From an optimization exercise on the open Yosys and OpenROAD flow, aimed at small area and a short achievable clock period; shortcuts taken in it are not production practice. Where RTL was checked, it was by simulation tests only, not by an equivalence proof against the original. The series may have gaps, and a smaller design here may also do less where the tests do not look. For runs 2 to 6, only the layout was checked, not whether the RTL still works.

--- design/flow/run.sh ---
#!/bin/bash
# synth_recipe.tcl (not shown) runs the flow's synth.tcl, then flattens the netlist and writes it again
# the make line also repeats each setting of config.mk as NAME=value (left out here)
make -C /OpenROAD-flow-scripts/flow DESIGN_CONFIG=/design/flow/config.mk WORK_HOME=/design/flow/orfs CLKGATE_MAP_FILE= SYNTH_SCRIPT=/design/flow/synth_recipe.tcl finish
--- design/flow/config.mk ---
export PLATFORM = sky130hd
export DESIGN_NAME = divider
export DESIGN_NICKNAME = divider
export VERILOG_FILES = /design/flow/design.v
export SDC_FILE = /design/flow/constraint.sdc
export NUM_CORES = 8
export LEC_CHECK = 0
export CAP_MARGIN = 20
export CORE_MARGIN = 2
export CORE_UTILIZATION = 40
export SLEW_MARGIN = 20
--- design/flow/constraint.sdc ---
create_clock -name core_clock -period 8.0 [get_ports {clk}]
set_input_delay 1.6000 -clock core_clock [delete_from_list [all_inputs] [get_ports {clk}]]
set_output_delay 1.6000 -clock core_clock [all_outputs]
set_load 0.01 [all_outputs]
--- design/flow/design.v ---
module divider
(
    input              clk,
    input              reset,
    input  [31:0]    A,
    input  [31:0]    B,
    input              start,
    input [7:0] Physical_address_in,
    input [31:0] PC_in,
    input divider_op_in,
    output reg divide_zero_exception,
    output reg [31:0] Result,
    output reg [7:0] Physical_address_out,
    output reg [31:0] PC_out,
    output reg             done
);
 localparam                      XLEN          = 32;
 localparam [31:0]               STAGE_LIST    = 32'b01010101010101010101010101010101;
   reg  [7:0]        Physical_address_in_reg [XLEN:0]; 
   reg [31:0]        PC_in_reg [XLEN:0];
   reg [3:0]         divider_op_in_reg [XLEN:0];
   reg               divide_zero_exception_reg [XLEN:0];
   reg               ready    [XLEN:0];
   reg [31:0]        dividend [XLEN:0];  
   reg [31:0]        divisor  [XLEN:0];
   reg [31:0]        quotient [XLEN:0];     
   wire [31:0]       quo, rem;
    always@(*) begin
        Physical_address_in_reg[0] = Physical_address_in;
        PC_in_reg[0] = PC_in;
        divider_op_in_reg[0] = divider_op_in;
        divide_zero_exception_reg[0] = (A != 0) && (B == 0);
        ready[0]    = start;    
        dividend[0] = A;
        divisor[0]  = B;
        quotient[0] = 0;
    end   
    generate
        genvar i;
        for (i = 0; i < XLEN; i = i + 1) begin: gen_div
            wire [i:0] m = dividend[i] >> (XLEN-i-1);
            wire [i:0] n = divisor[i];
            wire q = (|(divisor[i] >> (i+1))) ? 1'b0 : (m >= n);
            wire [i:0] t = q ? (m - n) : m;
            wire [XLEN-1:0] u = dividend[i] << (i+1);
            wire [XLEN+i:0] d = {t, u} >> (i+1);
            if (STAGE_LIST[XLEN-i-1]) begin: gen_ff
                always @ (posedge clk) begin
                    if (reset) begin
                        Physical_address_in_reg[i+1] <= 0;
                        PC_in_reg[i+1] <= 0;
                        divider_op_in_reg[i+1] <= 0;
                        divide_zero_exception_reg[i+1] <= 0;
                        ready[i+1] <= 0;
                        dividend[i+1] <= 0;
                        divisor[i+1] <= 0;
                        quotient[i+1] <= 0;
                    end else begin
                        Physical_address_in_reg[i+1] <= Physical_address_in_reg[i];
                        PC_in_reg[i+1] <= PC_in_reg[i];
                        divider_op_in_reg[i+1] <= divider_op_in_reg[i];
                        divide_zero_exception_reg[i+1] <= divide_zero_exception_reg[i];
                        ready[i+1] <= ready[i];
                        dividend[i+1] <= d;
                        divisor[i+1] <= divisor[i];
                        quotient[i+1] <= quotient[i] | (q << (XLEN-i-1));
                    end
                end
            end else begin: gen_comb
                always @* begin
                    Physical_address_in_reg[i+1] = Physical_address_in_reg[i];
                    PC_in_reg[i+1] = PC_in_reg[i];
                    divider_op_in_reg[i+1] = divider_op_in_reg[i];
                    divide_zero_exception_reg[i+1] = divide_zero_exception_reg[i];
                    ready[i+1]    = ready[i];
                    dividend[i+1] = d;
                    divisor[i+1]  = divisor[i];
                    quotient[i+1] = quotient[i] | (q << (XLEN-i-1));                  
                end
            end
        end
    endgenerate
    always @* begin
        Result = (divider_op_in_reg[XLEN] == 4'b0001) ? quo : rem;
        divide_zero_exception = divide_zero_exception_reg[XLEN];
        Physical_address_out = Physical_address_in_reg[XLEN];
        PC_out = PC_in_reg[XLEN];
        done = ready[XLEN];
    end
    assign quo = quotient[XLEN];
    assign rem = dividend[XLEN];
endmodule
Fig. 1: run 1, metal 1
Bar = 100 um. Supply wires on this layer in gray.
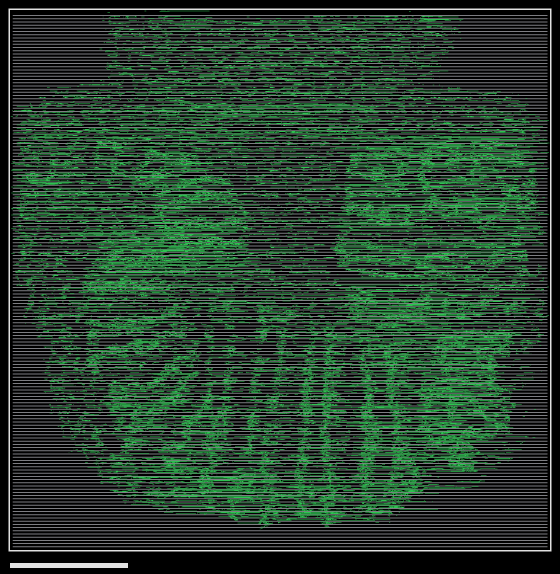
main direction: horizontal
share of all routed wire: 48%
wire length on this layer: 94.1 mm
longest straight run: 124 um
WL final: 197000 um
via count: 58035
GR met1 Demand/Resource: 0.247

Fig. 2: run 1, M2 wires
Bar = 100 um.
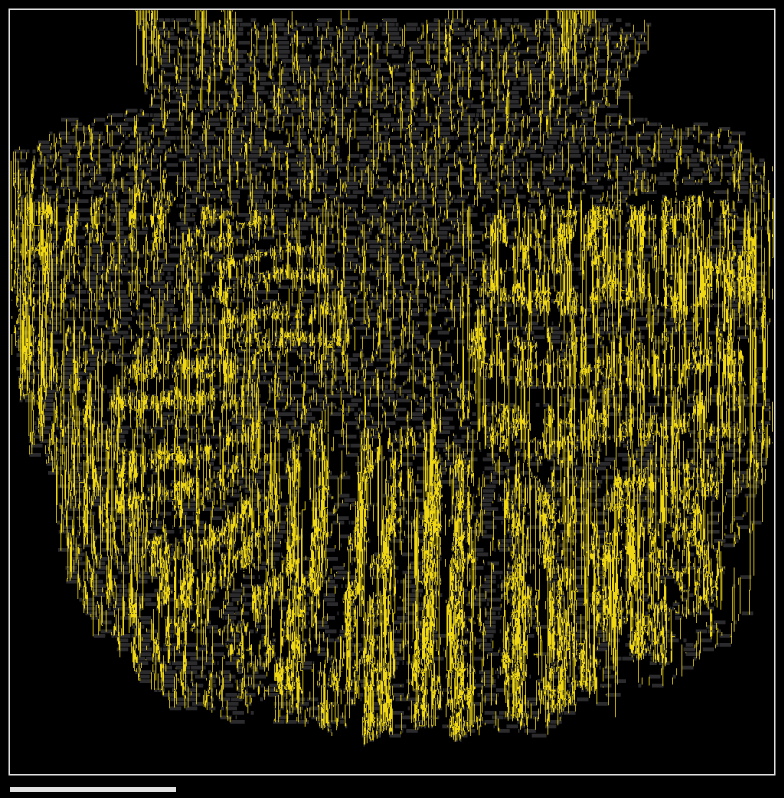
main direction: vertical
wire length on this layer: 89.6 mm
nets with wire on the layer: 7501
met2 track demand over resource: 0.300

==> flow_summary_export.csv, run 1 <==
group,metric,value,unit
worst_setup_path,path_class,"flip-flop to flip-flop",
cts,htree_levels,4,
grt,grt_overflow,0,
timing,tns,0,ps
floorplan,coreArea,0.205,mm^2
timing,final-setup-viol-count,0,
grt,grt_pass1_vias,56493,
synth,syn_avg_cell_area,9.51,um^2
cts,cts_hold_buffers,0,
synth,muxShareOfSynthArea,0.0344,
route,drt_pass1_iterations,6,
timing,maxSlewHeadroom,0.323,
cts,cts_root_buf,"clkbuf_16",
synth,ys_async_sr_fraction,0,
route,drt-wirelength-per-cell,16.9,um
route,detail-route-antenna-nets,0,
route,first_iter_violations,3461,
route,drt-met1-wl,94100,um
layout,nFlopsAndLatches,1952,
layout,final_util,0.460,
layout,drive_above_1_share,0.0724,
timing,fmax,0.138,GHz
worst_setup_path,worstPathMaxFanout,19,
synth,synth_cells,8705,
layout,fin_area,0.0944,mm^2
layout,nNonClkBuffers,235,
layout,multiInputGateArea,0.0408,mm^2
layout,fillCellCount,19378,
grt,grt_antenna_before_repair,13,
worst_setup_path,cpMaxStageDelayCell,"o311ai_0",
worst_setup_path,r2r_end,"dividend[32][3]",
route,dr_wl_met3,8260,um
synth,ys_top_cells_by_area,"dfxtp_1 47%, nor2b_1 11%, ha_1 8.0%, nor2_1 3.3%, a21oi_1 2.8%",
layout,antenna_cells,4,
worst_setup_path,critical_path_arrival,8000,ps
synth,synth-seq-cells,1952,
worst_setup_path,critPathBufInv,3,
worst_setup_path,rr_worst_depth,23,
layout,seqCellArea,0.0391,mm^2
timing,final_max_slew_viol_count,0,
place,hpwlAfterDp,149000,um
timing,whs,410,ps
place,dp.cells,11317,
synth,ys_types,101,
synth,synth_top_area_cell,"dfxtp_1",
worst_setup_path,cp_num_cells,23,
worst_setup_path,start_kind,"flip-flop",
timing,hold_viol,0,
cts,cts_max_path_buffers,3,
grt,grt_max_degree,226,
layout,multi_input_area_share,0.433,
route,wl_met2,89600,um
run,maxCapViolations,0,
layout,buffer_area_frac,0.0246,
synth,synthAdderAreaFrac,0.0873,
layout,layout_commonest_cell,"dfxtp_1",
place,dp_slack,1130,ps
synth,synthXorXnorAreaFrac,0.0408,
cts,clock_latency,840,ps
timing,rsz0062_at_grt,"false",
synth,synthTopCellsByCount,"1952 x dfxtp_1, 1509 x nor2b_1, 736 x nor2_1",
worst_setup_path,path_cells,"inv_1 > ha_1 > nand3b_1 > a21oi_1 > o311ai_0 > a31oi_1 > o21ai_1 > a211oi_1 > o21ai_2 > nand2_1 > o21ai_0 > inv_1 > fa_1 > nor2b_1 > o21ai_0 > a21bo_2 > nand3_1 > a21oi_1 > nor4_1 > o31a_1 > nand2_1 > inv_2 > a32o_1",
place,placed_area,0.0873,mm^2
status,outcome,"complete, no violations",
route,drc,0,
synth,yosysWarningCount,9,
layout,area_dominant_class,"multi-input combinational cells",
floorplan,die_area,0.211,mm^2
timing,period_share,0.903,
worst_hold_path,whs_path_depth,1,
worst_setup_path,cp-endpoint,"dividend[32][3]",
cts,cts.repair.resized,0,
worst_setup_path,end_kind,"flip-flop",
worst_hold_path,holdPathEnd,"divider_op_in_reg[18][0]",
Testbench counts for the RTL of run 1, summed over its fixed seeds: latency 384,000, ops 24,000.
Fig. 3: run 1, M3 wires
Bar = 100 um.
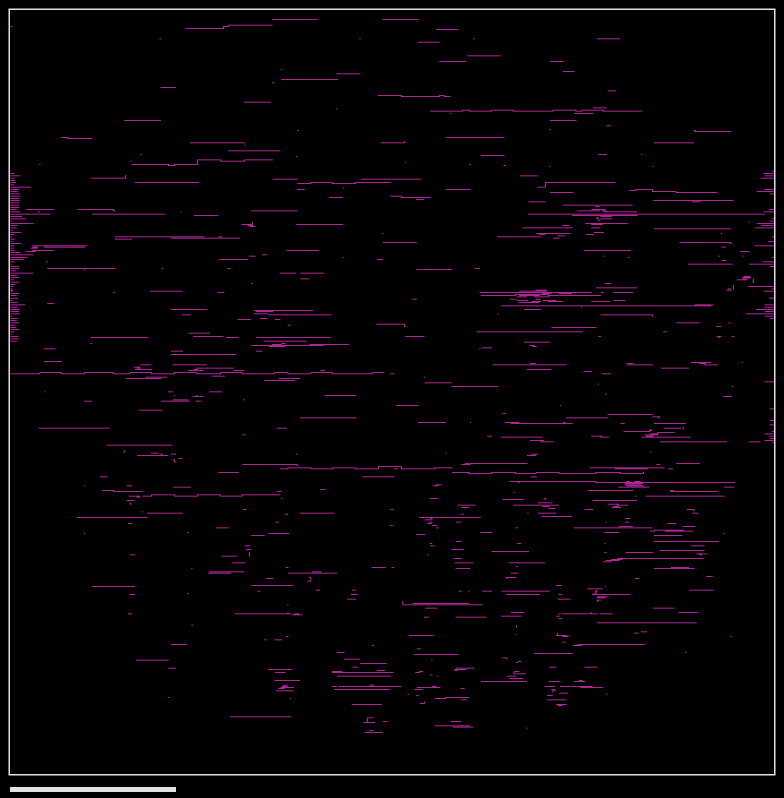
main direction: horizontal
share of all routed wire: 4.2%
grt met3 use: 0.0264

## Run 2: files that changed since run 1, shown whole
==> design/flow/design.v <==
module divider
(
    input              clk,
    input              reset,
    input  [31:0]      A,
    input  [31:0]      B,
    input              start,
    input  [7:0]       Physical_address_in,
    input  [31:0]      PC_in,
    input              divider_op_in,
    output             divide_zero_exception,
    output [31:0]      Result,
    output [7:0]       Physical_address_out,
    output [31:0]      PC_out,
    output             done
);
    wire [31:0] x0 = A;
    wire [31:0] d0 = B;
    wire        v0 = start;
    wire        op0 = divider_op_in;
    wire        z0 = (A != 32'd0) && (B == 32'd0);
    wire [7:0]  pa0 = Physical_address_in;
    wire [31:0] pc0 = PC_in;
    wire [31:0] x0_0 = x0;
    wire [0:0] m0_0 = x0_0[31:31];
    wire hz0_0 = ~|d0[31:1];
    wire [1:0] df0_0 = {1'b0, m0_0} - {1'b0, d0[0:0]};
    wire qb0_0 = hz0_0 & ~df0_0[1];
    wire [0:0] t0_0 = qb0_0 ? df0_0[0:0] : m0_0;
    wire [31:0] x0_1 = {t0_0, x0_0[30:0]};
    wire [1:0] m0_1 = x0_1[31:30];
    wire hz0_1 = ~|d0[31:2];
    wire [2:0] df0_1 = {1'b0, m0_1} - {1'b0, d0[1:0]};
    wire qb0_1 = hz0_1 & ~df0_1[2];
    wire [1:0] t0_1 = qb0_1 ? df0_1[1:0] : m0_1;
    wire [31:0] x0_2 = {t0_1, x0_1[29:0]};
    wire [2:0] m0_2 = x0_2[31:29];
    wire hz0_2 = ~|d0[31:3];
    wire [3:0] df0_2 = {1'b0, m0_2} - {1'b0, d0[2:0]};
    wire qb0_2 = hz0_2 & ~df0_2[3];
    wire [2:0] t0_2 = qb0_2 ? df0_2[2:0] : m0_2;
    wire [31:0] x0_3 = {t0_2, x0_2[28:0]};
    wire [2:0] qn0 = {qb0_0, qb0_1, qb0_2};
    reg [31:0] x1, d1;
    reg [2:0] q1;
    reg v1, op1, z1;
    reg [7:0] pa1;
    reg [31:0] pc1;
    always @(posedge clk) begin
        x1 <= x0_3;
        d1 <= d0;
        q1 <= qn0;
        op1 <= op0;
        z1 <= z0;
        pa1 <= pa0;
        pc1 <= pc0;
        v1 <= v0 & ~reset;
    end
    wire [31:0] x1_0 = x1;
    wire [3:0] m1_0 = x1_0[31:28];
    wire hz1_0 = ~|d1[31:4];
    wire [4:0] df1_0 = {1'b0, m1_0} - {1'b0, d1[3:0]};
    wire qb1_0 = hz1_0 & ~df1_0[4];
    wire [3:0] t1_0 = qb1_0 ? df1_0[3:0] : m1_0;
    wire [31:0] x1_1 = {t1_0, x1_0[27:0]};
    wire [4:0] m1_1 = x1_1[31:27];
    wire hz1_1 = ~|d1[31:5];
    wire [5:0] df1_1 = {1'b0, m1_1} - {1'b0, d1[4:0]};
    wire qb1_1 = hz1_1 & ~df1_1[5];
    wire [4:0] t1_1 = qb1_1 ? df1_1[4:0] : m1_1;
    wire [31:0] x1_2 = {t1_1, x1_1[26:0]};
    wire [5:0] m1_2 = x1_2[31:26];
    wire hz1_2 = ~|d1[31:6];
    wire [6:0] df1_2 = {1'b0, m1_2} - {1'b0, d1[5:0]};
    wire qb1_2 = hz1_2 & ~df1_2[6];
    wire [5:0] t1_2 = qb1_2 ? df1_2[5:0] : m1_2;
    wire [31:0] x1_3 = {t1_2, x1_2[25:0]};
    wire [5:0] qn1 = {q1, qb1_0, qb1_1, qb1_2};
    reg [31:0] x2, d2;
    reg [5:0] q2;
    reg v2, op2, z2;
    reg [7:0] pa2;
    reg [31:0] pc2;
    always @(posedge clk) begin
        x2 <= x1_3;
        d2 <= d1;
        q2 <= qn1;
        op2 <= op1;
        z2 <= z1;
        pa2 <= pa1;
        pc2 <= pc1;
        v2 <= v1 & ~reset;
    end
    wire [31:0] x2_0 = x2;
    wire [6:0] m2_0 = x2_0[31:25];
    wire hz2_0 = ~|d2[31:7];
    wire [7:0] df2_0 = {1'b0, m2_0} - {1'b0, d2[6:0]};
    wire qb2_0 = hz2_0 & ~df2_0[7];
    wire [6:0] t2_0 = qb2_0 ? df2_0[6:0] : m2_0;
    wire [31:0] x2_1 = {t2_0, x2_0[24:0]};
    wire [7:0] m2_1 = x2_1[31:24];
    wire hz2_1 = ~|d2[31:8];
    wire [8:0] df2_1 = {1'b0, m2_1} - {1'b0, d2[7:0]};
    wire qb2_1 = hz2_1 & ~df2_1[8];
    wire [7:0] t2_1 = qb2_1 ? df2_1[7:0] : m2_1;
    wire [31:0] x2_2 = {t2_1, x2_1[23:0]};
    wire [8:0] m2_2 = x2_2[31:23];
    wire hz2_2 = ~|d2[31:9];
    wire [9:0] df2_2 = {1'b0, m2_2} - {1'b0, d2[8:0]};
    wire qb2_2 = hz2_2 & ~df2_2[9];
    wire [8:0] t2_2 = qb2_2 ? df2_2[8:0] : m2_2;
    wire [31:0] x2_3 = {t2_2, x2_2[22:0]};
    wire [8:0] qn2 = {q2, qb2_0, qb2_1, qb2_2};
    reg [31:0] x3, d3;
    reg [8:0] q3;
    reg v3, op3, z3;
    reg [7:0] pa3;
    reg [31:0] pc3;
    always @(posedge clk) begin
        x3 <= x2_3;
        d3 <= d2;
        q3 <= qn2;
        op3 <= op2;
        z3 <= z2;
        pa3 <= pa2;
        pc3 <= pc2;
        v3 <= v2 & ~reset;
    end
    wire [31:0] x3_0 = x3;
    wire [9:0] m3_0 = x3_0[31:22];
    wire hz3_0 = ~|d3[31:10];
    wire [10:0] df3_0 = {1'b0, m3_0} - {1'b0, d3[9:0]};
    wire qb3_0 = hz3_0 & ~df3_0[10];
    wire [9:0] t3_0 = qb3_0 ? df3_0[9:0] : m3_0;
    wire [31:0] x3_1 = {t3_0, x3_0[21:0]};
    wire [10:0] m3_1 = x3_1[31:21];
    wire hz3_1 = ~|d3[31:11];
    wire [11:0] df3_1 = {1'b0, m3_1} - {1'b0, d3[10:0]};
    wire qb3_1 = hz3_1 & ~df3_1[11];
    wire [10:0] t3_1 = qb3_1 ? df3_1[10:0] : m3_1;
    wire [31:0] x3_2 = {t3_1, x3_1[20:0]};
    wire [11:0] m3_2 = x3_2[31:20];
    wire hz3_2 = ~|d3[31:12];
    wire [12:0] df3_2 = {1'b0, m3_2} - {1'b0, d3[11:0]};
    wire qb3_2 = hz3_2 & ~df3_2[12];
    wire [11:0] t3_2 = qb3_2 ? df3_2[11:0] : m3_2;
    wire [31:0] x3_3 = {t3_2, x3_2[19:0]};
    wire [11:0] qn3 = {q3, qb3_0, qb3_1, qb3_2};
    reg [31:0] x4, d4;
    reg [11:0] q4;
    reg v4, op4, z4;
    reg [7:0] pa4;
    reg [31:0] pc4;
    always @(posedge clk) begin
        x4 <= x3_3;
        d4 <= d3;
        q4 <= qn3;
        op4 <= op3;
        z4 <= z3;
        pa4 <= pa3;
        pc4 <= pc3;
        v4 <= v3 & ~reset;
    end
    wire [31:0] x4_0 = x4;
    wire [12:0] m4_0 = x4_0[31:19];
    wire hz4_0 = ~|d4[31:13];
    wire [13:0] df4_0 = {1'b0, m4_0} - {1'b0, d4[12:0]};
    wire qb4_0 = hz4_0 & ~df4_0[13];
    wire [12:0] t4_0 = qb4_0 ? df4_0[12:0] : m4_0;
    wire [31:0] x4_1 = {t4_0, x4_0[18:0]};
    wire [13:0] m4_1 = x4_1[31:18];
    wire hz4_1 = ~|d4[31:14];
    wire [14:0] df4_1 = {1'b0, m4_1} - {1'b0, d4[13:0]};
    wire qb4_1 = hz4_1 & ~df4_1[14];
    wire [13:0] t4_1 = qb4_1 ? df4_1[13:0] : m4_1;
    wire [31:0] x4_2 = {t4_1, x4_1[17:0]};
    wire [14:0] m4_2 = x4_2[31:17];
    wire hz4_2 = ~|d4[31:15];
    wire [15:0] df4_2 = {1'b0, m4_2} - {1'b0, d4[14:0]};
    wire qb4_2 = hz4_2 & ~df4_2[15];
    wire [14:0] t4_2 = qb4_2 ? df4_2[14:0] : m4_2;
    wire [31:0] x4_3 = {t4_2, x4_2[16:0]};
    wire [14:0] qn4 = {q4, qb4_0, qb4_1, qb4_2};
    reg [31:0] x5, d5;
    reg [14:0] q5;
    reg v5, op5, z5;
    reg [7:0] pa5;
    reg [31:0] pc5;
    always @(posedge clk) begin
        x5 <= x4_3;
        d5 <= d4;
        q5 <= qn4;
        op5 <= op4;
        z5 <= z4;
        pa5 <= pa4;
        pc5 <= pc4;
        v5 <= v4 & ~reset;
    end
    wire [31:0] x5_0 = x5;
    wire [15:0] m5_0 = x5_0[31:16];
    wire hz5_0 = ~|d5[31:16];
    wire [16:0] df5_0 = {1'b0, m5_0} - {1'b0, d5[15:0]};
    wire qb5_0 = hz5_0 & ~df5_0[16];
    wire [15:0] t5_0 = qb5_0 ? df5_0[15:0] : m5_0;
    wire [31:0] x5_1 = {t5_0, x5_0[15:0]};
    wire [16:0] m5_1 = x5_1[31:15];
    wire hz5_1 = ~|d5[31:17];
    wire [17:0] df5_1 = {1'b0, m5_1} - {1'b0, d5[16:0]};
    wire qb5_1 = hz5_1 & ~df5_1[17];
    wire [16:0] t5_1 = qb5_1 ? df5_1[16:0] : m5_1;
    wire [31:0] x5_2 = {t5_1, x5_1[14:0]};
    wire [17:0] m5_2 = x5_2[31:14];
    wire hz5_2 = ~|d5[31:18];
    wire [18:0] df5_2 = {1'b0, m5_2} - {1'b0, d5[17:0]};
    wire qb5_2 = hz5_2 & ~df5_2[18];
    wire [17:0] t5_2 = qb5_2 ? df5_2[17:0] : m5_2;
    wire [31:0] x5_3 = {t5_2, x5_2[13:0]};
    wire [17:0] qn5 = {q5, qb5_0, qb5_1, qb5_2};
    reg [31:0] x6, d6;
    reg [17:0] q6;
    reg v6, op6, z6;
    reg [7:0] pa6;
    reg [31:0] pc6;
    always @(posedge clk) begin
        x6 <= x5_3;
        d6 <= d5;
        q6 <= qn5;
        op6 <= op5;
        z6 <= z5;
        pa6 <= pa5;
        pc6 <= pc5;
        v6 <= v5 & ~reset;
    end
    wire [31:0] x6_0 = x6;
    wire [18:0] m6_0 = x6_0[31:13];
    wire hz6_0 = ~|d6[31:19];
    wire [19:0] df6_0 = {1'b0, m6_0} - {1'b0, d6[18:0]};
    wire qb6_0 = hz6_0 & ~df6_0[19];
    wire [18:0] t6_0 = qb6_0 ? df6_0[18:0] : m6_0;
    wire [31:0] x6_1 = {t6_0, x6_0[12:0]};
    wire [19:0] m6_1 = x6_1[31:12];
    wire hz6_1 = ~|d6[31:20];
    wire [20:0] df6_1 = {1'b0, m6_1} - {1'b0, d6[19:0]};
    wire qb6_1 = hz6_1 & ~df6_1[20];
    wire [19:0] t6_1 = qb6_1 ? df6_1[19:0] : m6_1;
    wire [31:0] x6_2 = {t6_1, x6_1[11:0]};
    wire [20:0] m6_2 = x6_2[31:11];
    wire hz6_2 = ~|d6[31:21];
    wire [21:0] df6_2 = {1'b0, m6_2} - {1'b0, d6[20:0]};
    wire qb6_2 = hz6_2 & ~df6_2[21];
    wire [20:0] t6_2 = qb6_2 ? df6_2[20:0] : m6_2;
    wire [31:0] x6_3 = {t6_2, x6_2[10:0]};
    wire [20:0] qn6 = {q6, qb6_0, qb6_1, qb6_2};
    reg [31:0] x7, d7;
    reg [20:0] q7;
    reg v7, op7, z7;
    reg [7:0] pa7;
    reg [31:0] pc7;
    always @(posedge clk) begin
        x7 <= x6_3;
        d7 <= d6;
        q7 <= qn6;
        op7 <= op6;
        z7 <= z6;
        pa7 <= pa6;
        pc7 <= pc6;
        v7 <= v6 & ~reset;
    end
    wire [31:0] x7_0 = x7;
    wire [21:0] m7_0 = x7_0[31:10];
    wire hz7_0 = ~|d7[31:22];
    wire [22:0] df7_0 = {1'b0, m7_0} - {1'b0, d7[21:0]};
    wire qb7_0 = hz7_0 & ~df7_0[22];
    wire [21:0] t7_0 = qb7_0 ? df7_0[21:0] : m7_0;
    wire [31:0] x7_1 = {t7_0, x7_0[9:0]};
    wire [22:0] m7_1 = x7_1[31:9];
    wire hz7_1 = ~|d7[31:23];
    wire [23:0] df7_1 = {1'b0, m7_1} - {1'b0, d7[22:0]};
    wire qb7_1 = hz7_1 & ~df7_1[23];
    wire [22:0] t7_1 = qb7_1 ? df7_1[22:0] : m7_1;
    wire [31:0] x7_2 = {t7_1, x7_1[8:0]};
    wire [23:0] m7_2 = x7_2[31:8];
    wire hz7_2 = ~|d7[31:24];
    wire [24:0] df7_2 = {1'b0, m7_2} - {1'b0, d7[23:0]};
    wire qb7_2 = hz7_2 & ~df7_2[24];
    wire [23:0] t7_2 = qb7_2 ? df7_2[23:0] : m7_2;
    wire [31:0] x7_3 = {t7_2, x7_2[7:0]};
    wire [23:0] qn7 = {q7, qb7_0, qb7_1, qb7_2};
    reg [31:0] x8, d8;
    reg [23:0] q8;
    reg v8, op8, z8;
    reg [7:0] pa8;
    reg [31:0] pc8;
    always @(posedge clk) begin
        x8 <= x7_3;
        d8 <= d7;
        q8 <= qn7;
        op8 <= op7;
        z8 <= z7;
        pa8 <= pa7;
        pc8 <= pc7;
        v8 <= v7 & ~reset;
    end
    wire [31:0] x8_0 = x8;
    wire [24:0] m8_0 = x8_0[31:7];
    wire hz8_0 = ~|d8[31:25];
    wire [25:0] df8_0 = {1'b0, m8_0} - {1'b0, d8[24:0]};
    wire qb8_0 = hz8_0 & ~df8_0[25];
    wire [24:0] t8_0 = qb8_0 ? df8_0[24:0] : m8_0;
    wire [31:0] x8_1 = {t8_0, x8_0[6:0]};
    wire [25:0] m8_1 = x8_1[31:6];
    wire hz8_1 = ~|d8[31:26];
    wire [26:0] df8_1 = {1'b0, m8_1} - {1'b0, d8[25:0]};
    wire qb8_1 = hz8_1 & ~df8_1[26];
    wire [25:0] t8_1 = qb8_1 ? df8_1[25:0] : m8_1;
    wire [31:0] x8_2 = {t8_1, x8_1[5:0]};
    wire [26:0] m8_2 = x8_2[31:5];
    wire hz8_2 = ~|d8[31:27];
    wire [27:0] df8_2 = {1'b0, m8_2} - {1'b0, d8[26:0]};
    wire qb8_2 = hz8_2 & ~df8_2[27];
    wire [26:0] t8_2 = qb8_2 ? df8_2[26:0] : m8_2;
    wire [31:0] x8_3 = {t8_2, x8_2[4:0]};
    wire [27:0] m8_3 = x8_3[31:4];
    wire hz8_3 = ~|d8[31:28];
    wire [28:0] df8_3 = {1'b0, m8_3} - {1'b0, d8[27:0]};
    wire qb8_3 = hz8_3 & ~df8_3[28];
    wire [27:0] t8_3 = qb8_3 ? df8_3[27:0] : m8_3;
    wire [31:0] x8_4 = {t8_3, x8_3[3:0]};
    wire [27:0] qn8 = {q8, qb8_0, qb8_1, qb8_2, qb8_3};
    reg [31:0] x9, d9;
    reg [27:0] q9;
    reg v9, op9, z9;
    reg [7:0] pa9;
    reg [31:0] pc9;
    always @(posedge clk) begin
        x9 <= x8_4;
        d9 <= d8;
        q9 <= qn8;
        op9 <= op8;
        z9 <= z8;
        pa9 <= pa8;
        pc9 <= pc8;
        v9 <= v8 & ~reset;
    end
    wire [31:0] x9_0 = x9;
    wire [28:0] m9_0 = x9_0[31:3];
    wire hz9_0 = ~|d9[31:29];
    wire [29:0] df9_0 = {1'b0, m9_0} - {1'b0, d9[28:0]};
    wire qb9_0 = hz9_0 & ~df9_0[29];
    wire [28:0] t9_0 = qb9_0 ? df9_0[28:0] : m9_0;
    wire [31:0] x9_1 = {t9_0, x9_0[2:0]};
    wire [29:0] m9_1 = x9_1[31:2];
    wire hz9_1 = ~|d9[31:30];
    wire [30:0] df9_1 = {1'b0, m9_1} - {1'b0, d9[29:0]};
    wire qb9_1 = hz9_1 & ~df9_1[30];
    wire [29:0] t9_1 = qb9_1 ? df9_1[29:0] : m9_1;
    wire [31:0] x9_2 = {t9_1, x9_1[1:0]};
    wire [30:0] m9_2 = x9_2[31:1];
    wire hz9_2 = ~|d9[31:31];
    wire [31:0] df9_2 = {1'b0, m9_2} - {1'b0, d9[30:0]};
    wire qb9_2 = hz9_2 & ~df9_2[31];
    wire [30:0] t9_2 = qb9_2 ? df9_2[30:0] : m9_2;
    wire [31:0] x9_3 = {t9_2, x9_2[0:0]};
    wire [31:0] m9_3 = x9_3[31:0];
    wire hz9_3 = 1'b1;
    wire [32:0] df9_3 = {1'b0, m9_3} - {1'b0, d9[31:0]};
    wire qb9_3 = hz9_3 & ~df9_3[32];
    wire [31:0] t9_3 = qb9_3 ? df9_3[31:0] : m9_3;
    wire [31:0] x9_4 = t9_3;
    wire [31:0] qn9 = {q9, qb9_0, qb9_1, qb9_2, qb9_3};
    reg [31:0] res_r;
    reg v_r, z_r;
    reg [7:0] pa_r;
    reg [31:0] pc_r;
    always @(posedge clk) begin
        res_r <= op9 ? qn9 : x9_4;
        z_r <= z9;
        pa_r <= pa9;
        pc_r <= pc9;
        v_r <= v9 & ~reset;
    end
    assign Result = res_r;
    assign divide_zero_exception = z_r;
    assign Physical_address_out = pa_r;
    assign PC_out = pc_r;
    assign done = v_r;
endmodule
Fig. 4: run 2, signal wires on met4
Supply wires on this layer in gray.
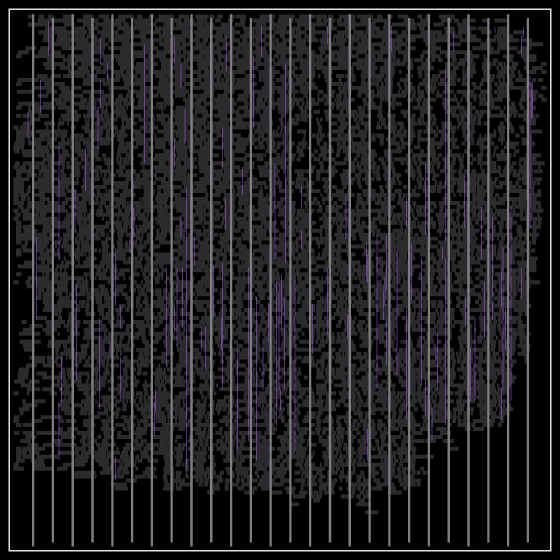
share of all routed wire: 3.1%
wire length on this layer: 4550 um
longest straight run: 194 um
main direction: vertical
nets with wire on the layer: 66
via count: 44573
WL final: 149000 um

Fig. 5: run 2, M3 wires
Bar = 100 um.
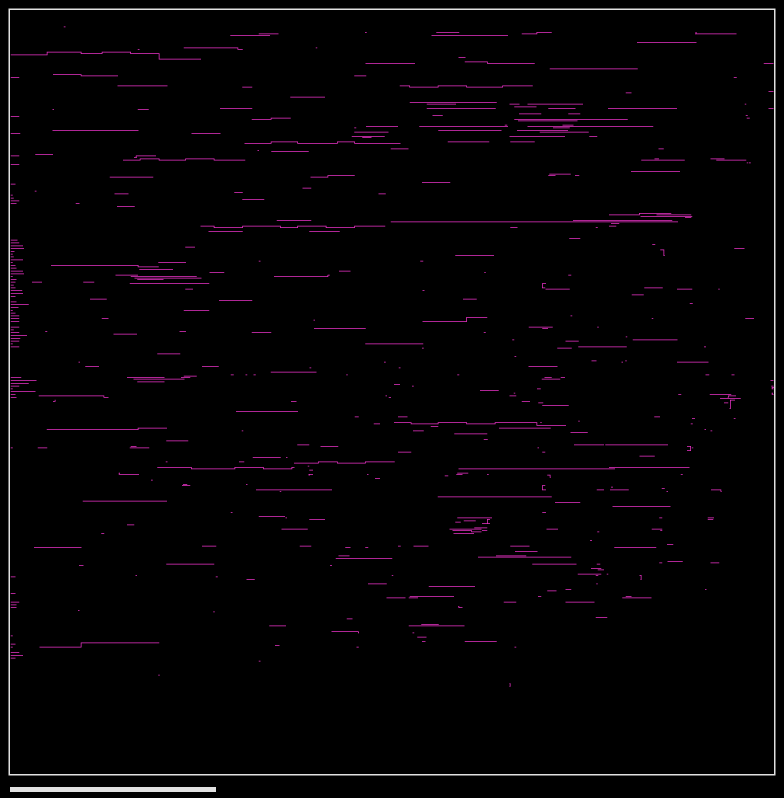
nets with wire on the layer: 288
main direction: horizontal
share of all routed wire: 3.1%
grt met3 use: 0.0256

Fig. 6: run 2, metal 1
Bar = 100 um. Supply wires on this layer in gray.
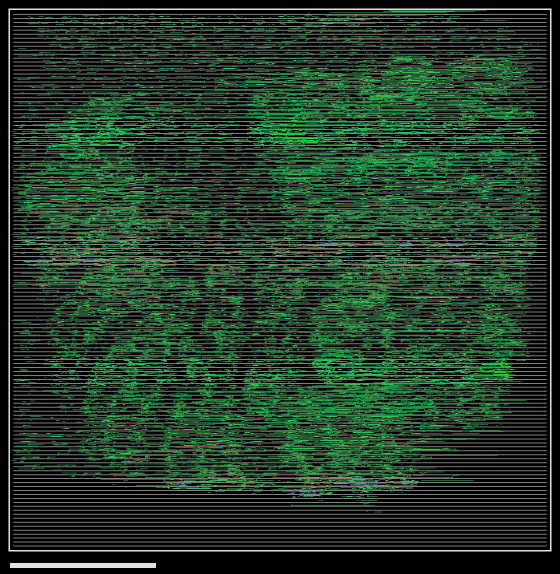
longest straight run: 115 um
share of all routed wire: 46%
main direction: horizontal
GR met1 Demand/Resource: 0.270

==> flow_summary_export.csv, run 2 <==
group,metric,value,unit
status,outcome,"failed layout checks",
status,so.violations,"negative setup slack",
synth,ys_types,99,
worst_hold_path,holdPathEnd,"x5[1]",
worst_setup_path,critPathBufInv,8,
timing,tightest_slew,1160,ps
route,detail-route-antenna-nets,0,
route,drt-wirelength-per-cell,16.5,um
timing,whs,301,ps
place,dp_slack,-2630,ps
layout,fillCellCount,11504,
route,wl_met2,71900,um
timing,final_max_slew_viol_count,0,
worst_setup_path,critPathTopFamily,"compound AO/OA/AOI/OAI gates",
place,hpwlAfterDp,118000,um
timing,setup_ws,-2060,ps
layout,layout_commonest_cell,"buf_4",
worst_setup_path,cp-startpoint,"d9[1]",
worst_hold_path,whs_path_depth,0,
layout,buffer_area_frac,0.183,
layout,multiInputGateArea,0.0311,mm^2
synth,synthAdderAreaFrac,0.134,
timing,fmax,0.0994,GHz
synth,synth_area,0.0537,mm^2
worst_setup_path,cp_num_cells,51,
timing,rsz0062_at_grt,"true",
worst_setup_path,end_kind,"flip-flop",
timing,period_share,1.26,
synth,muxShareOfSynthArea,0.0576,
route,drt_pass1_iterations,5,
worst_setup_path,critical_path_arrival,10620,ps
synth,synth_top_family_by_area,"compound AO/OA/AOI/OAI gates",
cts,cts_max_path_buffers,3,
grt,grt_max_degree,51,
layout,nFlopsAndLatches,1173,
floorplan,die_area,0.137,mm^2
layout,drive_above_1_share,0.328,
place,io_buffer_count,181,
worst_setup_path,r2r_end,"res_r[18]",
place,dp.cells,8688,
timing,final-setup-viol-count,86,
cts,cts.reportedPaths.clkPinSlew,70,ps
route,via_per_inst,4.93,
layout,final_cell_mix,"1427 x buf_4, 1157 x dfxtp_1, 454 x ha_1, 381 x a21oi_1, 381 x nor2_1",
timing,maxSlewHeadroom,0.224,
synth,synth_seq_area_share,0.438,
place,placed_area,0.0684,mm^2
worst_setup_path,start_kind,"flip-flop",
cts,cts_root_buf,"clkbuf_16",
floorplan,initial_core_util,0.403,
synth,synth-seq-cells,1173,
route,drc,0,
cts,htree_levels,3,
grt,grt_overflow,0,
run,maxCapViolations,0,
worst_setup_path,rr_worst_depth,51,
synth,synthTopCellsByCount,"1173 x dfxtp_1, 527 x ha_1, 456 x a21oi_1",
synth,syn_avg_cell_area,9.84,um^2
floorplan,coreArea,0.133,mm^2
timing,hold_viol,0,
route,dr_wl_met3,4580,um
synth,synth_cells,5455,
cts,cts.repair.resized,281,
layout,fin_area,0.0762,mm^2
worst_setup_path,worstPathMaxFanout,9,
worst_setup_path,timing.rr.start,"d9[1]",
synth,synthXorXnorAreaFrac,0.0628,
floorplan,io_pins,182,
cts,cts_hold_buffers,0,
synth,synth_top_area_cell,"dfxtp_1",
synth,yosysWarningCount,1,
route,first_iter_violations,1994,
timing,tns,-109280,ps
synth,ys_top_cells_by_area,"dfxtp_1 44%, ha_1 12%, mux2_2 5.0%, a21oi_1 4.3%, xnor2_1 4.0%",
grt,grt_antenna_before_repair,1,
grt,use_met2,0.374,
route,drt-met1-wl,68100,um
synth,ys_async_sr_fraction,0,
grt,grt_pass1_wl,234000,um
worst_setup_path,cp-endpoint,"res_r[18]",
worst_setup_path,worst_ep_required_time,8560,ps
grt,grt_pass1_vias,44967,
layout,antenna_cells,2,
layout,clock_buffers,142,
cts,clock_latency,750,ps
layout,area_dominant_class,"multi-input combinational cells",
layout,final_util,0.572,
layout,seqCellArea,0.0235,mm^2
worst_setup_path,cpMaxStageDelayCell,"fa_2",
worst_setup_path,path_class,"flip-flop to flip-flop",
layout,multi_input_area_share,0.408,
layout,nNonClkBuffers,1692,
--- run 3 (changed files replaced; the others as in run 2) ---
==> design/flow/design.v <==
module divider
(
    input              clk,
    input              reset,
    input  [31:0]      A,
    input  [31:0]      B,
    input              start,
    input  [7:0]       Physical_address_in,
    input  [31:0]      PC_in,
    input              divider_op_in,
    output             divide_zero_exception,
    output [31:0]      Result,
    output [7:0]       Physical_address_out,
    output [31:0]      PC_out,
    output             done
);
    wire [31:0] x0 = A;
    wire [31:0] d0 = B;
    wire        v0 = start;
    wire        op0 = divider_op_in;
    wire        z0 = (A != 32'd0) && (B == 32'd0);
    wire [7:0]  pa0 = Physical_address_in;
    wire [31:0] pc0 = PC_in;
    wire [31:0] x0_0 = x0;
    wire [0:0] m0_0 = x0_0[31:31];
    wire hz0_0 = ~|d0[31:1];
    wire [1:0] df0_0 = {1'b0, m0_0} - {1'b0, d0[0:0]};
    wire qb0_0 = hz0_0 & ~df0_0[1];
    wire [0:0] t0_0 = qb0_0 ? df0_0[0:0] : m0_0;
    wire [31:0] x0_1 = {t0_0, x0_0[30:0]};
    wire [1:0] m0_1 = x0_1[31:30];
    wire hz0_1 = ~|d0[31:2];
    wire [2:0] df0_1 = {1'b0, m0_1} - {1'b0, d0[1:0]};
    wire qb0_1 = hz0_1 & ~df0_1[2];
    wire [1:0] t0_1 = qb0_1 ? df0_1[1:0] : m0_1;
    wire [31:0] x0_2 = {t0_1, x0_1[29:0]};
    wire [2:0] m0_2 = x0_2[31:29];
    wire hz0_2 = ~|d0[31:3];
    wire [3:0] df0_2 = {1'b0, m0_2} - {1'b0, d0[2:0]};
    wire qb0_2 = hz0_2 & ~df0_2[3];
    wire [2:0] t0_2 = qb0_2 ? df0_2[2:0] : m0_2;
    wire [31:0] x0_3 = {t0_2, x0_2[28:0]};
    wire [3:0] m0_3 = x0_3[31:28];
    wire hz0_3 = ~|d0[31:4];
    wire [4:0] df0_3 = {1'b0, m0_3} - {1'b0, d0[3:0]};
    wire qb0_3 = hz0_3 & ~df0_3[4];
    wire [3:0] t0_3 = qb0_3 ? df0_3[3:0] : m0_3;
    wire [31:0] x0_4 = {t0_3, x0_3[27:0]};
    wire [3:0] qn0 = {qb0_0, qb0_1, qb0_2, qb0_3};
    reg [31:0] x1, d1;
    reg [3:0] q1;
    reg v1, op1, z1;
    reg [7:0] pa1;
    reg [31:0] pc1;
    always @(posedge clk) begin
        x1 <= x0_4;
        d1 <= d0;
        q1 <= qn0;
        op1 <= op0;
        z1 <= z0;
        pa1 <= pa0;
        pc1 <= pc0;
        v1 <= v0 & ~reset;
    end
    wire [31:0] x1_0 = x1;
    wire [4:0] m1_0 = x1_0[31:27];
    wire hz1_0 = ~|d1[31:5];
    wire [5:0] df1_0 = {1'b0, m1_0} - {1'b0, d1[4:0]};
    wire qb1_0 = hz1_0 & ~df1_0[5];
    wire [4:0] t1_0 = qb1_0 ? df1_0[4:0] : m1_0;
    wire [31:0] x1_1 = {t1_0, x1_0[26:0]};
    wire [5:0] m1_1 = x1_1[31:26];
    wire hz1_1 = ~|d1[31:6];
    wire [6:0] df1_1 = {1'b0, m1_1} - {1'b0, d1[5:0]};
    wire qb1_1 = hz1_1 & ~df1_1[6];
    wire [5:0] t1_1 = qb1_1 ? df1_1[5:0] : m1_1;
    wire [31:0] x1_2 = {t1_1, x1_1[25:0]};
    wire [6:0] m1_2 = x1_2[31:25];
    wire hz1_2 = ~|d1[31:7];
    wire [7:0] df1_2 = {1'b0, m1_2} - {1'b0, d1[6:0]};
    wire qb1_2 = hz1_2 & ~df1_2[7];
    wire [6:0] t1_2 = qb1_2 ? df1_2[6:0] : m1_2;
    wire [31:0] x1_3 = {t1_2, x1_2[24:0]};
    wire [7:0] m1_3 = x1_3[31:24];
    wire hz1_3 = ~|d1[31:8];
    wire [8:0] df1_3 = {1'b0, m1_3} - {1'b0, d1[7:0]};
    wire qb1_3 = hz1_3 & ~df1_3[8];
    wire [7:0] t1_3 = qb1_3 ? df1_3[7:0] : m1_3;
    wire [31:0] x1_4 = {t1_3, x1_3[23:0]};
    wire [7:0] qn1 = {q1, qb1_0, qb1_1, qb1_2, qb1_3};
    reg [31:0] x2, d2;
    reg [7:0] q2;
    reg v2, op2, z2;
    reg [7:0] pa2;
    reg [31:0] pc2;
    always @(posedge clk) begin
        x2 <= x1_4;
        d2 <= d1;
        q2 <= qn1;
        op2 <= op1;
        z2 <= z1;
        pa2 <= pa1;
        pc2 <= pc1;
        v2 <= v1 & ~reset;
    end
    wire [31:0] x2_0 = x2;
    wire [8:0] m2_0 = x2_0[31:23];
    wire hz2_0 = ~|d2[31:9];
    wire [9:0] df2_0 = {1'b0, m2_0} - {1'b0, d2[8:0]};
    wire qb2_0 = hz2_0 & ~df2_0[9];
    wire [8:0] t2_0 = qb2_0 ? df2_0[8:0] : m2_0;
    wire [31:0] x2_1 = {t2_0, x2_0[22:0]};
    wire [9:0] m2_1 = x2_1[31:22];
    wire hz2_1 = ~|d2[31:10];
    wire [10:0] df2_1 = {1'b0, m2_1} - {1'b0, d2[9:0]};
    wire qb2_1 = hz2_1 & ~df2_1[10];
    wire [9:0] t2_1 = qb2_1 ? df2_1[9:0] : m2_1;
    wire [31:0] x2_2 = {t2_1, x2_1[21:0]};
    wire [10:0] m2_2 = x2_2[31:21];
    wire hz2_2 = ~|d2[31:11];
    wire [11:0] df2_2 = {1'b0, m2_2} - {1'b0, d2[10:0]};
    wire qb2_2 = hz2_2 & ~df2_2[11];
    wire [10:0] t2_2 = qb2_2 ? df2_2[10:0] : m2_2;
    wire [31:0] x2_3 = {t2_2, x2_2[20:0]};
    wire [11:0] m2_3 = x2_3[31:20];
    wire hz2_3 = ~|d2[31:12];
    wire [12:0] df2_3 = {1'b0, m2_3} - {1'b0, d2[11:0]};
    wire qb2_3 = hz2_3 & ~df2_3[12];
    wire [11:0] t2_3 = qb2_3 ? df2_3[11:0] : m2_3;
    wire [31:0] x2_4 = {t2_3, x2_3[19:0]};
    wire [11:0] qn2 = {q2, qb2_0, qb2_1, qb2_2, qb2_3};
    reg [31:0] x3, d3;
    reg [11:0] q3;
    reg v3, op3, z3;
    reg [7:0] pa3;
    reg [31:0] pc3;
    always @(posedge clk) begin
        x3 <= x2_4;
        d3 <= d2;
        q3 <= qn2;
        op3 <= op2;
        z3 <= z2;
        pa3 <= pa2;
        pc3 <= pc2;
        v3 <= v2 & ~reset;
    end
    wire [31:0] x3_0 = x3;
    wire [12:0] m3_0 = x3_0[31:19];
    wire hz3_0 = ~|d3[31:13];
    wire [13:0] df3_0 = {1'b0, m3_0} - {1'b0, d3[12:0]};
    wire qb3_0 = hz3_0 & ~df3_0[13];
    wire [12:0] t3_0 = qb3_0 ? df3_0[12:0] : m3_0;
    wire [31:0] x3_1 = {t3_0, x3_0[18:0]};
    wire [13:0] m3_1 = x3_1[31:18];
    wire hz3_1 = ~|d3[31:14];
    wire [14:0] df3_1 = {1'b0, m3_1} - {1'b0, d3[13:0]};
    wire qb3_1 = hz3_1 & ~df3_1[14];
    wire [13:0] t3_1 = qb3_1 ? df3_1[13:0] : m3_1;
    wire [31:0] x3_2 = {t3_1, x3_1[17:0]};
    wire [14:0] m3_2 = x3_2[31:17];
    wire hz3_2 = ~|d3[31:15];
    wire [15:0] df3_2 = {1'b0, m3_2} - {1'b0, d3[14:0]};
    wire qb3_2 = hz3_2 & ~df3_2[15];
    wire [14:0] t3_2 = qb3_2 ? df3_2[14:0] : m3_2;
    wire [31:0] x3_3 = {t3_2, x3_2[16:0]};
    wire [15:0] m3_3 = x3_3[31:16];
    wire hz3_3 = ~|d3[31:16];
    wire [16:0] df3_3 = {1'b0, m3_3} - {1'b0, d3[15:0]};
    wire qb3_3 = hz3_3 & ~df3_3[16];
    wire [15:0] t3_3 = qb3_3 ? df3_3[15:0] : m3_3;
    wire [31:0] x3_4 = {t3_3, x3_3[15:0]};
    wire [15:0] qn3 = {q3, qb3_0, qb3_1, qb3_2, qb3_3};
    reg [31:0] x4, d4;
    reg [15:0] q4;
    reg v4, op4, z4;
    reg [7:0] pa4;
    reg [31:0] pc4;
    always @(posedge clk) begin
        x4 <= x3_4;
        d4 <= d3;
        q4 <= qn3;
        op4 <= op3;
        z4 <= z3;
        pa4 <= pa3;
        pc4 <= pc3;
        v4 <= v3 & ~reset;
    end
    wire [31:0] x4_0 = x4;
    wire [16:0] m4_0 = x4_0[31:15];
    wire hz4_0 = ~|d4[31:17];
    wire [17:0] df4_0 = {1'b0, m4_0} - {1'b0, d4[16:0]};
    wire qb4_0 = hz4_0 & ~df4_0[17];
    wire [16:0] t4_0 = qb4_0 ? df4_0[16:0] : m4_0;
    wire [31:0] x4_1 = {t4_0, x4_0[14:0]};
    wire [17:0] m4_1 = x4_1[31:14];
    wire hz4_1 = ~|d4[31:18];
    wire [18:0] df4_1 = {1'b0, m4_1} - {1'b0, d4[17:0]};
    wire qb4_1 = hz4_1 & ~df4_1[18];
    wire [17:0] t4_1 = qb4_1 ? df4_1[17:0] : m4_1;
    wire [31:0] x4_2 = {t4_1, x4_1[13:0]};
    wire [18:0] m4_2 = x4_2[31:13];
    wire hz4_2 = ~|d4[31:19];
    wire [19:0] df4_2 = {1'b0, m4_2} - {1'b0, d4[18:0]};
    wire qb4_2 = hz4_2 & ~df4_2[19];
    wire [18:0] t4_2 = qb4_2 ? df4_2[18:0] : m4_2;
    wire [31:0] x4_3 = {t4_2, x4_2[12:0]};
    wire [19:0] m4_3 = x4_3[31:12];
    wire hz4_3 = ~|d4[31:20];
    wire [20:0] df4_3 = {1'b0, m4_3} - {1'b0, d4[19:0]};
    wire qb4_3 = hz4_3 & ~df4_3[20];
    wire [19:0] t4_3 = qb4_3 ? df4_3[19:0] : m4_3;
    wire [31:0] x4_4 = {t4_3, x4_3[11:0]};
    wire [19:0] qn4 = {q4, qb4_0, qb4_1, qb4_2, qb4_3};
    reg [31:0] x5, d5;
    reg [19:0] q5;
    reg v5, op5, z5;
    reg [7:0] pa5;
    reg [31:0] pc5;
    always @(posedge clk) begin
        x5 <= x4_4;
        d5 <= d4;
        q5 <= qn4;
        op5 <= op4;
        z5 <= z4;
        pa5 <= pa4;
        pc5 <= pc4;
        v5 <= v4 & ~reset;
    end
    wire [31:0] x5_0 = x5;
    wire [20:0] m5_0 = x5_0[31:11];
    wire hz5_0 = ~|d5[31:21];
    wire [21:0] df5_0 = {1'b0, m5_0} - {1'b0, d5[20:0]};
    wire qb5_0 = hz5_0 & ~df5_0[21];
    wire [20:0] t5_0 = qb5_0 ? df5_0[20:0] : m5_0;
    wire [31:0] x5_1 = {t5_0, x5_0[10:0]};
    wire [21:0] m5_1 = x5_1[31:10];
    wire hz5_1 = ~|d5[31:22];
    wire [22:0] df5_1 = {1'b0, m5_1} - {1'b0, d5[21:0]};
    wire qb5_1 = hz5_1 & ~df5_1[22];
    wire [21:0] t5_1 = qb5_1 ? df5_1[21:0] : m5_1;
    wire [31:0] x5_2 = {t5_1, x5_1[9:0]};
    wire [22:0] m5_2 = x5_2[31:9];
    wire hz5_2 = ~|d5[31:23];
    wire [23:0] df5_2 = {1'b0, m5_2} - {1'b0, d5[22:0]};
    wire qb5_2 = hz5_2 & ~df5_2[23];
    wire [22:0] t5_2 = qb5_2 ? df5_2[22:0] : m5_2;
    wire [31:0] x5_3 = {t5_2, x5_2[8:0]};
    wire [23:0] m5_3 = x5_3[31:8];
    wire hz5_3 = ~|d5[31:24];
    wire [24:0] df5_3 = {1'b0, m5_3} - {1'b0, d5[23:0]};
    wire qb5_3 = hz5_3 & ~df5_3[24];
    wire [23:0] t5_3 = qb5_3 ? df5_3[23:0] : m5_3;
    wire [31:0] x5_4 = {t5_3, x5_3[7:0]};
    wire [23:0] qn5 = {q5, qb5_0, qb5_1, qb5_2, qb5_3};
    reg [31:0] x6, d6;
    reg [23:0] q6;
    reg v6, op6, z6;
    reg [7:0] pa6;
    reg [31:0] pc6;
    always @(posedge clk) begin
        x6 <= x5_4;
        d6 <= d5;
        q6 <= qn5;
        op6 <= op5;
        z6 <= z5;
        pa6 <= pa5;
        pc6 <= pc5;
        v6 <= v5 & ~reset;
    end
    wire [31:0] x6_0 = x6;
    wire [24:0] m6_0 = x6_0[31:7];
    wire hz6_0 = ~|d6[31:25];
    wire [25:0] df6_0 = {1'b0, m6_0} - {1'b0, d6[24:0]};
    wire qb6_0 = hz6_0 & ~df6_0[25];
    wire [24:0] t6_0 = qb6_0 ? df6_0[24:0] : m6_0;
    wire [31:0] x6_1 = {t6_0, x6_0[6:0]};
    wire [25:0] m6_1 = x6_1[31:6];
    wire hz6_1 = ~|d6[31:26];
    wire [26:0] df6_1 = {1'b0, m6_1} - {1'b0, d6[25:0]};
    wire qb6_1 = hz6_1 & ~df6_1[26];
    wire [25:0] t6_1 = qb6_1 ? df6_1[25:0] : m6_1;
    wire [31:0] x6_2 = {t6_1, x6_1[5:0]};
    wire [26:0] m6_2 = x6_2[31:5];
    wire hz6_2 = ~|d6[31:27];
    wire [27:0] df6_2 = {1'b0, m6_2} - {1'b0, d6[26:0]};
    wire qb6_2 = hz6_2 & ~df6_2[27];
    wire [26:0] t6_2 = qb6_2 ? df6_2[26:0] : m6_2;
    wire [31:0] x6_3 = {t6_2, x6_2[4:0]};
    wire [27:0] m6_3 = x6_3[31:4];
    wire hz6_3 = ~|d6[31:28];
    wire [28:0] df6_3 = {1'b0, m6_3} - {1'b0, d6[27:0]};
    wire qb6_3 = hz6_3 & ~df6_3[28];
    wire [27:0] t6_3 = qb6_3 ? df6_3[27:0] : m6_3;
    wire [31:0] x6_4 = {t6_3, x6_3[3:0]};
    wire [27:0] qn6 = {q6, qb6_0, qb6_1, qb6_2, qb6_3};
    reg [31:0] x7, d7;
    reg [27:0] q7;
    reg v7, op7, z7;
    reg [7:0] pa7;
    reg [31:0] pc7;
    always @(posedge clk) begin
        x7 <= x6_4;
        d7 <= d6;
        q7 <= qn6;
        op7 <= op6;
        z7 <= z6;
        pa7 <= pa6;
        pc7 <= pc6;
        v7 <= v6 & ~reset;
    end
    wire [31:0] x7_0 = x7;
    wire [28:0] m7_0 = x7_0[31:3];
    wire hz7_0 = ~|d7[31:29];
    wire [29:0] df7_0 = {1'b0, m7_0} - {1'b0, d7[28:0]};
    wire qb7_0 = hz7_0 & ~df7_0[29];
    wire [28:0] t7_0 = qb7_0 ? df7_0[28:0] : m7_0;
    wire [31:0] x7_1 = {t7_0, x7_0[2:0]};
    wire [29:0] m7_1 = x7_1[31:2];
    wire hz7_1 = ~|d7[31:30];
    wire [30:0] df7_1 = {1'b0, m7_1} - {1'b0, d7[29:0]};
    wire qb7_1 = hz7_1 & ~df7_1[30];
    wire [29:0] t7_1 = qb7_1 ? df7_1[29:0] : m7_1;
    wire [31:0] x7_2 = {t7_1, x7_1[1:0]};
    wire [30:0] m7_2 = x7_2[31:1];
    wire hz7_2 = ~|d7[31:31];
    wire [31:0] df7_2 = {1'b0, m7_2} - {1'b0, d7[30:0]};
    wire qb7_2 = hz7_2 & ~df7_2[31];
    wire [30:0] t7_2 = qb7_2 ? df7_2[30:0] : m7_2;
    wire [31:0] x7_3 = {t7_2, x7_2[0:0]};
    wire [31:0] m7_3 = x7_3[31:0];
    wire hz7_3 = 1'b1;
    wire [32:0] df7_3 = {1'b0, m7_3} - {1'b0, d7[31:0]};
    wire qb7_3 = hz7_3 & ~df7_3[32];
    wire [31:0] t7_3 = qb7_3 ? df7_3[31:0] : m7_3;
    wire [31:0] x7_4 = t7_3;
    wire [31:0] qn7 = {q7, qb7_0, qb7_1, qb7_2, qb7_3};
    reg [31:0] res_r;
    reg v_r, z_r;
    reg [7:0] pa_r;
    reg [31:0] pc_r;
    always @(posedge clk) begin
        res_r <= op7 ? qn7 : x7_4;
        z_r <= z7;
        pa_r <= pa7;
        pc_r <= pc7;
        v_r <= v7 & ~reset;
    end
    assign Result = res_r;
    assign divide_zero_exception = z_r;
    assign Physical_address_out = pa_r;
    assign PC_out = pc_r;
    assign done = v_r;
endmodule
Fig. 7: run 3, M3 wires
Bar = 100 um.
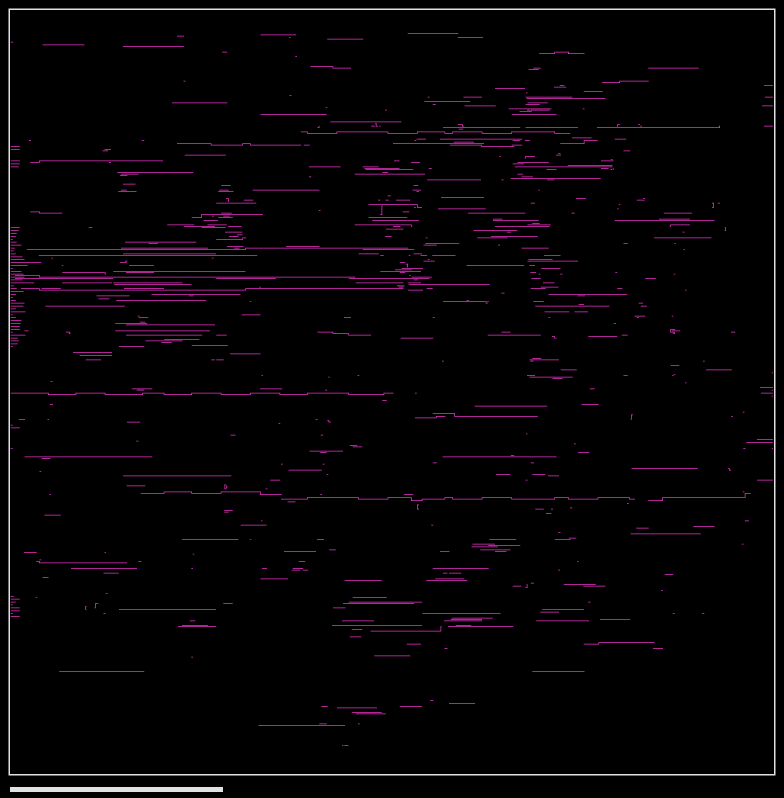
nets with wire on the layer: 402
wire length on this layer: 6670 um
main direction: horizontal
share of all routed wire: 4.1%
longest straight run: 148 um
WL final: 163000 um
grt met3 use: 0.0313

Fig. 8: run 3, metal 1
Bar = 100 um. Supply wires on this layer in gray.
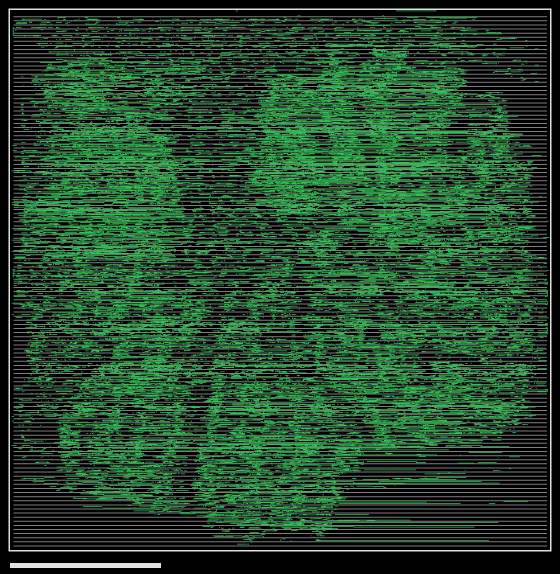
longest straight run: 129 um
nets with wire on the layer: 7955
wire length on this layer: 72.8 mm
GR met1 Demand/Resource: 0.312
via count: 47342

Fig. 9: run 3, signal wires on met4
Supply wires on this layer in gray.
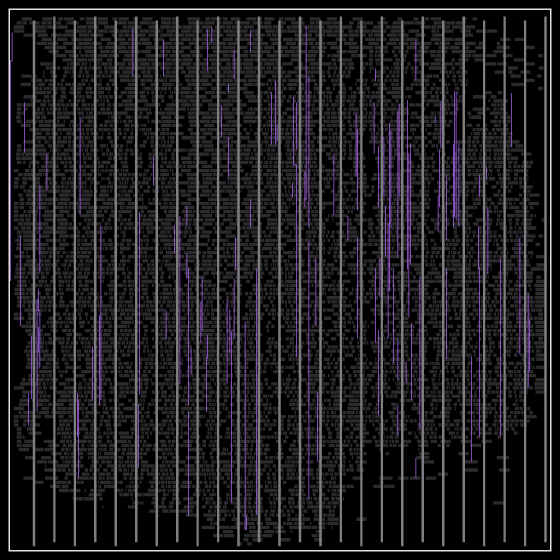
wire length on this layer: 5720 um
share of all routed wire: 3.5%

==> flow_summary_export.csv, run 3 <==
group,metric,value,unit
route,dr_wl_met3,6670,um
status,outcome,"failed layout checks",
layout,fin_area,0.0776,mm^2
timing,hold_viol,0,
cts,htree_levels,3,
synth,ys_types,94,
synth,synth_cells,5347,
layout,antenna_cells,8,
route,drc,0,
route,drt-met1-wl,72800,um
route,drt-wirelength-per-cell,17.5,um
layout,final_cell_mix,"1953 x buf_4, 896 x dfxtp_1, 450 x ha_1, 361 x inv_1, 337 x nor2_1",
worst_hold_path,holdPathEnd,"pa5[5]",
worst_setup_path,critical_path_arrival,10920,ps
synth,muxShareOfSynthArea,0.0760,
worst_setup_path,worstPathMaxFanout,7,
timing,fmax,0.0965,GHz
worst_setup_path,cp_num_cells,47,
route,via_per_inst,5.07,
grt,grt_overflow,0,
timing,setup_ws,-2370,ps
synth,ys_top_cells_by_area,"dfxtp_1 37%, ha_1 13%, mux2_2 6.0%, xnor2_1 4.3%, a21oi_1 4.1%",
cts,cts.repair.resized,248,
place,hpwlAfterDp,130000,um
layout,area_dominant_class,"multi-input combinational cells",
synth,ys_async_sr_fraction,0,
timing,period_share,1.30,
grt,use_met2,0.421,
floorplan,coreArea,0.124,mm^2
timing,tightest_slew,1140,ps
worst_setup_path,worst_ep_required_time,8550,ps
worst_setup_path,cp-endpoint,"x7[21]",
route,detail-route-antenna-nets,1,
timing,final-setup-viol-count,137,
run,maxCapViolations,0,
grt,grt_pass1_wl,247000,um
worst_setup_path,r2r_end,"x7[21]",
layout,seqCellArea,0.0188,mm^2
status,so.violations,"antenna violations, negative setup slack",
floorplan,initial_core_util,0.404,
place,io_buffer_count,181,
timing,maxSlewHeadroom,0.231,
floorplan,io_pins,182,
layout,buffer_area_frac,0.235,
synth,synth_area,0.0501,mm^2
synth,synth_top_family_by_area,"compound AO/OA/AOI/OAI gates",
layout,clock_buffers,130,
synth,synthTopCellsByCount,"935 x dfxtp_1, 527 x ha_1, 413 x a21oi_1",
grt,grt_pass1_vias,46229,
worst_setup_path,cpMaxStageDelayCell,"a2111o_1",
place,placed_area,0.0694,mm^2
timing,final_max_slew_viol_count,0,
cts,cts.reportedPaths.clkPinSlew,70,ps
worst_hold_path,whs_path_depth,0,
grt,grt_max_degree,43,
synth,synthAdderAreaFrac,0.144,
layout,nNonClkBuffers,2246,
place,dp.cells,8926,
timing,whs,294,ps
synth,synth_top_area_cell,"dfxtp_1",
timing,tns,-217020,ps
synth,synth-seq-cells,935,
route,first_iter_violations,2669,
worst_setup_path,path_class,"flip-flop to flip-flop",
cts,clock_latency,730,ps
worst_setup_path,cp-startpoint,"d6[1]",
grt,grt_antenna_before_repair,6,
synth,synthXorXnorAreaFrac,0.0620,
timing,rsz0062_at_grt,"true",
synth,synth_seq_area_share,0.373,
route,drt_pass1_iterations,6,
==> run 3 -> run 4 <==
--- a/design/flow/config.mk
+++ b/design/flow/config.mk
@@ -6,4 +6,5 @@
 export NUM_CORES = 8
 export LEC_CHECK = 0
+export ABC_AREA = 1
 export CAP_MARGIN = 20
 export CORE_MARGIN = 2
Fig. 10: run 4, signal wires on met4
Supply wires on this layer in gray.
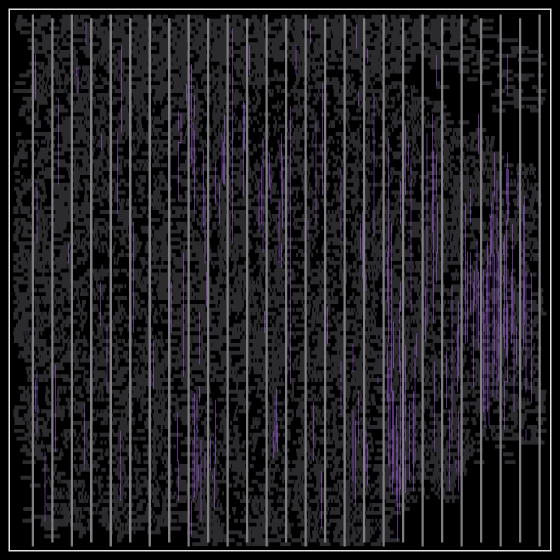
share of all routed wire: 4.4%
wire length on this layer: 8710 um
nets with wire on the layer: 146
longest straight run: 193 um
WL final: 199000 um
via count: 55163

Fig. 11: run 4, routing congestion
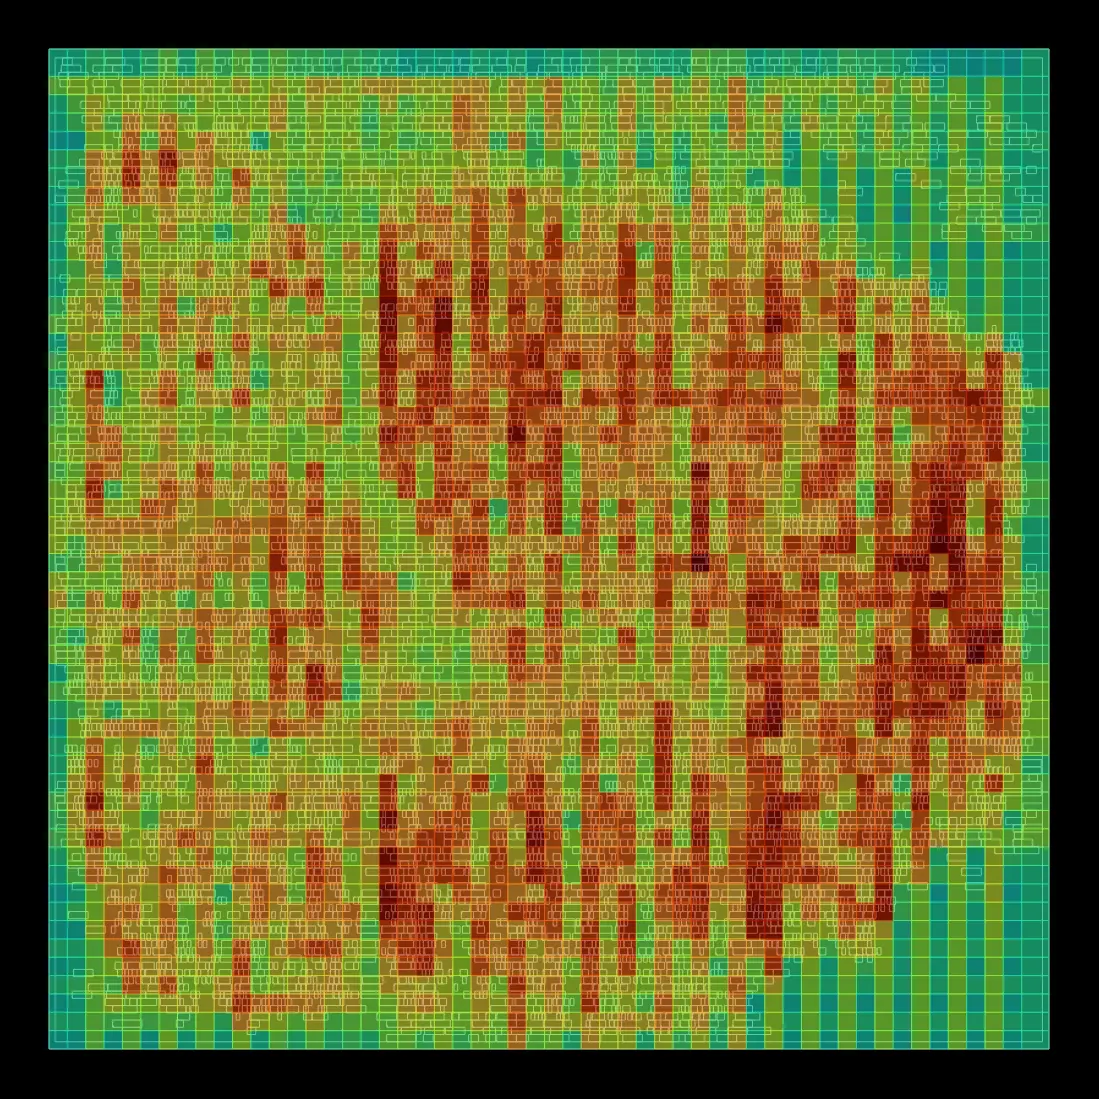
met2 track demand over resource: 0.460
Top Usage Layer GRT: met2
drt wl/cell: 18.0 um

Fig. 12: run 4, metal 1
Bar = 100 um. Supply wires on this layer in gray.
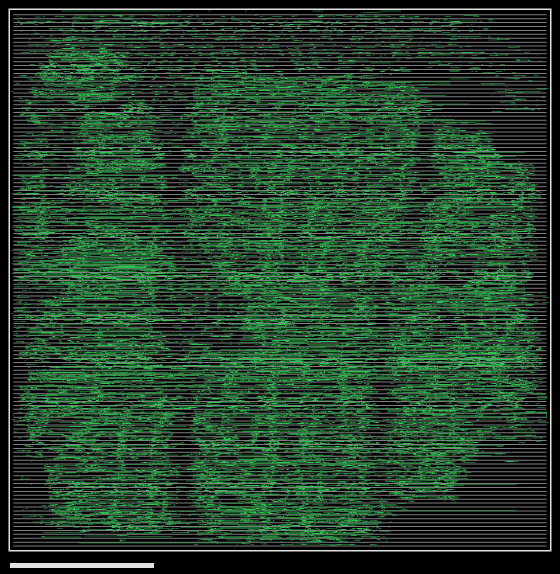
main direction: horizontal
share of all routed wire: 44%
nets with wire on the layer: 9494
wire length on this layer: 88.0 mm
GR met1 Demand/Resource: 0.348

==> flow_summary_export.csv, run 4 <==
group,metric,value,unit
synth,yosysWarningCount,1,
worst_setup_path,worst_ep_required_time,8610,ps
layout,nFlopsAndLatches,935,
timing,period_share,0.968,
synth,ys_async_sr_fraction,0,
synth,synthXorXnorAreaFrac,0.0557,
layout,multi_input_area_share,0.461,
grt,grt_pass1_wl,296000,um
cts,cts.repair.resized,49,
timing,tightest_slew,907,ps
synth,synth_top_family_by_area,"simple AND/OR/NAND/NOR gates",
route,drt_pass1_iterations,6,
layout,nNonClkBuffers,1436,
timing,final_max_slew_viol_count,0,
run,maxCapViolations,0,
synth,ys_top_cells_by_area,"dfxtp_1 34%, nand2_1 14%, ha_1 12%, inv_1 6.6%, nand3_1 5.5%",
floorplan,coreArea,0.137,mm^2
floorplan,die_area,0.141,mm^2
cts,cts_root_buf,"clkbuf_16",
worst_setup_path,cp-endpoint,"x6[27]",
synth,syn_avg_cell_area,7.18,um^2
place,dp.cells,10782,
layout,fillCellCount,13229,
grt,grt_max_degree,34,
cts,cts.reportedPaths.clkPinSlew,70,ps
grt,grt_pass1_vias,53434,
route,drc,0,
timing,whs,301,ps
synth,synth_cells,7707,
worst_setup_path,critPathBufInv,8,
floorplan,io_pins,182,
worst_setup_path,end_kind,"flip-flop",
worst_setup_path,critPathTopFamily,"simple AND/OR/NAND/NOR gates",
synth,synthTopCellsByCount,"2067 x nand2_1, 971 x inv_1, 935 x dfxtp_1",
worst_hold_path,whs_path_depth,0,
worst_setup_path,worstPathMaxFanout,11,
layout,area_dominant_class,"multi-input combinational cells",
status,outcome,"complete, no violations",
synth,muxShareOfSynthArea,0,
route,drt-met1-wl,88000,um
synth,ys_types,59,
route,via_per_inst,5.00,
worst_setup_path,cpMaxStageDelayCell,"dfxtp_2",
layout,clock_buffers,126,
synth,synth_top_area_cell,"dfxtp_1",
route,first_iter_violations,3469,
layout,layout_commonest_cell,"nand2_1",
cts,clock_latency,730,ps
worst_setup_path,timing.rr.start,"d5[19]",
route,detail-route-antenna-nets,0,
worst_setup_path,cp-startpoint,"d5[19]",
layout,drive_above_1_share,0.209,
timing,maxSlewHeadroom,0.389,
grt,grt_overflow,0,
cts,cts_hold_buffers,0,
layout,final_cell_mix,"2007 x nand2_1, 1200 x buf_4, 948 x inv_1, 910 x dfxtp_1, 577 x nand3_1",
synth,synth-seq-cells,935,
place,placed_area,0.0681,mm^2
worst_setup_path,start_kind,"flip-flop",
synth,synth_seq_area_share,0.338,
timing,tns,0,ps
layout,antenna_cells,2,
synth,synth_area,0.0553,mm^2
place,io_buffer_count,181,
place,dp_slack,-467,ps
cts,htree_levels,3,
layout,final_util,0.543,
layout,seqCellArea,0.0188,mm^2
--- run 5 (changed files replaced; the others as in run 4) ---
==> design/flow/design.v <==
module divider
(
    input              clk,
    input              reset,
    input  [31:0]      A,
    input  [31:0]      B,
    input              start,
    input  [7:0]       Physical_address_in,
    input  [31:0]      PC_in,
    input              divider_op_in,
    output             divide_zero_exception,
    output [31:0]      Result,
    output [7:0]       Physical_address_out,
    output [31:0]      PC_out,
    output             done
);
    wire [31:0] x0 = A;
    wire [31:0] d0 = B;
    wire [33:0] e0 = {2'b0, B} + {1'b0, B, 1'b0};   
    wire        v0 = start;
    wire        op0 = divider_op_in;
    wire        z0 = (A != 32'd0) && (B == 32'd0);
    wire [7:0]  pa0 = Physical_address_in;
    wire [31:0] pc0 = PC_in;
    wire [31:0] x0_0 = x0;
    wire [1:0] s0_0_x = x0_0[31:30];
    wire [34:0] s0_0_m0 = 35'd0;
    wire [34:0] s0_0_m1 = {3'b0, d0};
    wire s0_0_h1 = ~|s0_0_m1[34:2];
    wire [2:0] s0_0_d1 = {1'b0, s0_0_x} - {1'b0, s0_0_m1[1:0]};
    wire s0_0_c1 = s0_0_h1 & ~s0_0_d1[2];
    wire [34:0] s0_0_m2 = {2'b0, d0, 1'b0};
    wire s0_0_h2 = ~|s0_0_m2[34:2];
    wire [2:0] s0_0_d2 = {1'b0, s0_0_x} - {1'b0, s0_0_m2[1:0]};
    wire s0_0_c2 = s0_0_h2 & ~s0_0_d2[2];
    wire [34:0] s0_0_m3 = {1'b0, e0};
    wire s0_0_h3 = ~|s0_0_m3[34:2];
    wire [2:0] s0_0_d3 = {1'b0, s0_0_x} - {1'b0, s0_0_m3[1:0]};
    wire s0_0_c3 = s0_0_h3 & ~s0_0_d3[2];
    wire [1:0] s0_0_t = s0_0_c3 ? s0_0_d3[1:0] : (s0_0_c2 ? s0_0_d2[1:0] : (s0_0_c1 ? s0_0_d1[1:0] : (s0_0_x)));
    wire [1:0] s0_0_q = s0_0_c3 ? 2'd3 : (s0_0_c2 ? 2'd2 : (s0_0_c1 ? 2'd1 : (0)));
    wire [31:0] x0_1 = {s0_0_t, x0_0[29:0]};
    wire [3:0] s0_1_x = x0_1[31:28];
    wire [34:0] s0_1_m0 = 35'd0;
    wire [34:0] s0_1_m1 = {3'b0, d0};
    wire s0_1_h1 = ~|s0_1_m1[34:4];
    wire [4:0] s0_1_d1 = {1'b0, s0_1_x} - {1'b0, s0_1_m1[3:0]};
    wire s0_1_c1 = s0_1_h1 & ~s0_1_d1[4];
    wire [34:0] s0_1_m2 = {2'b0, d0, 1'b0};
    wire s0_1_h2 = ~|s0_1_m2[34:4];
    wire [4:0] s0_1_d2 = {1'b0, s0_1_x} - {1'b0, s0_1_m2[3:0]};
    wire s0_1_c2 = s0_1_h2 & ~s0_1_d2[4];
    wire [34:0] s0_1_m3 = {1'b0, e0};
    wire s0_1_h3 = ~|s0_1_m3[34:4];
    wire [4:0] s0_1_d3 = {1'b0, s0_1_x} - {1'b0, s0_1_m3[3:0]};
    wire s0_1_c3 = s0_1_h3 & ~s0_1_d3[4];
    wire [3:0] s0_1_t = s0_1_c3 ? s0_1_d3[3:0] : (s0_1_c2 ? s0_1_d2[3:0] : (s0_1_c1 ? s0_1_d1[3:0] : (s0_1_x)));
    wire [1:0] s0_1_q = s0_1_c3 ? 2'd3 : (s0_1_c2 ? 2'd2 : (s0_1_c1 ? 2'd1 : (0)));
    wire [31:0] x0_2 = {s0_1_t, x0_1[27:0]};
    wire [4:0] s0_2_x = x0_2[31:27];
    wire [34:0] s0_2_m0 = 35'd0;
    wire [34:0] s0_2_m1 = {3'b0, d0};
    wire s0_2_h1 = ~|s0_2_m1[34:5];
    wire [5:0] s0_2_d1 = {1'b0, s0_2_x} - {1'b0, s0_2_m1[4:0]};
    wire s0_2_c1 = s0_2_h1 & ~s0_2_d1[5];
    wire [4:0] s0_2_t = s0_2_c1 ? s0_2_d1[4:0] : (s0_2_x);
    wire [0:0] s0_2_q = s0_2_c1 ? 1'd1 : (0);
    wire [31:0] x0_3 = {s0_2_t, x0_2[26:0]};
    wire [4:0] qn0 = {s0_0_q, s0_1_q, s0_2_q};
    reg [31:0] x1, d1;
    reg [33:0] e1;
    reg [4:0] q1;
    reg v1, op1, z1;
    reg [7:0] pa1;
    reg [31:0] pc1;
    always @(posedge clk) begin
        x1 <= x0_3;
        d1 <= d0;
        e1 <= e0;
        q1 <= qn0;
        op1 <= op0;
        z1 <= z0;
        pa1 <= pa0;
        pc1 <= pc0;
        v1 <= v0 & ~reset;
    end
    wire [31:0] x1_0 = x1;
    wire [6:0] s1_0_x = x1_0[31:25];
    wire [34:0] s1_0_m0 = 35'd0;
    wire [34:0] s1_0_m1 = {3'b0, d1};
    wire s1_0_h1 = ~|s1_0_m1[34:7];
    wire [7:0] s1_0_d1 = {1'b0, s1_0_x} - {1'b0, s1_0_m1[6:0]};
    wire s1_0_c1 = s1_0_h1 & ~s1_0_d1[7];
    wire [34:0] s1_0_m2 = {2'b0, d1, 1'b0};
    wire s1_0_h2 = ~|s1_0_m2[34:7];
    wire [7:0] s1_0_d2 = {1'b0, s1_0_x} - {1'b0, s1_0_m2[6:0]};
    wire s1_0_c2 = s1_0_h2 & ~s1_0_d2[7];
    wire [34:0] s1_0_m3 = {1'b0, e1};
    wire s1_0_h3 = ~|s1_0_m3[34:7];
    wire [7:0] s1_0_d3 = {1'b0, s1_0_x} - {1'b0, s1_0_m3[6:0]};
    wire s1_0_c3 = s1_0_h3 & ~s1_0_d3[7];
    wire [6:0] s1_0_t = s1_0_c3 ? s1_0_d3[6:0] : (s1_0_c2 ? s1_0_d2[6:0] : (s1_0_c1 ? s1_0_d1[6:0] : (s1_0_x)));
    wire [1:0] s1_0_q = s1_0_c3 ? 2'd3 : (s1_0_c2 ? 2'd2 : (s1_0_c1 ? 2'd1 : (0)));
    wire [31:0] x1_1 = {s1_0_t, x1_0[24:0]};
    wire [8:0] s1_1_x = x1_1[31:23];
    wire [34:0] s1_1_m0 = 35'd0;
    wire [34:0] s1_1_m1 = {3'b0, d1};
    wire s1_1_h1 = ~|s1_1_m1[34:9];
    wire [9:0] s1_1_d1 = {1'b0, s1_1_x} - {1'b0, s1_1_m1[8:0]};
    wire s1_1_c1 = s1_1_h1 & ~s1_1_d1[9];
    wire [34:0] s1_1_m2 = {2'b0, d1, 1'b0};
    wire s1_1_h2 = ~|s1_1_m2[34:9];
    wire [9:0] s1_1_d2 = {1'b0, s1_1_x} - {1'b0, s1_1_m2[8:0]};
    wire s1_1_c2 = s1_1_h2 & ~s1_1_d2[9];
    wire [34:0] s1_1_m3 = {1'b0, e1};
    wire s1_1_h3 = ~|s1_1_m3[34:9];
    wire [9:0] s1_1_d3 = {1'b0, s1_1_x} - {1'b0, s1_1_m3[8:0]};
    wire s1_1_c3 = s1_1_h3 & ~s1_1_d3[9];
    wire [8:0] s1_1_t = s1_1_c3 ? s1_1_d3[8:0] : (s1_1_c2 ? s1_1_d2[8:0] : (s1_1_c1 ? s1_1_d1[8:0] : (s1_1_x)));
    wire [1:0] s1_1_q = s1_1_c3 ? 2'd3 : (s1_1_c2 ? 2'd2 : (s1_1_c1 ? 2'd1 : (0)));
    wire [31:0] x1_2 = {s1_1_t, x1_1[22:0]};
    wire [9:0] s1_2_x = x1_2[31:22];
    wire [34:0] s1_2_m0 = 35'd0;
    wire [34:0] s1_2_m1 = {3'b0, d1};
    wire s1_2_h1 = ~|s1_2_m1[34:10];
    wire [10:0] s1_2_d1 = {1'b0, s1_2_x} - {1'b0, s1_2_m1[9:0]};
    wire s1_2_c1 = s1_2_h1 & ~s1_2_d1[10];
    wire [9:0] s1_2_t = s1_2_c1 ? s1_2_d1[9:0] : (s1_2_x);
    wire [0:0] s1_2_q = s1_2_c1 ? 1'd1 : (0);
    wire [31:0] x1_3 = {s1_2_t, x1_2[21:0]};
    wire [9:0] qn1 = {q1, s1_0_q, s1_1_q, s1_2_q};
    reg [31:0] x2, d2;
    reg [33:0] e2;
    reg [9:0] q2;
    reg v2, op2, z2;
    reg [7:0] pa2;
    reg [31:0] pc2;
    always @(posedge clk) begin
        x2 <= x1_3;
        d2 <= d1;
        e2 <= e1;
        q2 <= qn1;
        op2 <= op1;
        z2 <= z1;
        pa2 <= pa1;
        pc2 <= pc1;
        v2 <= v1 & ~reset;
    end
    wire [31:0] x2_0 = x2;
    wire [11:0] s2_0_x = x2_0[31:20];
    wire [34:0] s2_0_m0 = 35'd0;
    wire [34:0] s2_0_m1 = {3'b0, d2};
    wire s2_0_h1 = ~|s2_0_m1[34:12];
    wire [12:0] s2_0_d1 = {1'b0, s2_0_x} - {1'b0, s2_0_m1[11:0]};
    wire s2_0_c1 = s2_0_h1 & ~s2_0_d1[12];
    wire [34:0] s2_0_m2 = {2'b0, d2, 1'b0};
    wire s2_0_h2 = ~|s2_0_m2[34:12];
    wire [12:0] s2_0_d2 = {1'b0, s2_0_x} - {1'b0, s2_0_m2[11:0]};
    wire s2_0_c2 = s2_0_h2 & ~s2_0_d2[12];
    wire [34:0] s2_0_m3 = {1'b0, e2};
    wire s2_0_h3 = ~|s2_0_m3[34:12];
    wire [12:0] s2_0_d3 = {1'b0, s2_0_x} - {1'b0, s2_0_m3[11:0]};
    wire s2_0_c3 = s2_0_h3 & ~s2_0_d3[12];
    wire [11:0] s2_0_t = s2_0_c3 ? s2_0_d3[11:0] : (s2_0_c2 ? s2_0_d2[11:0] : (s2_0_c1 ? s2_0_d1[11:0] : (s2_0_x)));
    wire [1:0] s2_0_q = s2_0_c3 ? 2'd3 : (s2_0_c2 ? 2'd2 : (s2_0_c1 ? 2'd1 : (0)));
    wire [31:0] x2_1 = {s2_0_t, x2_0[19:0]};
    wire [13:0] s2_1_x = x2_1[31:18];
    wire [34:0] s2_1_m0 = 35'd0;
    wire [34:0] s2_1_m1 = {3'b0, d2};
    wire s2_1_h1 = ~|s2_1_m1[34:14];
    wire [14:0] s2_1_d1 = {1'b0, s2_1_x} - {1'b0, s2_1_m1[13:0]};
    wire s2_1_c1 = s2_1_h1 & ~s2_1_d1[14];
    wire [34:0] s2_1_m2 = {2'b0, d2, 1'b0};
    wire s2_1_h2 = ~|s2_1_m2[34:14];
    wire [14:0] s2_1_d2 = {1'b0, s2_1_x} - {1'b0, s2_1_m2[13:0]};
    wire s2_1_c2 = s2_1_h2 & ~s2_1_d2[14];
    wire [34:0] s2_1_m3 = {1'b0, e2};
    wire s2_1_h3 = ~|s2_1_m3[34:14];
    wire [14:0] s2_1_d3 = {1'b0, s2_1_x} - {1'b0, s2_1_m3[13:0]};
    wire s2_1_c3 = s2_1_h3 & ~s2_1_d3[14];
    wire [13:0] s2_1_t = s2_1_c3 ? s2_1_d3[13:0] : (s2_1_c2 ? s2_1_d2[13:0] : (s2_1_c1 ? s2_1_d1[13:0] : (s2_1_x)));
    wire [1:0] s2_1_q = s2_1_c3 ? 2'd3 : (s2_1_c2 ? 2'd2 : (s2_1_c1 ? 2'd1 : (0)));
    wire [31:0] x2_2 = {s2_1_t, x2_1[17:0]};
    wire [14:0] s2_2_x = x2_2[31:17];
    wire [34:0] s2_2_m0 = 35'd0;
    wire [34:0] s2_2_m1 = {3'b0, d2};
    wire s2_2_h1 = ~|s2_2_m1[34:15];
    wire [15:0] s2_2_d1 = {1'b0, s2_2_x} - {1'b0, s2_2_m1[14:0]};
    wire s2_2_c1 = s2_2_h1 & ~s2_2_d1[15];
    wire [14:0] s2_2_t = s2_2_c1 ? s2_2_d1[14:0] : (s2_2_x);
    wire [0:0] s2_2_q = s2_2_c1 ? 1'd1 : (0);
    wire [31:0] x2_3 = {s2_2_t, x2_2[16:0]};
    wire [14:0] qn2 = {q2, s2_0_q, s2_1_q, s2_2_q};
    reg [31:0] x3, d3;
    reg [33:0] e3;
    reg [14:0] q3;
    reg v3, op3, z3;
    reg [7:0] pa3;
    reg [31:0] pc3;
    always @(posedge clk) begin
        x3 <= x2_3;
        d3 <= d2;
        e3 <= e2;
        q3 <= qn2;
        op3 <= op2;
        z3 <= z2;
        pa3 <= pa2;
        pc3 <= pc2;
        v3 <= v2 & ~reset;
    end
    wire [31:0] x3_0 = x3;
    wire [16:0] s3_0_x = x3_0[31:15];
    wire [34:0] s3_0_m0 = 35'd0;
    wire [34:0] s3_0_m1 = {3'b0, d3};
    wire s3_0_h1 = ~|s3_0_m1[34:17];
    wire [17:0] s3_0_d1 = {1'b0, s3_0_x} - {1'b0, s3_0_m1[16:0]};
    wire s3_0_c1 = s3_0_h1 & ~s3_0_d1[17];
    wire [34:0] s3_0_m2 = {2'b0, d3, 1'b0};
    wire s3_0_h2 = ~|s3_0_m2[34:17];
    wire [17:0] s3_0_d2 = {1'b0, s3_0_x} - {1'b0, s3_0_m2[16:0]};
    wire s3_0_c2 = s3_0_h2 & ~s3_0_d2[17];
    wire [34:0] s3_0_m3 = {1'b0, e3};
    wire s3_0_h3 = ~|s3_0_m3[34:17];
    wire [17:0] s3_0_d3 = {1'b0, s3_0_x} - {1'b0, s3_0_m3[16:0]};
    wire s3_0_c3 = s3_0_h3 & ~s3_0_d3[17];
    wire [16:0] s3_0_t = s3_0_c3 ? s3_0_d3[16:0] : (s3_0_c2 ? s3_0_d2[16:0] : (s3_0_c1 ? s3_0_d1[16:0] : (s3_0_x)));
    wire [1:0] s3_0_q = s3_0_c3 ? 2'd3 : (s3_0_c2 ? 2'd2 : (s3_0_c1 ? 2'd1 : (0)));
    wire [31:0] x3_1 = {s3_0_t, x3_0[14:0]};
    wire [18:0] s3_1_x = x3_1[31:13];
    wire [34:0] s3_1_m0 = 35'd0;
    wire [34:0] s3_1_m1 = {3'b0, d3};
    wire s3_1_h1 = ~|s3_1_m1[34:19];
    wire [19:0] s3_1_d1 = {1'b0, s3_1_x} - {1'b0, s3_1_m1[18:0]};
    wire s3_1_c1 = s3_1_h1 & ~s3_1_d1[19];
    wire [34:0] s3_1_m2 = {2'b0, d3, 1'b0};
    wire s3_1_h2 = ~|s3_1_m2[34:19];
    wire [19:0] s3_1_d2 = {1'b0, s3_1_x} - {1'b0, s3_1_m2[18:0]};
    wire s3_1_c2 = s3_1_h2 & ~s3_1_d2[19];
    wire [34:0] s3_1_m3 = {1'b0, e3};
    wire s3_1_h3 = ~|s3_1_m3[34:19];
    wire [19:0] s3_1_d3 = {1'b0, s3_1_x} - {1'b0, s3_1_m3[18:0]};
    wire s3_1_c3 = s3_1_h3 & ~s3_1_d3[19];
    wire [18:0] s3_1_t = s3_1_c3 ? s3_1_d3[18:0] : (s3_1_c2 ? s3_1_d2[18:0] : (s3_1_c1 ? s3_1_d1[18:0] : (s3_1_x)));
    wire [1:0] s3_1_q = s3_1_c3 ? 2'd3 : (s3_1_c2 ? 2'd2 : (s3_1_c1 ? 2'd1 : (0)));
    wire [31:0] x3_2 = {s3_1_t, x3_1[12:0]};
    wire [19:0] s3_2_x = x3_2[31:12];
    wire [34:0] s3_2_m0 = 35'd0;
    wire [34:0] s3_2_m1 = {3'b0, d3};
    wire s3_2_h1 = ~|s3_2_m1[34:20];
    wire [20:0] s3_2_d1 = {1'b0, s3_2_x} - {1'b0, s3_2_m1[19:0]};
    wire s3_2_c1 = s3_2_h1 & ~s3_2_d1[20];
    wire [19:0] s3_2_t = s3_2_c1 ? s3_2_d1[19:0] : (s3_2_x);
    wire [0:0] s3_2_q = s3_2_c1 ? 1'd1 : (0);
    wire [31:0] x3_3 = {s3_2_t, x3_2[11:0]};
    wire [19:0] qn3 = {q3, s3_0_q, s3_1_q, s3_2_q};
    reg [31:0] x4, d4;
    reg [33:0] e4;
    reg [19:0] q4;
    reg v4, op4, z4;
    reg [7:0] pa4;
    reg [31:0] pc4;
    always @(posedge clk) begin
        x4 <= x3_3;
        d4 <= d3;
        e4 <= e3;
        q4 <= qn3;
        op4 <= op3;
        z4 <= z3;
        pa4 <= pa3;
        pc4 <= pc3;
        v4 <= v3 & ~reset;
    end
    wire [31:0] x4_0 = x4;
    wire [21:0] s4_0_x = x4_0[31:10];
    wire [34:0] s4_0_m0 = 35'd0;
    wire [34:0] s4_0_m1 = {3'b0, d4};
    wire s4_0_h1 = ~|s4_0_m1[34:22];
    wire [22:0] s4_0_d1 = {1'b0, s4_0_x} - {1'b0, s4_0_m1[21:0]};
    wire s4_0_c1 = s4_0_h1 & ~s4_0_d1[22];
    wire [34:0] s4_0_m2 = {2'b0, d4, 1'b0};
    wire s4_0_h2 = ~|s4_0_m2[34:22];
    wire [22:0] s4_0_d2 = {1'b0, s4_0_x} - {1'b0, s4_0_m2[21:0]};
    wire s4_0_c2 = s4_0_h2 & ~s4_0_d2[22];
    wire [34:0] s4_0_m3 = {1'b0, e4};
    wire s4_0_h3 = ~|s4_0_m3[34:22];
    wire [22:0] s4_0_d3 = {1'b0, s4_0_x} - {1'b0, s4_0_m3[21:0]};
    wire s4_0_c3 = s4_0_h3 & ~s4_0_d3[22];
    wire [21:0] s4_0_t = s4_0_c3 ? s4_0_d3[21:0] : (s4_0_c2 ? s4_0_d2[21:0] : (s4_0_c1 ? s4_0_d1[21:0] : (s4_0_x)));
    wire [1:0] s4_0_q = s4_0_c3 ? 2'd3 : (s4_0_c2 ? 2'd2 : (s4_0_c1 ? 2'd1 : (0)));
    wire [31:0] x4_1 = {s4_0_t, x4_0[9:0]};
    wire [23:0] s4_1_x = x4_1[31:8];
    wire [34:0] s4_1_m0 = 35'd0;
    wire [34:0] s4_1_m1 = {3'b0, d4};
    wire s4_1_h1 = ~|s4_1_m1[34:24];
    wire [24:0] s4_1_d1 = {1'b0, s4_1_x} - {1'b0, s4_1_m1[23:0]};
    wire s4_1_c1 = s4_1_h1 & ~s4_1_d1[24];
    wire [34:0] s4_1_m2 = {2'b0, d4, 1'b0};
    wire s4_1_h2 = ~|s4_1_m2[34:24];
    wire [24:0] s4_1_d2 = {1'b0, s4_1_x} - {1'b0, s4_1_m2[23:0]};
    wire s4_1_c2 = s4_1_h2 & ~s4_1_d2[24];
    wire [34:0] s4_1_m3 = {1'b0, e4};
    wire s4_1_h3 = ~|s4_1_m3[34:24];
    wire [24:0] s4_1_d3 = {1'b0, s4_1_x} - {1'b0, s4_1_m3[23:0]};
    wire s4_1_c3 = s4_1_h3 & ~s4_1_d3[24];
    wire [23:0] s4_1_t = s4_1_c3 ? s4_1_d3[23:0] : (s4_1_c2 ? s4_1_d2[23:0] : (s4_1_c1 ? s4_1_d1[23:0] : (s4_1_x)));
    wire [1:0] s4_1_q = s4_1_c3 ? 2'd3 : (s4_1_c2 ? 2'd2 : (s4_1_c1 ? 2'd1 : (0)));
    wire [31:0] x4_2 = {s4_1_t, x4_1[7:0]};
    wire [24:0] s4_2_x = x4_2[31:7];
    wire [34:0] s4_2_m0 = 35'd0;
    wire [34:0] s4_2_m1 = {3'b0, d4};
    wire s4_2_h1 = ~|s4_2_m1[34:25];
    wire [25:0] s4_2_d1 = {1'b0, s4_2_x} - {1'b0, s4_2_m1[24:0]};
    wire s4_2_c1 = s4_2_h1 & ~s4_2_d1[25];
    wire [24:0] s4_2_t = s4_2_c1 ? s4_2_d1[24:0] : (s4_2_x);
    wire [0:0] s4_2_q = s4_2_c1 ? 1'd1 : (0);
    wire [31:0] x4_3 = {s4_2_t, x4_2[6:0]};
    wire [24:0] qn4 = {q4, s4_0_q, s4_1_q, s4_2_q};
    reg [31:0] x5, d5;
    reg [33:0] e5;
    reg [24:0] q5;
    reg v5, op5, z5;
    reg [7:0] pa5;
    reg [31:0] pc5;
    always @(posedge clk) begin
        x5 <= x4_3;
        d5 <= d4;
        e5 <= e4;
        q5 <= qn4;
        op5 <= op4;
        z5 <= z4;
        pa5 <= pa4;
        pc5 <= pc4;
        v5 <= v4 & ~reset;
    end
    wire [31:0] x5_0 = x5;
    wire [26:0] s5_0_x = x5_0[31:5];
    wire [34:0] s5_0_m0 = 35'd0;
    wire [34:0] s5_0_m1 = {3'b0, d5};
    wire s5_0_h1 = ~|s5_0_m1[34:27];
    wire [27:0] s5_0_d1 = {1'b0, s5_0_x} - {1'b0, s5_0_m1[26:0]};
    wire s5_0_c1 = s5_0_h1 & ~s5_0_d1[27];
    wire [34:0] s5_0_m2 = {2'b0, d5, 1'b0};
    wire s5_0_h2 = ~|s5_0_m2[34:27];
    wire [27:0] s5_0_d2 = {1'b0, s5_0_x} - {1'b0, s5_0_m2[26:0]};
    wire s5_0_c2 = s5_0_h2 & ~s5_0_d2[27];
    wire [34:0] s5_0_m3 = {1'b0, e5};
    wire s5_0_h3 = ~|s5_0_m3[34:27];
    wire [27:0] s5_0_d3 = {1'b0, s5_0_x} - {1'b0, s5_0_m3[26:0]};
    wire s5_0_c3 = s5_0_h3 & ~s5_0_d3[27];
    wire [26:0] s5_0_t = s5_0_c3 ? s5_0_d3[26:0] : (s5_0_c2 ? s5_0_d2[26:0] : (s5_0_c1 ? s5_0_d1[26:0] : (s5_0_x)));
    wire [1:0] s5_0_q = s5_0_c3 ? 2'd3 : (s5_0_c2 ? 2'd2 : (s5_0_c1 ? 2'd1 : (0)));
    wire [31:0] x5_1 = {s5_0_t, x5_0[4:0]};
    wire [28:0] s5_1_x = x5_1[31:3];
    wire [34:0] s5_1_m0 = 35'd0;
    wire [34:0] s5_1_m1 = {3'b0, d5};
    wire s5_1_h1 = ~|s5_1_m1[34:29];
    wire [29:0] s5_1_d1 = {1'b0, s5_1_x} - {1'b0, s5_1_m1[28:0]};
    wire s5_1_c1 = s5_1_h1 & ~s5_1_d1[29];
    wire [34:0] s5_1_m2 = {2'b0, d5, 1'b0};
    wire s5_1_h2 = ~|s5_1_m2[34:29];
    wire [29:0] s5_1_d2 = {1'b0, s5_1_x} - {1'b0, s5_1_m2[28:0]};
    wire s5_1_c2 = s5_1_h2 & ~s5_1_d2[29];
    wire [34:0] s5_1_m3 = {1'b0, e5};
    wire s5_1_h3 = ~|s5_1_m3[34:29];
    wire [29:0] s5_1_d3 = {1'b0, s5_1_x} - {1'b0, s5_1_m3[28:0]};
    wire s5_1_c3 = s5_1_h3 & ~s5_1_d3[29];
    wire [28:0] s5_1_t = s5_1_c3 ? s5_1_d3[28:0] : (s5_1_c2 ? s5_1_d2[28:0] : (s5_1_c1 ? s5_1_d1[28:0] : (s5_1_x)));
    wire [1:0] s5_1_q = s5_1_c3 ? 2'd3 : (s5_1_c2 ? 2'd2 : (s5_1_c1 ? 2'd1 : (0)));
    wire [31:0] x5_2 = {s5_1_t, x5_1[2:0]};
    wire [29:0] s5_2_x = x5_2[31:2];
    wire [34:0] s5_2_m0 = 35'd0;
    wire [34:0] s5_2_m1 = {3'b0, d5};
    wire s5_2_h1 = ~|s5_2_m1[34:30];
    wire [30:0] s5_2_d1 = {1'b0, s5_2_x} - {1'b0, s5_2_m1[29:0]};
    wire s5_2_c1 = s5_2_h1 & ~s5_2_d1[30];
    wire [29:0] s5_2_t = s5_2_c1 ? s5_2_d1[29:0] : (s5_2_x);
    wire [0:0] s5_2_q = s5_2_c1 ? 1'd1 : (0);
    wire [31:0] x5_3 = {s5_2_t, x5_2[1:0]};
    wire [29:0] qn5 = {q5, s5_0_q, s5_1_q, s5_2_q};
    reg [31:0] x6, d6;
    reg [33:0] e6;
    reg [29:0] q6;
    reg v6, op6, z6;
    reg [7:0] pa6;
    reg [31:0] pc6;
    always @(posedge clk) begin
        x6 <= x5_3;
        d6 <= d5;
        e6 <= e5;
        q6 <= qn5;
        op6 <= op5;
        z6 <= z5;
        pa6 <= pa5;
        pc6 <= pc5;
        v6 <= v5 & ~reset;
    end
    wire [31:0] x6_0 = x6;
    wire [31:0] s6_0_x = x6_0[31:0];
    wire [34:0] s6_0_m0 = 35'd0;
    wire [34:0] s6_0_m1 = {3'b0, d6};
    wire s6_0_h1 = ~|s6_0_m1[34:32];
    wire [32:0] s6_0_d1 = {1'b0, s6_0_x} - {1'b0, s6_0_m1[31:0]};
    wire s6_0_c1 = s6_0_h1 & ~s6_0_d1[32];
    wire [34:0] s6_0_m2 = {2'b0, d6, 1'b0};
    wire s6_0_h2 = ~|s6_0_m2[34:32];
    wire [32:0] s6_0_d2 = {1'b0, s6_0_x} - {1'b0, s6_0_m2[31:0]};
    wire s6_0_c2 = s6_0_h2 & ~s6_0_d2[32];
    wire [34:0] s6_0_m3 = {1'b0, e6};
    wire s6_0_h3 = ~|s6_0_m3[34:32];
    wire [32:0] s6_0_d3 = {1'b0, s6_0_x} - {1'b0, s6_0_m3[31:0]};
    wire s6_0_c3 = s6_0_h3 & ~s6_0_d3[32];
    wire [31:0] s6_0_t = s6_0_c3 ? s6_0_d3[31:0] : (s6_0_c2 ? s6_0_d2[31:0] : (s6_0_c1 ? s6_0_d1[31:0] : (s6_0_x)));
    wire [1:0] s6_0_q = s6_0_c3 ? 2'd3 : (s6_0_c2 ? 2'd2 : (s6_0_c1 ? 2'd1 : (0)));
    wire [31:0] x6_1 = s6_0_t;
    wire [31:0] qn6 = {q6, s6_0_q};
    assign Result = op6 ? qn6 : x6_1;
    assign divide_zero_exception = z6;
    assign Physical_address_out = pa6;
    assign PC_out = pc6;
    assign done = v6;
endmodule
==> design/flow/config.mk <==
export PLATFORM = sky130hd
export DESIGN_NAME = divider
export DESIGN_NICKNAME = divider
export VERILOG_FILES = /design/flow/design.v
export SDC_FILE = /design/flow/constraint.sdc
export NUM_CORES = 8
export LEC_CHECK = 0
export ABC_AREA = 1
export CAP_MARGIN = 20
export CORE_MARGIN = 2
export CORE_UTILIZATION = 40
export GPL_TIMING_DRIVEN = 0
export SLEW_MARGIN = 20
Fig. 13: run 5, signal wires on met4
Supply wires on this layer in gray.
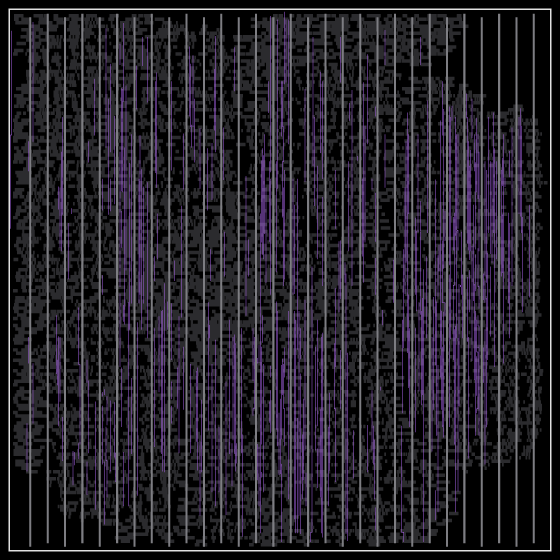
longest straight run: 250 um
nets with wire on the layer: 284
main direction: vertical
share of all routed wire: 8.0%
WL final: 289000 um
via count: 70149

Fig. 14: run 5, M3 wires
Bar = 100 um.
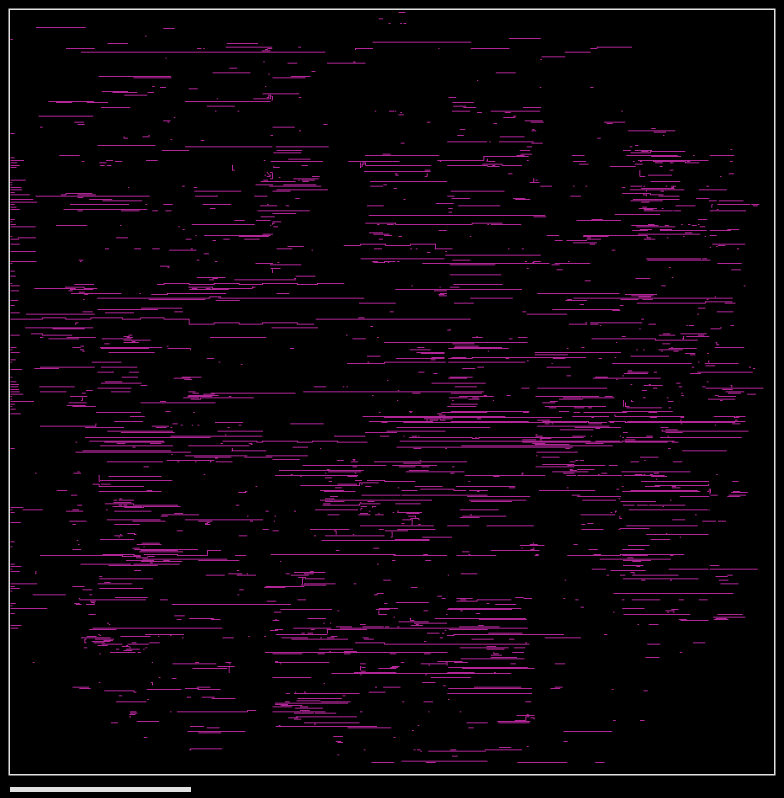
longest straight run: 135 um
main direction: horizontal
share of all routed wire: 6.4%
nets with wire on the layer: 1093
grt met3 use: 0.0418

Fig. 15: run 5, M2 wires
Bar = 100 um.
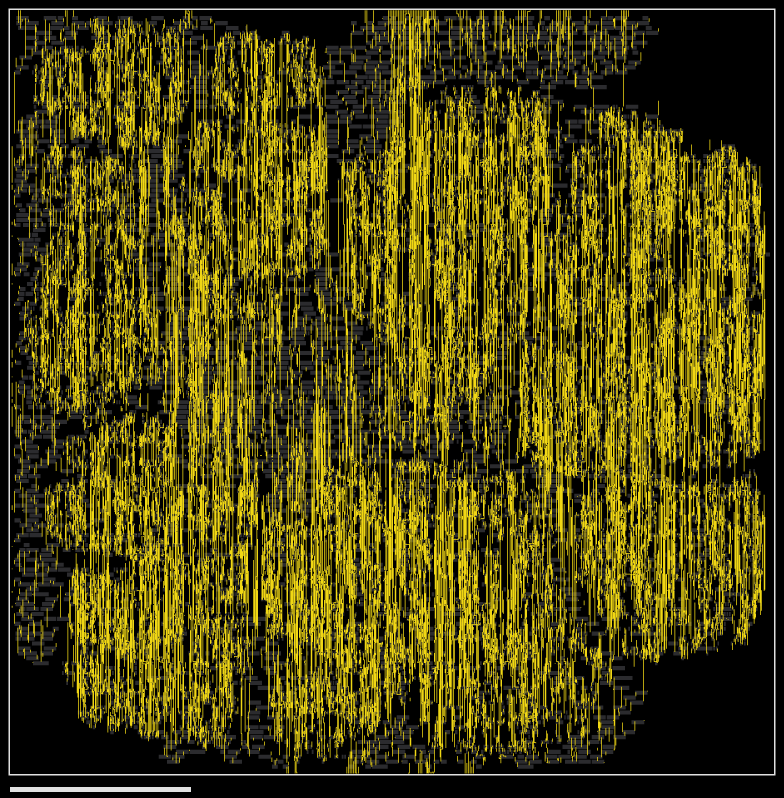
share of all routed wire: 45%
longest straight run: 123 um
wire length on this layer: 129 mm
met2 track demand over resource: 0.508

==> flow_summary_export.csv, run 5 <==
group,metric,value,unit
status,outcome,"complete, no violations",
route,detail-route-antenna-nets,0,
worst_setup_path,worst_path_most_repeated_cell,"nand2_1",
layout,clkCellAreaFrac,0.0419,
timing,tightest_slew,1080,ps
grt,met1_usage,0.382,
worst_setup_path,timing.rr.start,"d5[26]",
floorplan,coreArea,0.174,mm^2
place,dp_slack,-782,ps
worst_setup_path,critPathTopFamily,"simple AND/OR/NAND/NOR gates",
timing,final_max_slew_viol_count,0,
layout,layout_commonest_cell,"nand2_1",
timing,finClkSkew,86.4,ps
cts,post_cts_buffers,41,
synth,synth_top_family_by_area,"simple AND/OR/NAND/NOR gates",
timing,tns,0,ps
grt,grt_pass1_wl,418000,um
layout,nNonClkBuffers,414,
layout,final_cell_mix,"2623 x nand2_1, 1186 x inv_1, 917 x dfxtp_1, 811 x a21oi_1, 767 x nor2_1",
synth,synth_cells,10193,
grt,grt_overflow,0,
synth,synth-edff-count,0,
worst_setup_path,cpMaxStageDelayCell,"dfxtp_2",
grt,grt_antenna_before_repair,6,
timing,whs,246,ps
worst_setup_path,cp-startpoint,"d5[26]",
cts,clock_sinks,945,
timing,fmax,0.128,GHz
place,placed_area,0.0746,mm^2
synth,synth_top_area_share,0.271,
synth,yosysWarningCount,1,
layout,antenna_cells,6,
worst_setup_path,critical_path_arrival,8430,ps
layout,clock_buffers,116,
synth,synthAdderAreaFrac,0.155,
floorplan,die_h,422,um
synth,synthXorXnorAreaFrac,0.0621,
grt,grt_pass1_vias,66899,
worst_hold_path,whs_path_depth,0,
synth,ys_async_sr_fraction,0,
synth,synth_top_area_cell,"dfxtp_1",
synth,ys_types,71,
place,dp.cells,12699,
grt,grt_max_degree,17,
synth,synth-compound-area-share,0.146,
worst_setup_path,start_kind,"flip-flop",
worst_setup_path,path_class,"flip-flop to flip-flop",
synth,synth-simple-area-share,0.287,
worst_setup_path,cp_num_cells,40,
synth,synth-seq-cells,945,
layout,drive_above_1_share,0.0747,
worst_setup_path,cp-endpoint,"x6[25]",
worst_hold_path,hold_path.startpoint,"q5[10]",
timing,setup_ws,181,ps
synth,synthTopCellsByCount,"2648 x nand2_1, 1243 x inv_1, 945 x dfxtp_1",
worst_setup_path,r2r_slack,180,ps
worst_setup_path,rr_worst_depth,40,
synth,muxShareOfSynthArea,0,
layout,nFlopsAndLatches,945,
synth,syn_avg_cell_area,6.86,um^2
route,drt-wirelength-per-cell,22.2,um
route,dr_wl_met3,18400,um
worst_setup_path,critPathBufInv,8,
synth,syn-num-nets,11141,
place,io_buffer_count,181,
cts,cts_hold_buffers,0,
cts,clock_latency,770,ps
grt,grt_busiest_layer,"met2",
layout,area_dominant_class,"multi-input combinational cells",
timing,final-setup-viol-count,0,
layout,buffer_area_frac,0.0446,
worst_setup_path,worst_ep_required_time,8610,ps
route,first_iter_violations,6127,
route,via_per_inst,5.40,
layout,multi_input_area_share,0.578,
layout,multiInputGateArea,0.0462,mm^2
run,maxCapViolations,0,
timing,period_share,0.977,
timing,period_needed,7820,ps
synth,synth_seq_area_share,0.271,
layout,seqCellArea,0.0190,mm^2
route,drt-met1-wl,118000,um
layout,fin_nets,11523,
place,hpwlAfterDp,239000,um
worst_setup_path,crit_path_max_incr_delay,550,ps
route,wl_met2,129000,um
cts,htree_levels,3,
worst_setup_path,worstPathMaxFanout,10,
floorplan,rows,153,
layout,fin_area,0.0799,mm^2
route,drt_pass1_iterations,8,
synth,ys_top_cells_by_area,"dfxtp_1 27%, ha_1 14%, nand2_1 14%, inv_1 6.7%, a21oi_1 5.9%",
cts,cts_tree,"done",
synth,synth_most_common_cell,"nand2_1",
layout,inv_count,1267,
floorplan,tapCellCount,2325,
cts,cts_buffers,96,
worst_hold_path,holdPathEnd,"q6[15]",
synth,ys.flop_type,"dfxtp_1",
route,highest_layer,"met5",
timing,hold_viol,0,
cts,cts_root_buf,"clkbuf_16",
worst_setup_path,end_kind,"flip-flop",
layout,seq_share,0.237,
floorplan,die_area,0.178,mm^2
route,drc,0,
cts,cts.repair.resized,80,
grt,track_usage,0.313,
layout,final_util,0.460,
worst_setup_path,r2r_end,"x6[25]",
layout,area_growth_syn_to_layout,14.4,%
layout,fillCellCount,18147,
worst_hold_path,hold_path.class,"flip-flop to flip-flop",
floorplan,fp.dieW,422,um
cts,cts.reportedPaths.clkPinSlew,70,ps
layout,instances_no_fill,12979,
layout,multi_input_cells,7851,
timing,maxSlewHeadroom,0.276,
synth,synth_area,0.0699,mm^2
floorplan,io_pins,182,
place,gp_congestion,1.08,
cts,cts_max_path_buffers,3,
floorplan,initial_core_util,0.402,
--- run 6: outline of the changes from run 5 ---
design/flow/design.v: 421 -> 429 lines; modules unchanged: 0
  divider: edited, 421 -> 429 lines
--- a/design/flow/config.mk
+++ b/design/flow/config.mk
@@ -6,8 +6,6 @@
 export NUM_CORES = 8
 export LEC_CHECK = 0
-export ABC_AREA = 1
 export CAP_MARGIN = 20
 export CORE_MARGIN = 2
 export CORE_UTILIZATION = 40
-export GPL_TIMING_DRIVEN = 0
 export SLEW_MARGIN = 20
Fig. 16: run 6, routing congestion
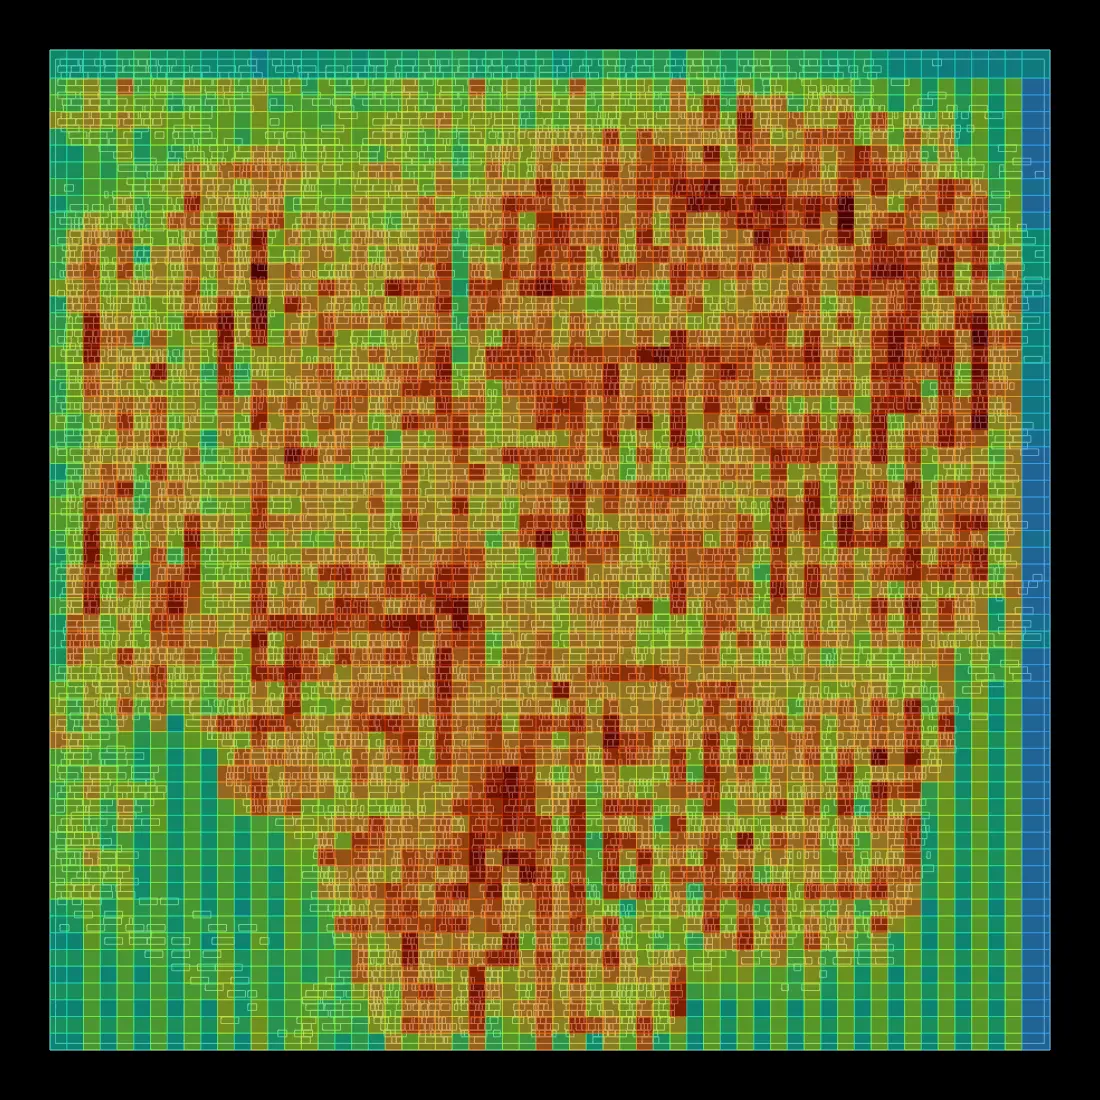
drt wl/cell: 20.9 um
Final Util: 0.536

Fig. 17: run 6, signal wires on met4
Supply wires on this layer in gray.
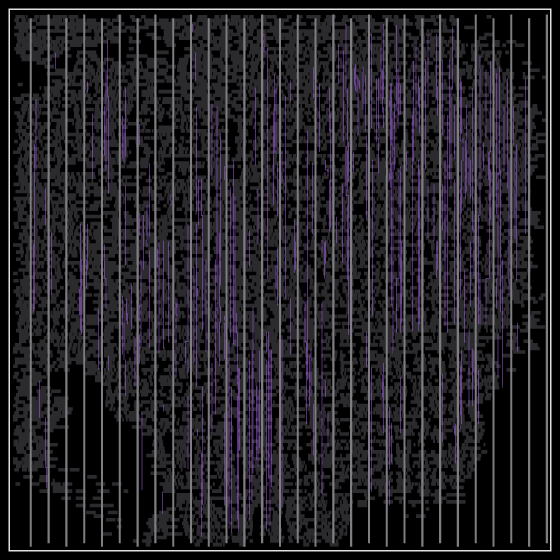
longest straight run: 190 um
share of all routed wire: 5.9%
via count: 64953
WL final: 247000 um

Fig. 18: run 6, M2 wires
Bar = 100 um.
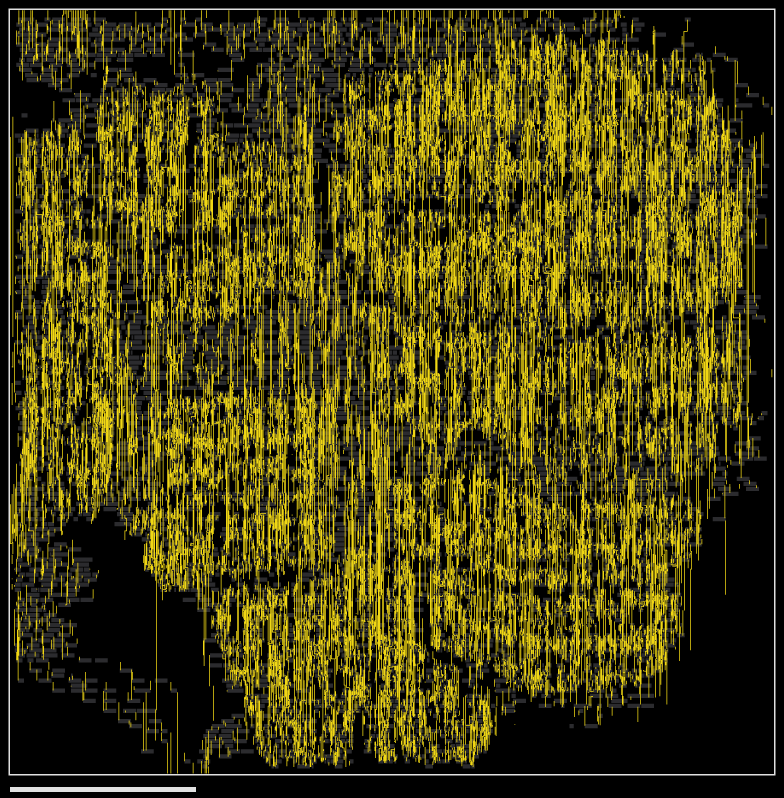
wire length on this layer: 112 mm
nets with wire on the layer: 9148
main direction: vertical
longest straight run: 131 um
share of all routed wire: 46%
met2 track demand over resource: 0.464

==> flow_summary_export.csv, run 6 <==
group,metric,value,unit
status,outcome,"failed layout checks",
status,so.violations,"negative setup slack",
cts,cts.repair.resized,247,
synth,yosysWarningCount,1,
synth,synth_top_area_share,0.304,
synth,syn-num-nets,8792,
route,drt_pass1_iterations,6,
layout,multiInputGateArea,0.0456,mm^2
synth,synth_cells,7790,
synth,synthTopCellsByCount,"1010 x dfxtp_1, 846 x ha_1, 637 x a21oi_1",
timing,tns,-28230,ps
timing,tightest_slew,1080,ps
layout,area_dominant_class,"multi-input combinational cells",
layout,buffer_area_frac,0.161,
synth,synth-simple-area-share,0.146,
synth,synthAdderAreaFrac,0.174,
grt,met1_usage,0.354,
layout,drive_above_1_share,0.225,
floorplan,fp.dieW,412,um
synth,synth-compound-area-share,0.242,
worst_hold_path,whs_path_depth,0,
place,gp_congestion,1.02,
grt,track_usage,0.281,
route,drc,0,
place,dp_slack,-1800,ps
synth,synth_area,0.0665,mm^2
timing,finClkSkew,64.8,ps
synth,synth_seq_area_share,0.304,
floorplan,tapCellCount,2189,
synth,synth_top_area_cell,"dfxtp_1",
worst_hold_path,holdPathEnd,"q4[17]",
layout,inv_count,563,
timing,rsz0062_at_grt,"true",
floorplan,initial_core_util,0.403,
floorplan,rows,149,
synth,ys_types,98,
cts,cts_hold_buffers,0,
route,detail-route-antenna-nets,0,
grt,grt_pass1_vias,63106,
timing,final-setup-viol-count,32,
floorplan,die_h,412,um
layout,clock_buffers,133,
floorplan,die_area,0.170,mm^2
layout,seqCellArea,0.0202,mm^2
worst_setup_path,critical_path_arrival,9540,ps
cts,post_cts_buffers,69,
worst_setup_path,critPathTopFamily,"compound AO/OA/AOI/OAI gates",
worst_setup_path,end_kind,"flip-flop",
layout,area_growth_syn_to_layout,33.1,%
layout,instances_no_fill,11794,
cts,cts_max_path_buffers,3,
worst_setup_path,timing.rr.start,"x6[4]",
synth,synth_top_family_by_area,"compound AO/OA/AOI/OAI gates",
synth,synth-edff-count,0,
layout,fin_nets,10514,
synth,ys.flop_type,"dfxtp_1",
floorplan,coreArea,0.165,mm^2
worst_hold_path,hold_path.class,"flip-flop to flip-flop",
synth,syn_avg_cell_area,8.54,um^2
route,dr_wl_met3,15200,um
grt,grt_pass1_wl,368000,um
layout,multi_input_cells,6076,
grt,grt_overflow,0,
worst_setup_path,worstPathMaxFanout,9,
route,first_iter_violations,4895,
cts,cts_tree,"done",
layout,nNonClkBuffers,1759,
worst_setup_path,critPathBufInv,14,
worst_setup_path,crit_path_max_incr_delay,430,ps
layout,nFlopsAndLatches,1010,
synth,muxShareOfSynthArea,0.0181,
cts,clock_latency,780,ps
worst_setup_path,worst_ep_required_time,8590,ps
cts,cts.reportedPaths.clkPinSlew,60,ps
layout,seq_share,0.229,
place,placed_area,0.0820,mm^2
worst_setup_path,r2r_end,"res_r[2]",
layout,multi_input_area_share,0.515,
layout,fin_area,0.0885,mm^2
worst_setup_path,cp-startpoint,"x6[4]",
worst_setup_path,cp-endpoint,"res_r[2]",
layout,final_cell_mix,"1497 x buf_4, 1003 x dfxtp_1, 811 x ha_1, 608 x a21oi_1, 552 x inv_1",
timing,fmax,0.112,GHz
run,maxCapViolations,0,
synth,synth_most_common_cell,"dfxtp_1",
cts,clock_sinks,1010,
synth,ys_top_cells_by_area,"dfxtp_1 30%, ha_1 16%, xnor2_1 4.8%, a21oi_1 4.8%, o21ai_0 3.7%",
timing,final_max_slew_viol_count,0,
timing,whs,319,ps
layout,antenna_cells,6,
timing,maxSlewHeadroom,0.281,
worst_setup_path,path_class,"flip-flop to flip-flop",
timing,period_needed,8950,ps
cts,cts_root_buf,"clkbuf_16",
worst_setup_path,rr_worst_depth,47,
worst_setup_path,cp_num_cells,47,
layout,clkCellAreaFrac,0.0407,
place,dp.cells,11477,
place,io_buffer_count,181,
worst_hold_path,hold_path.startpoint,"q3[13]",
worst_setup_path,start_kind,"flip-flop",
timing,setup_ws,-952,ps
cts,cts_buffers,102,
synth,ys_async_sr_fraction,0,
layout,fillCellCount,15236,
grt,grt_busiest_layer,"met2",
layout,layout_commonest_cell,"buf_4",
floorplan,io_pins,182,
worst_setup_path,r2r_slack,-950,ps
route,via_per_inst,5.51,

## Gallery

M2 wires.
Bar = 100 um.
(a)
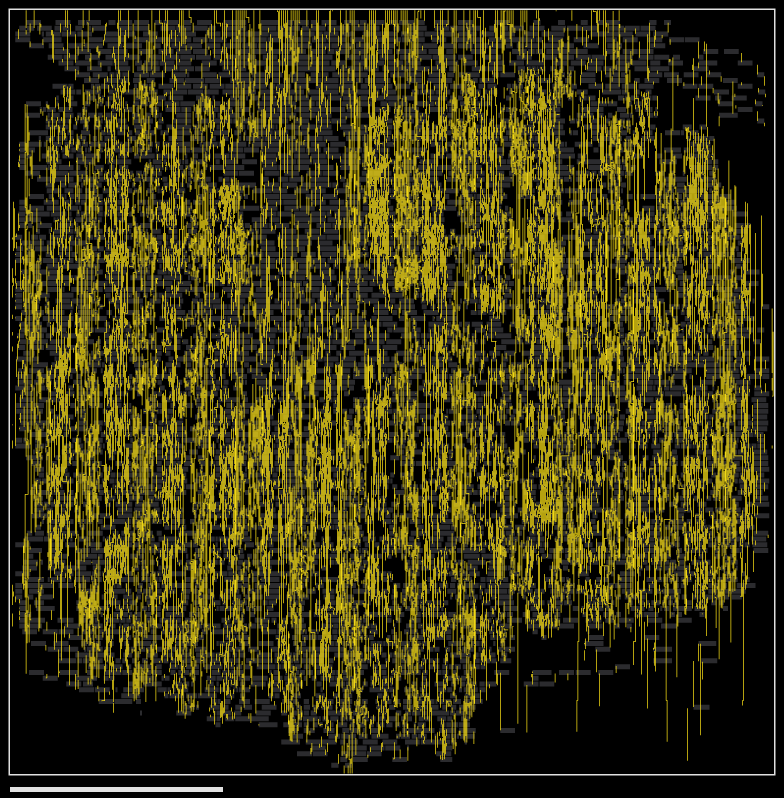
(b)
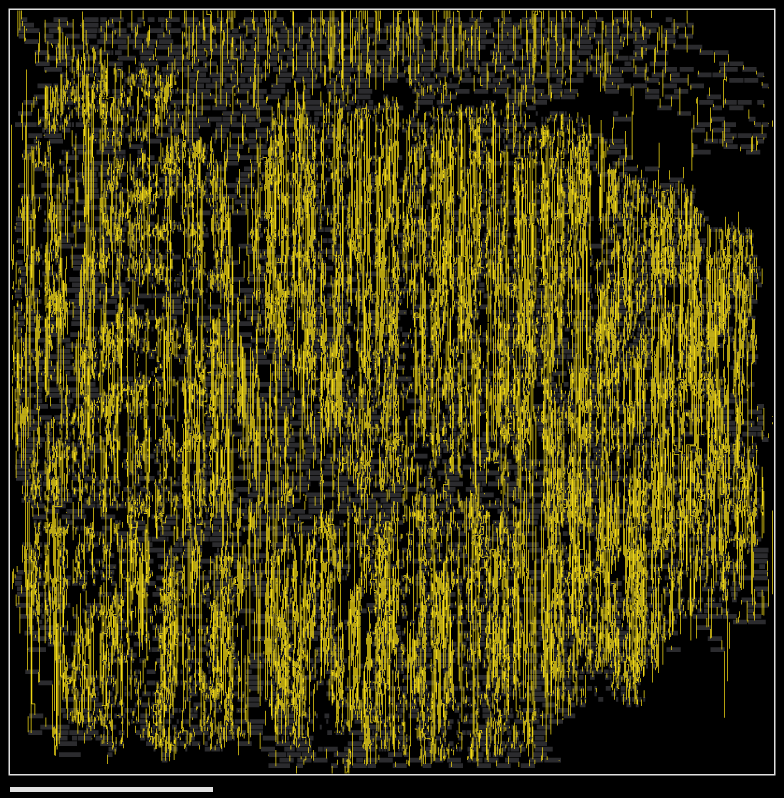
For run 4, see (b).
For run 3, see (a).

Key to (a):
main direction: vertical
longest straight run: 109 um


==> notes/layouts.md <==
Pictures saved along the way, in no particular order.

Routing congestion.
shot_01.png
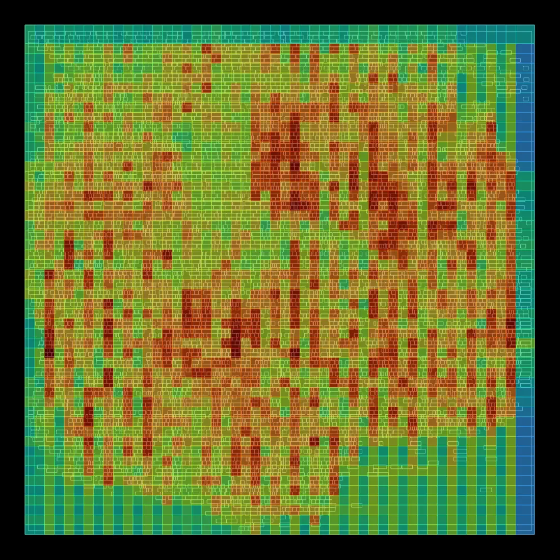
shot_02.png
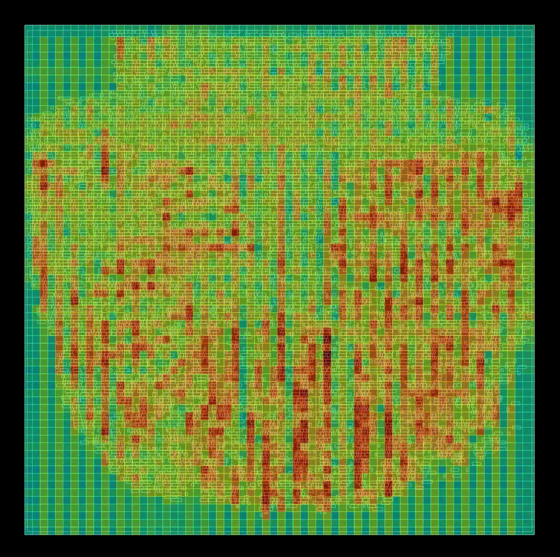
shot_03.png
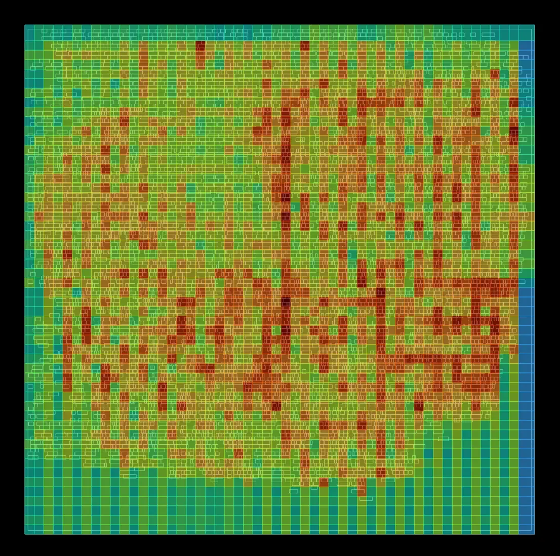
shot_04.png
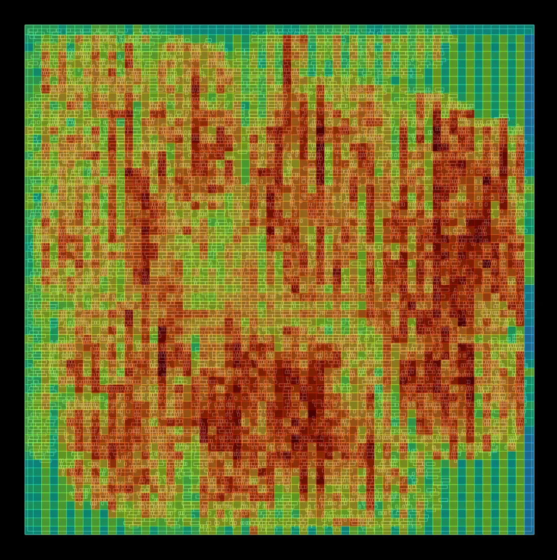
shot_01.png -> run 3
shot_02.png -> run 1
shot_03.png -> run 2
shot_04.png -> run 5
- lowest track usage: shot_02.png
- highest track usage: shot_04.png

==> port drivers added, routing unchanged <==
The flow's constraints put no driver on any port. The routed layouts listed below were extracted and timed again, unchanged, in two steps. Step 1: set_driving_cell puts a clkbuf_16 on clk and a buf_2 on each other input, an assumption about the parent block. Step 2 moves the port delays by t, midway between the first and last clock arrival at a register: inputs arrive t later, outputs are due t later. That takes back most of the time a late clock gives input paths. Slacks: no drivers / after step 1 / after step 2; pairs: no drivers / after step 1.
| run | t (ns) | setup slack, ns | hold WS [ns] | worst slew at a driven data input, ns |
|---|---|---|---|---|
| run 1 | 0.905 | 0.778 / 0.778 / 0.778 | 0.410 / 0.410 / 0.410 | 0.08 |
| run 2 | 0.780 | -2.062 / -2.062 / -2.062 | 0.301 / 0.301 / 0.301 | 0.08 |
| run 3 | 0.771 | -2.367 / -2.367 / -2.367 | 0.294 / 0.294 / 0.294 | 0.10 |
| run 4 | 0.785 | 0.252 / 0.252 / 0.252 | 0.301 / 0.301 / 0.301 | 0.09 |
| run 5 | 0.807 | 0.181 / 0.181 / 0.181 | 0.246 / 0.246 / 0.246 | 0.04 |
| run 6 | 0.826 | -0.952 / -0.952 / -0.952 | 0.319 / 0.319 / 0.319 | 0.06 |
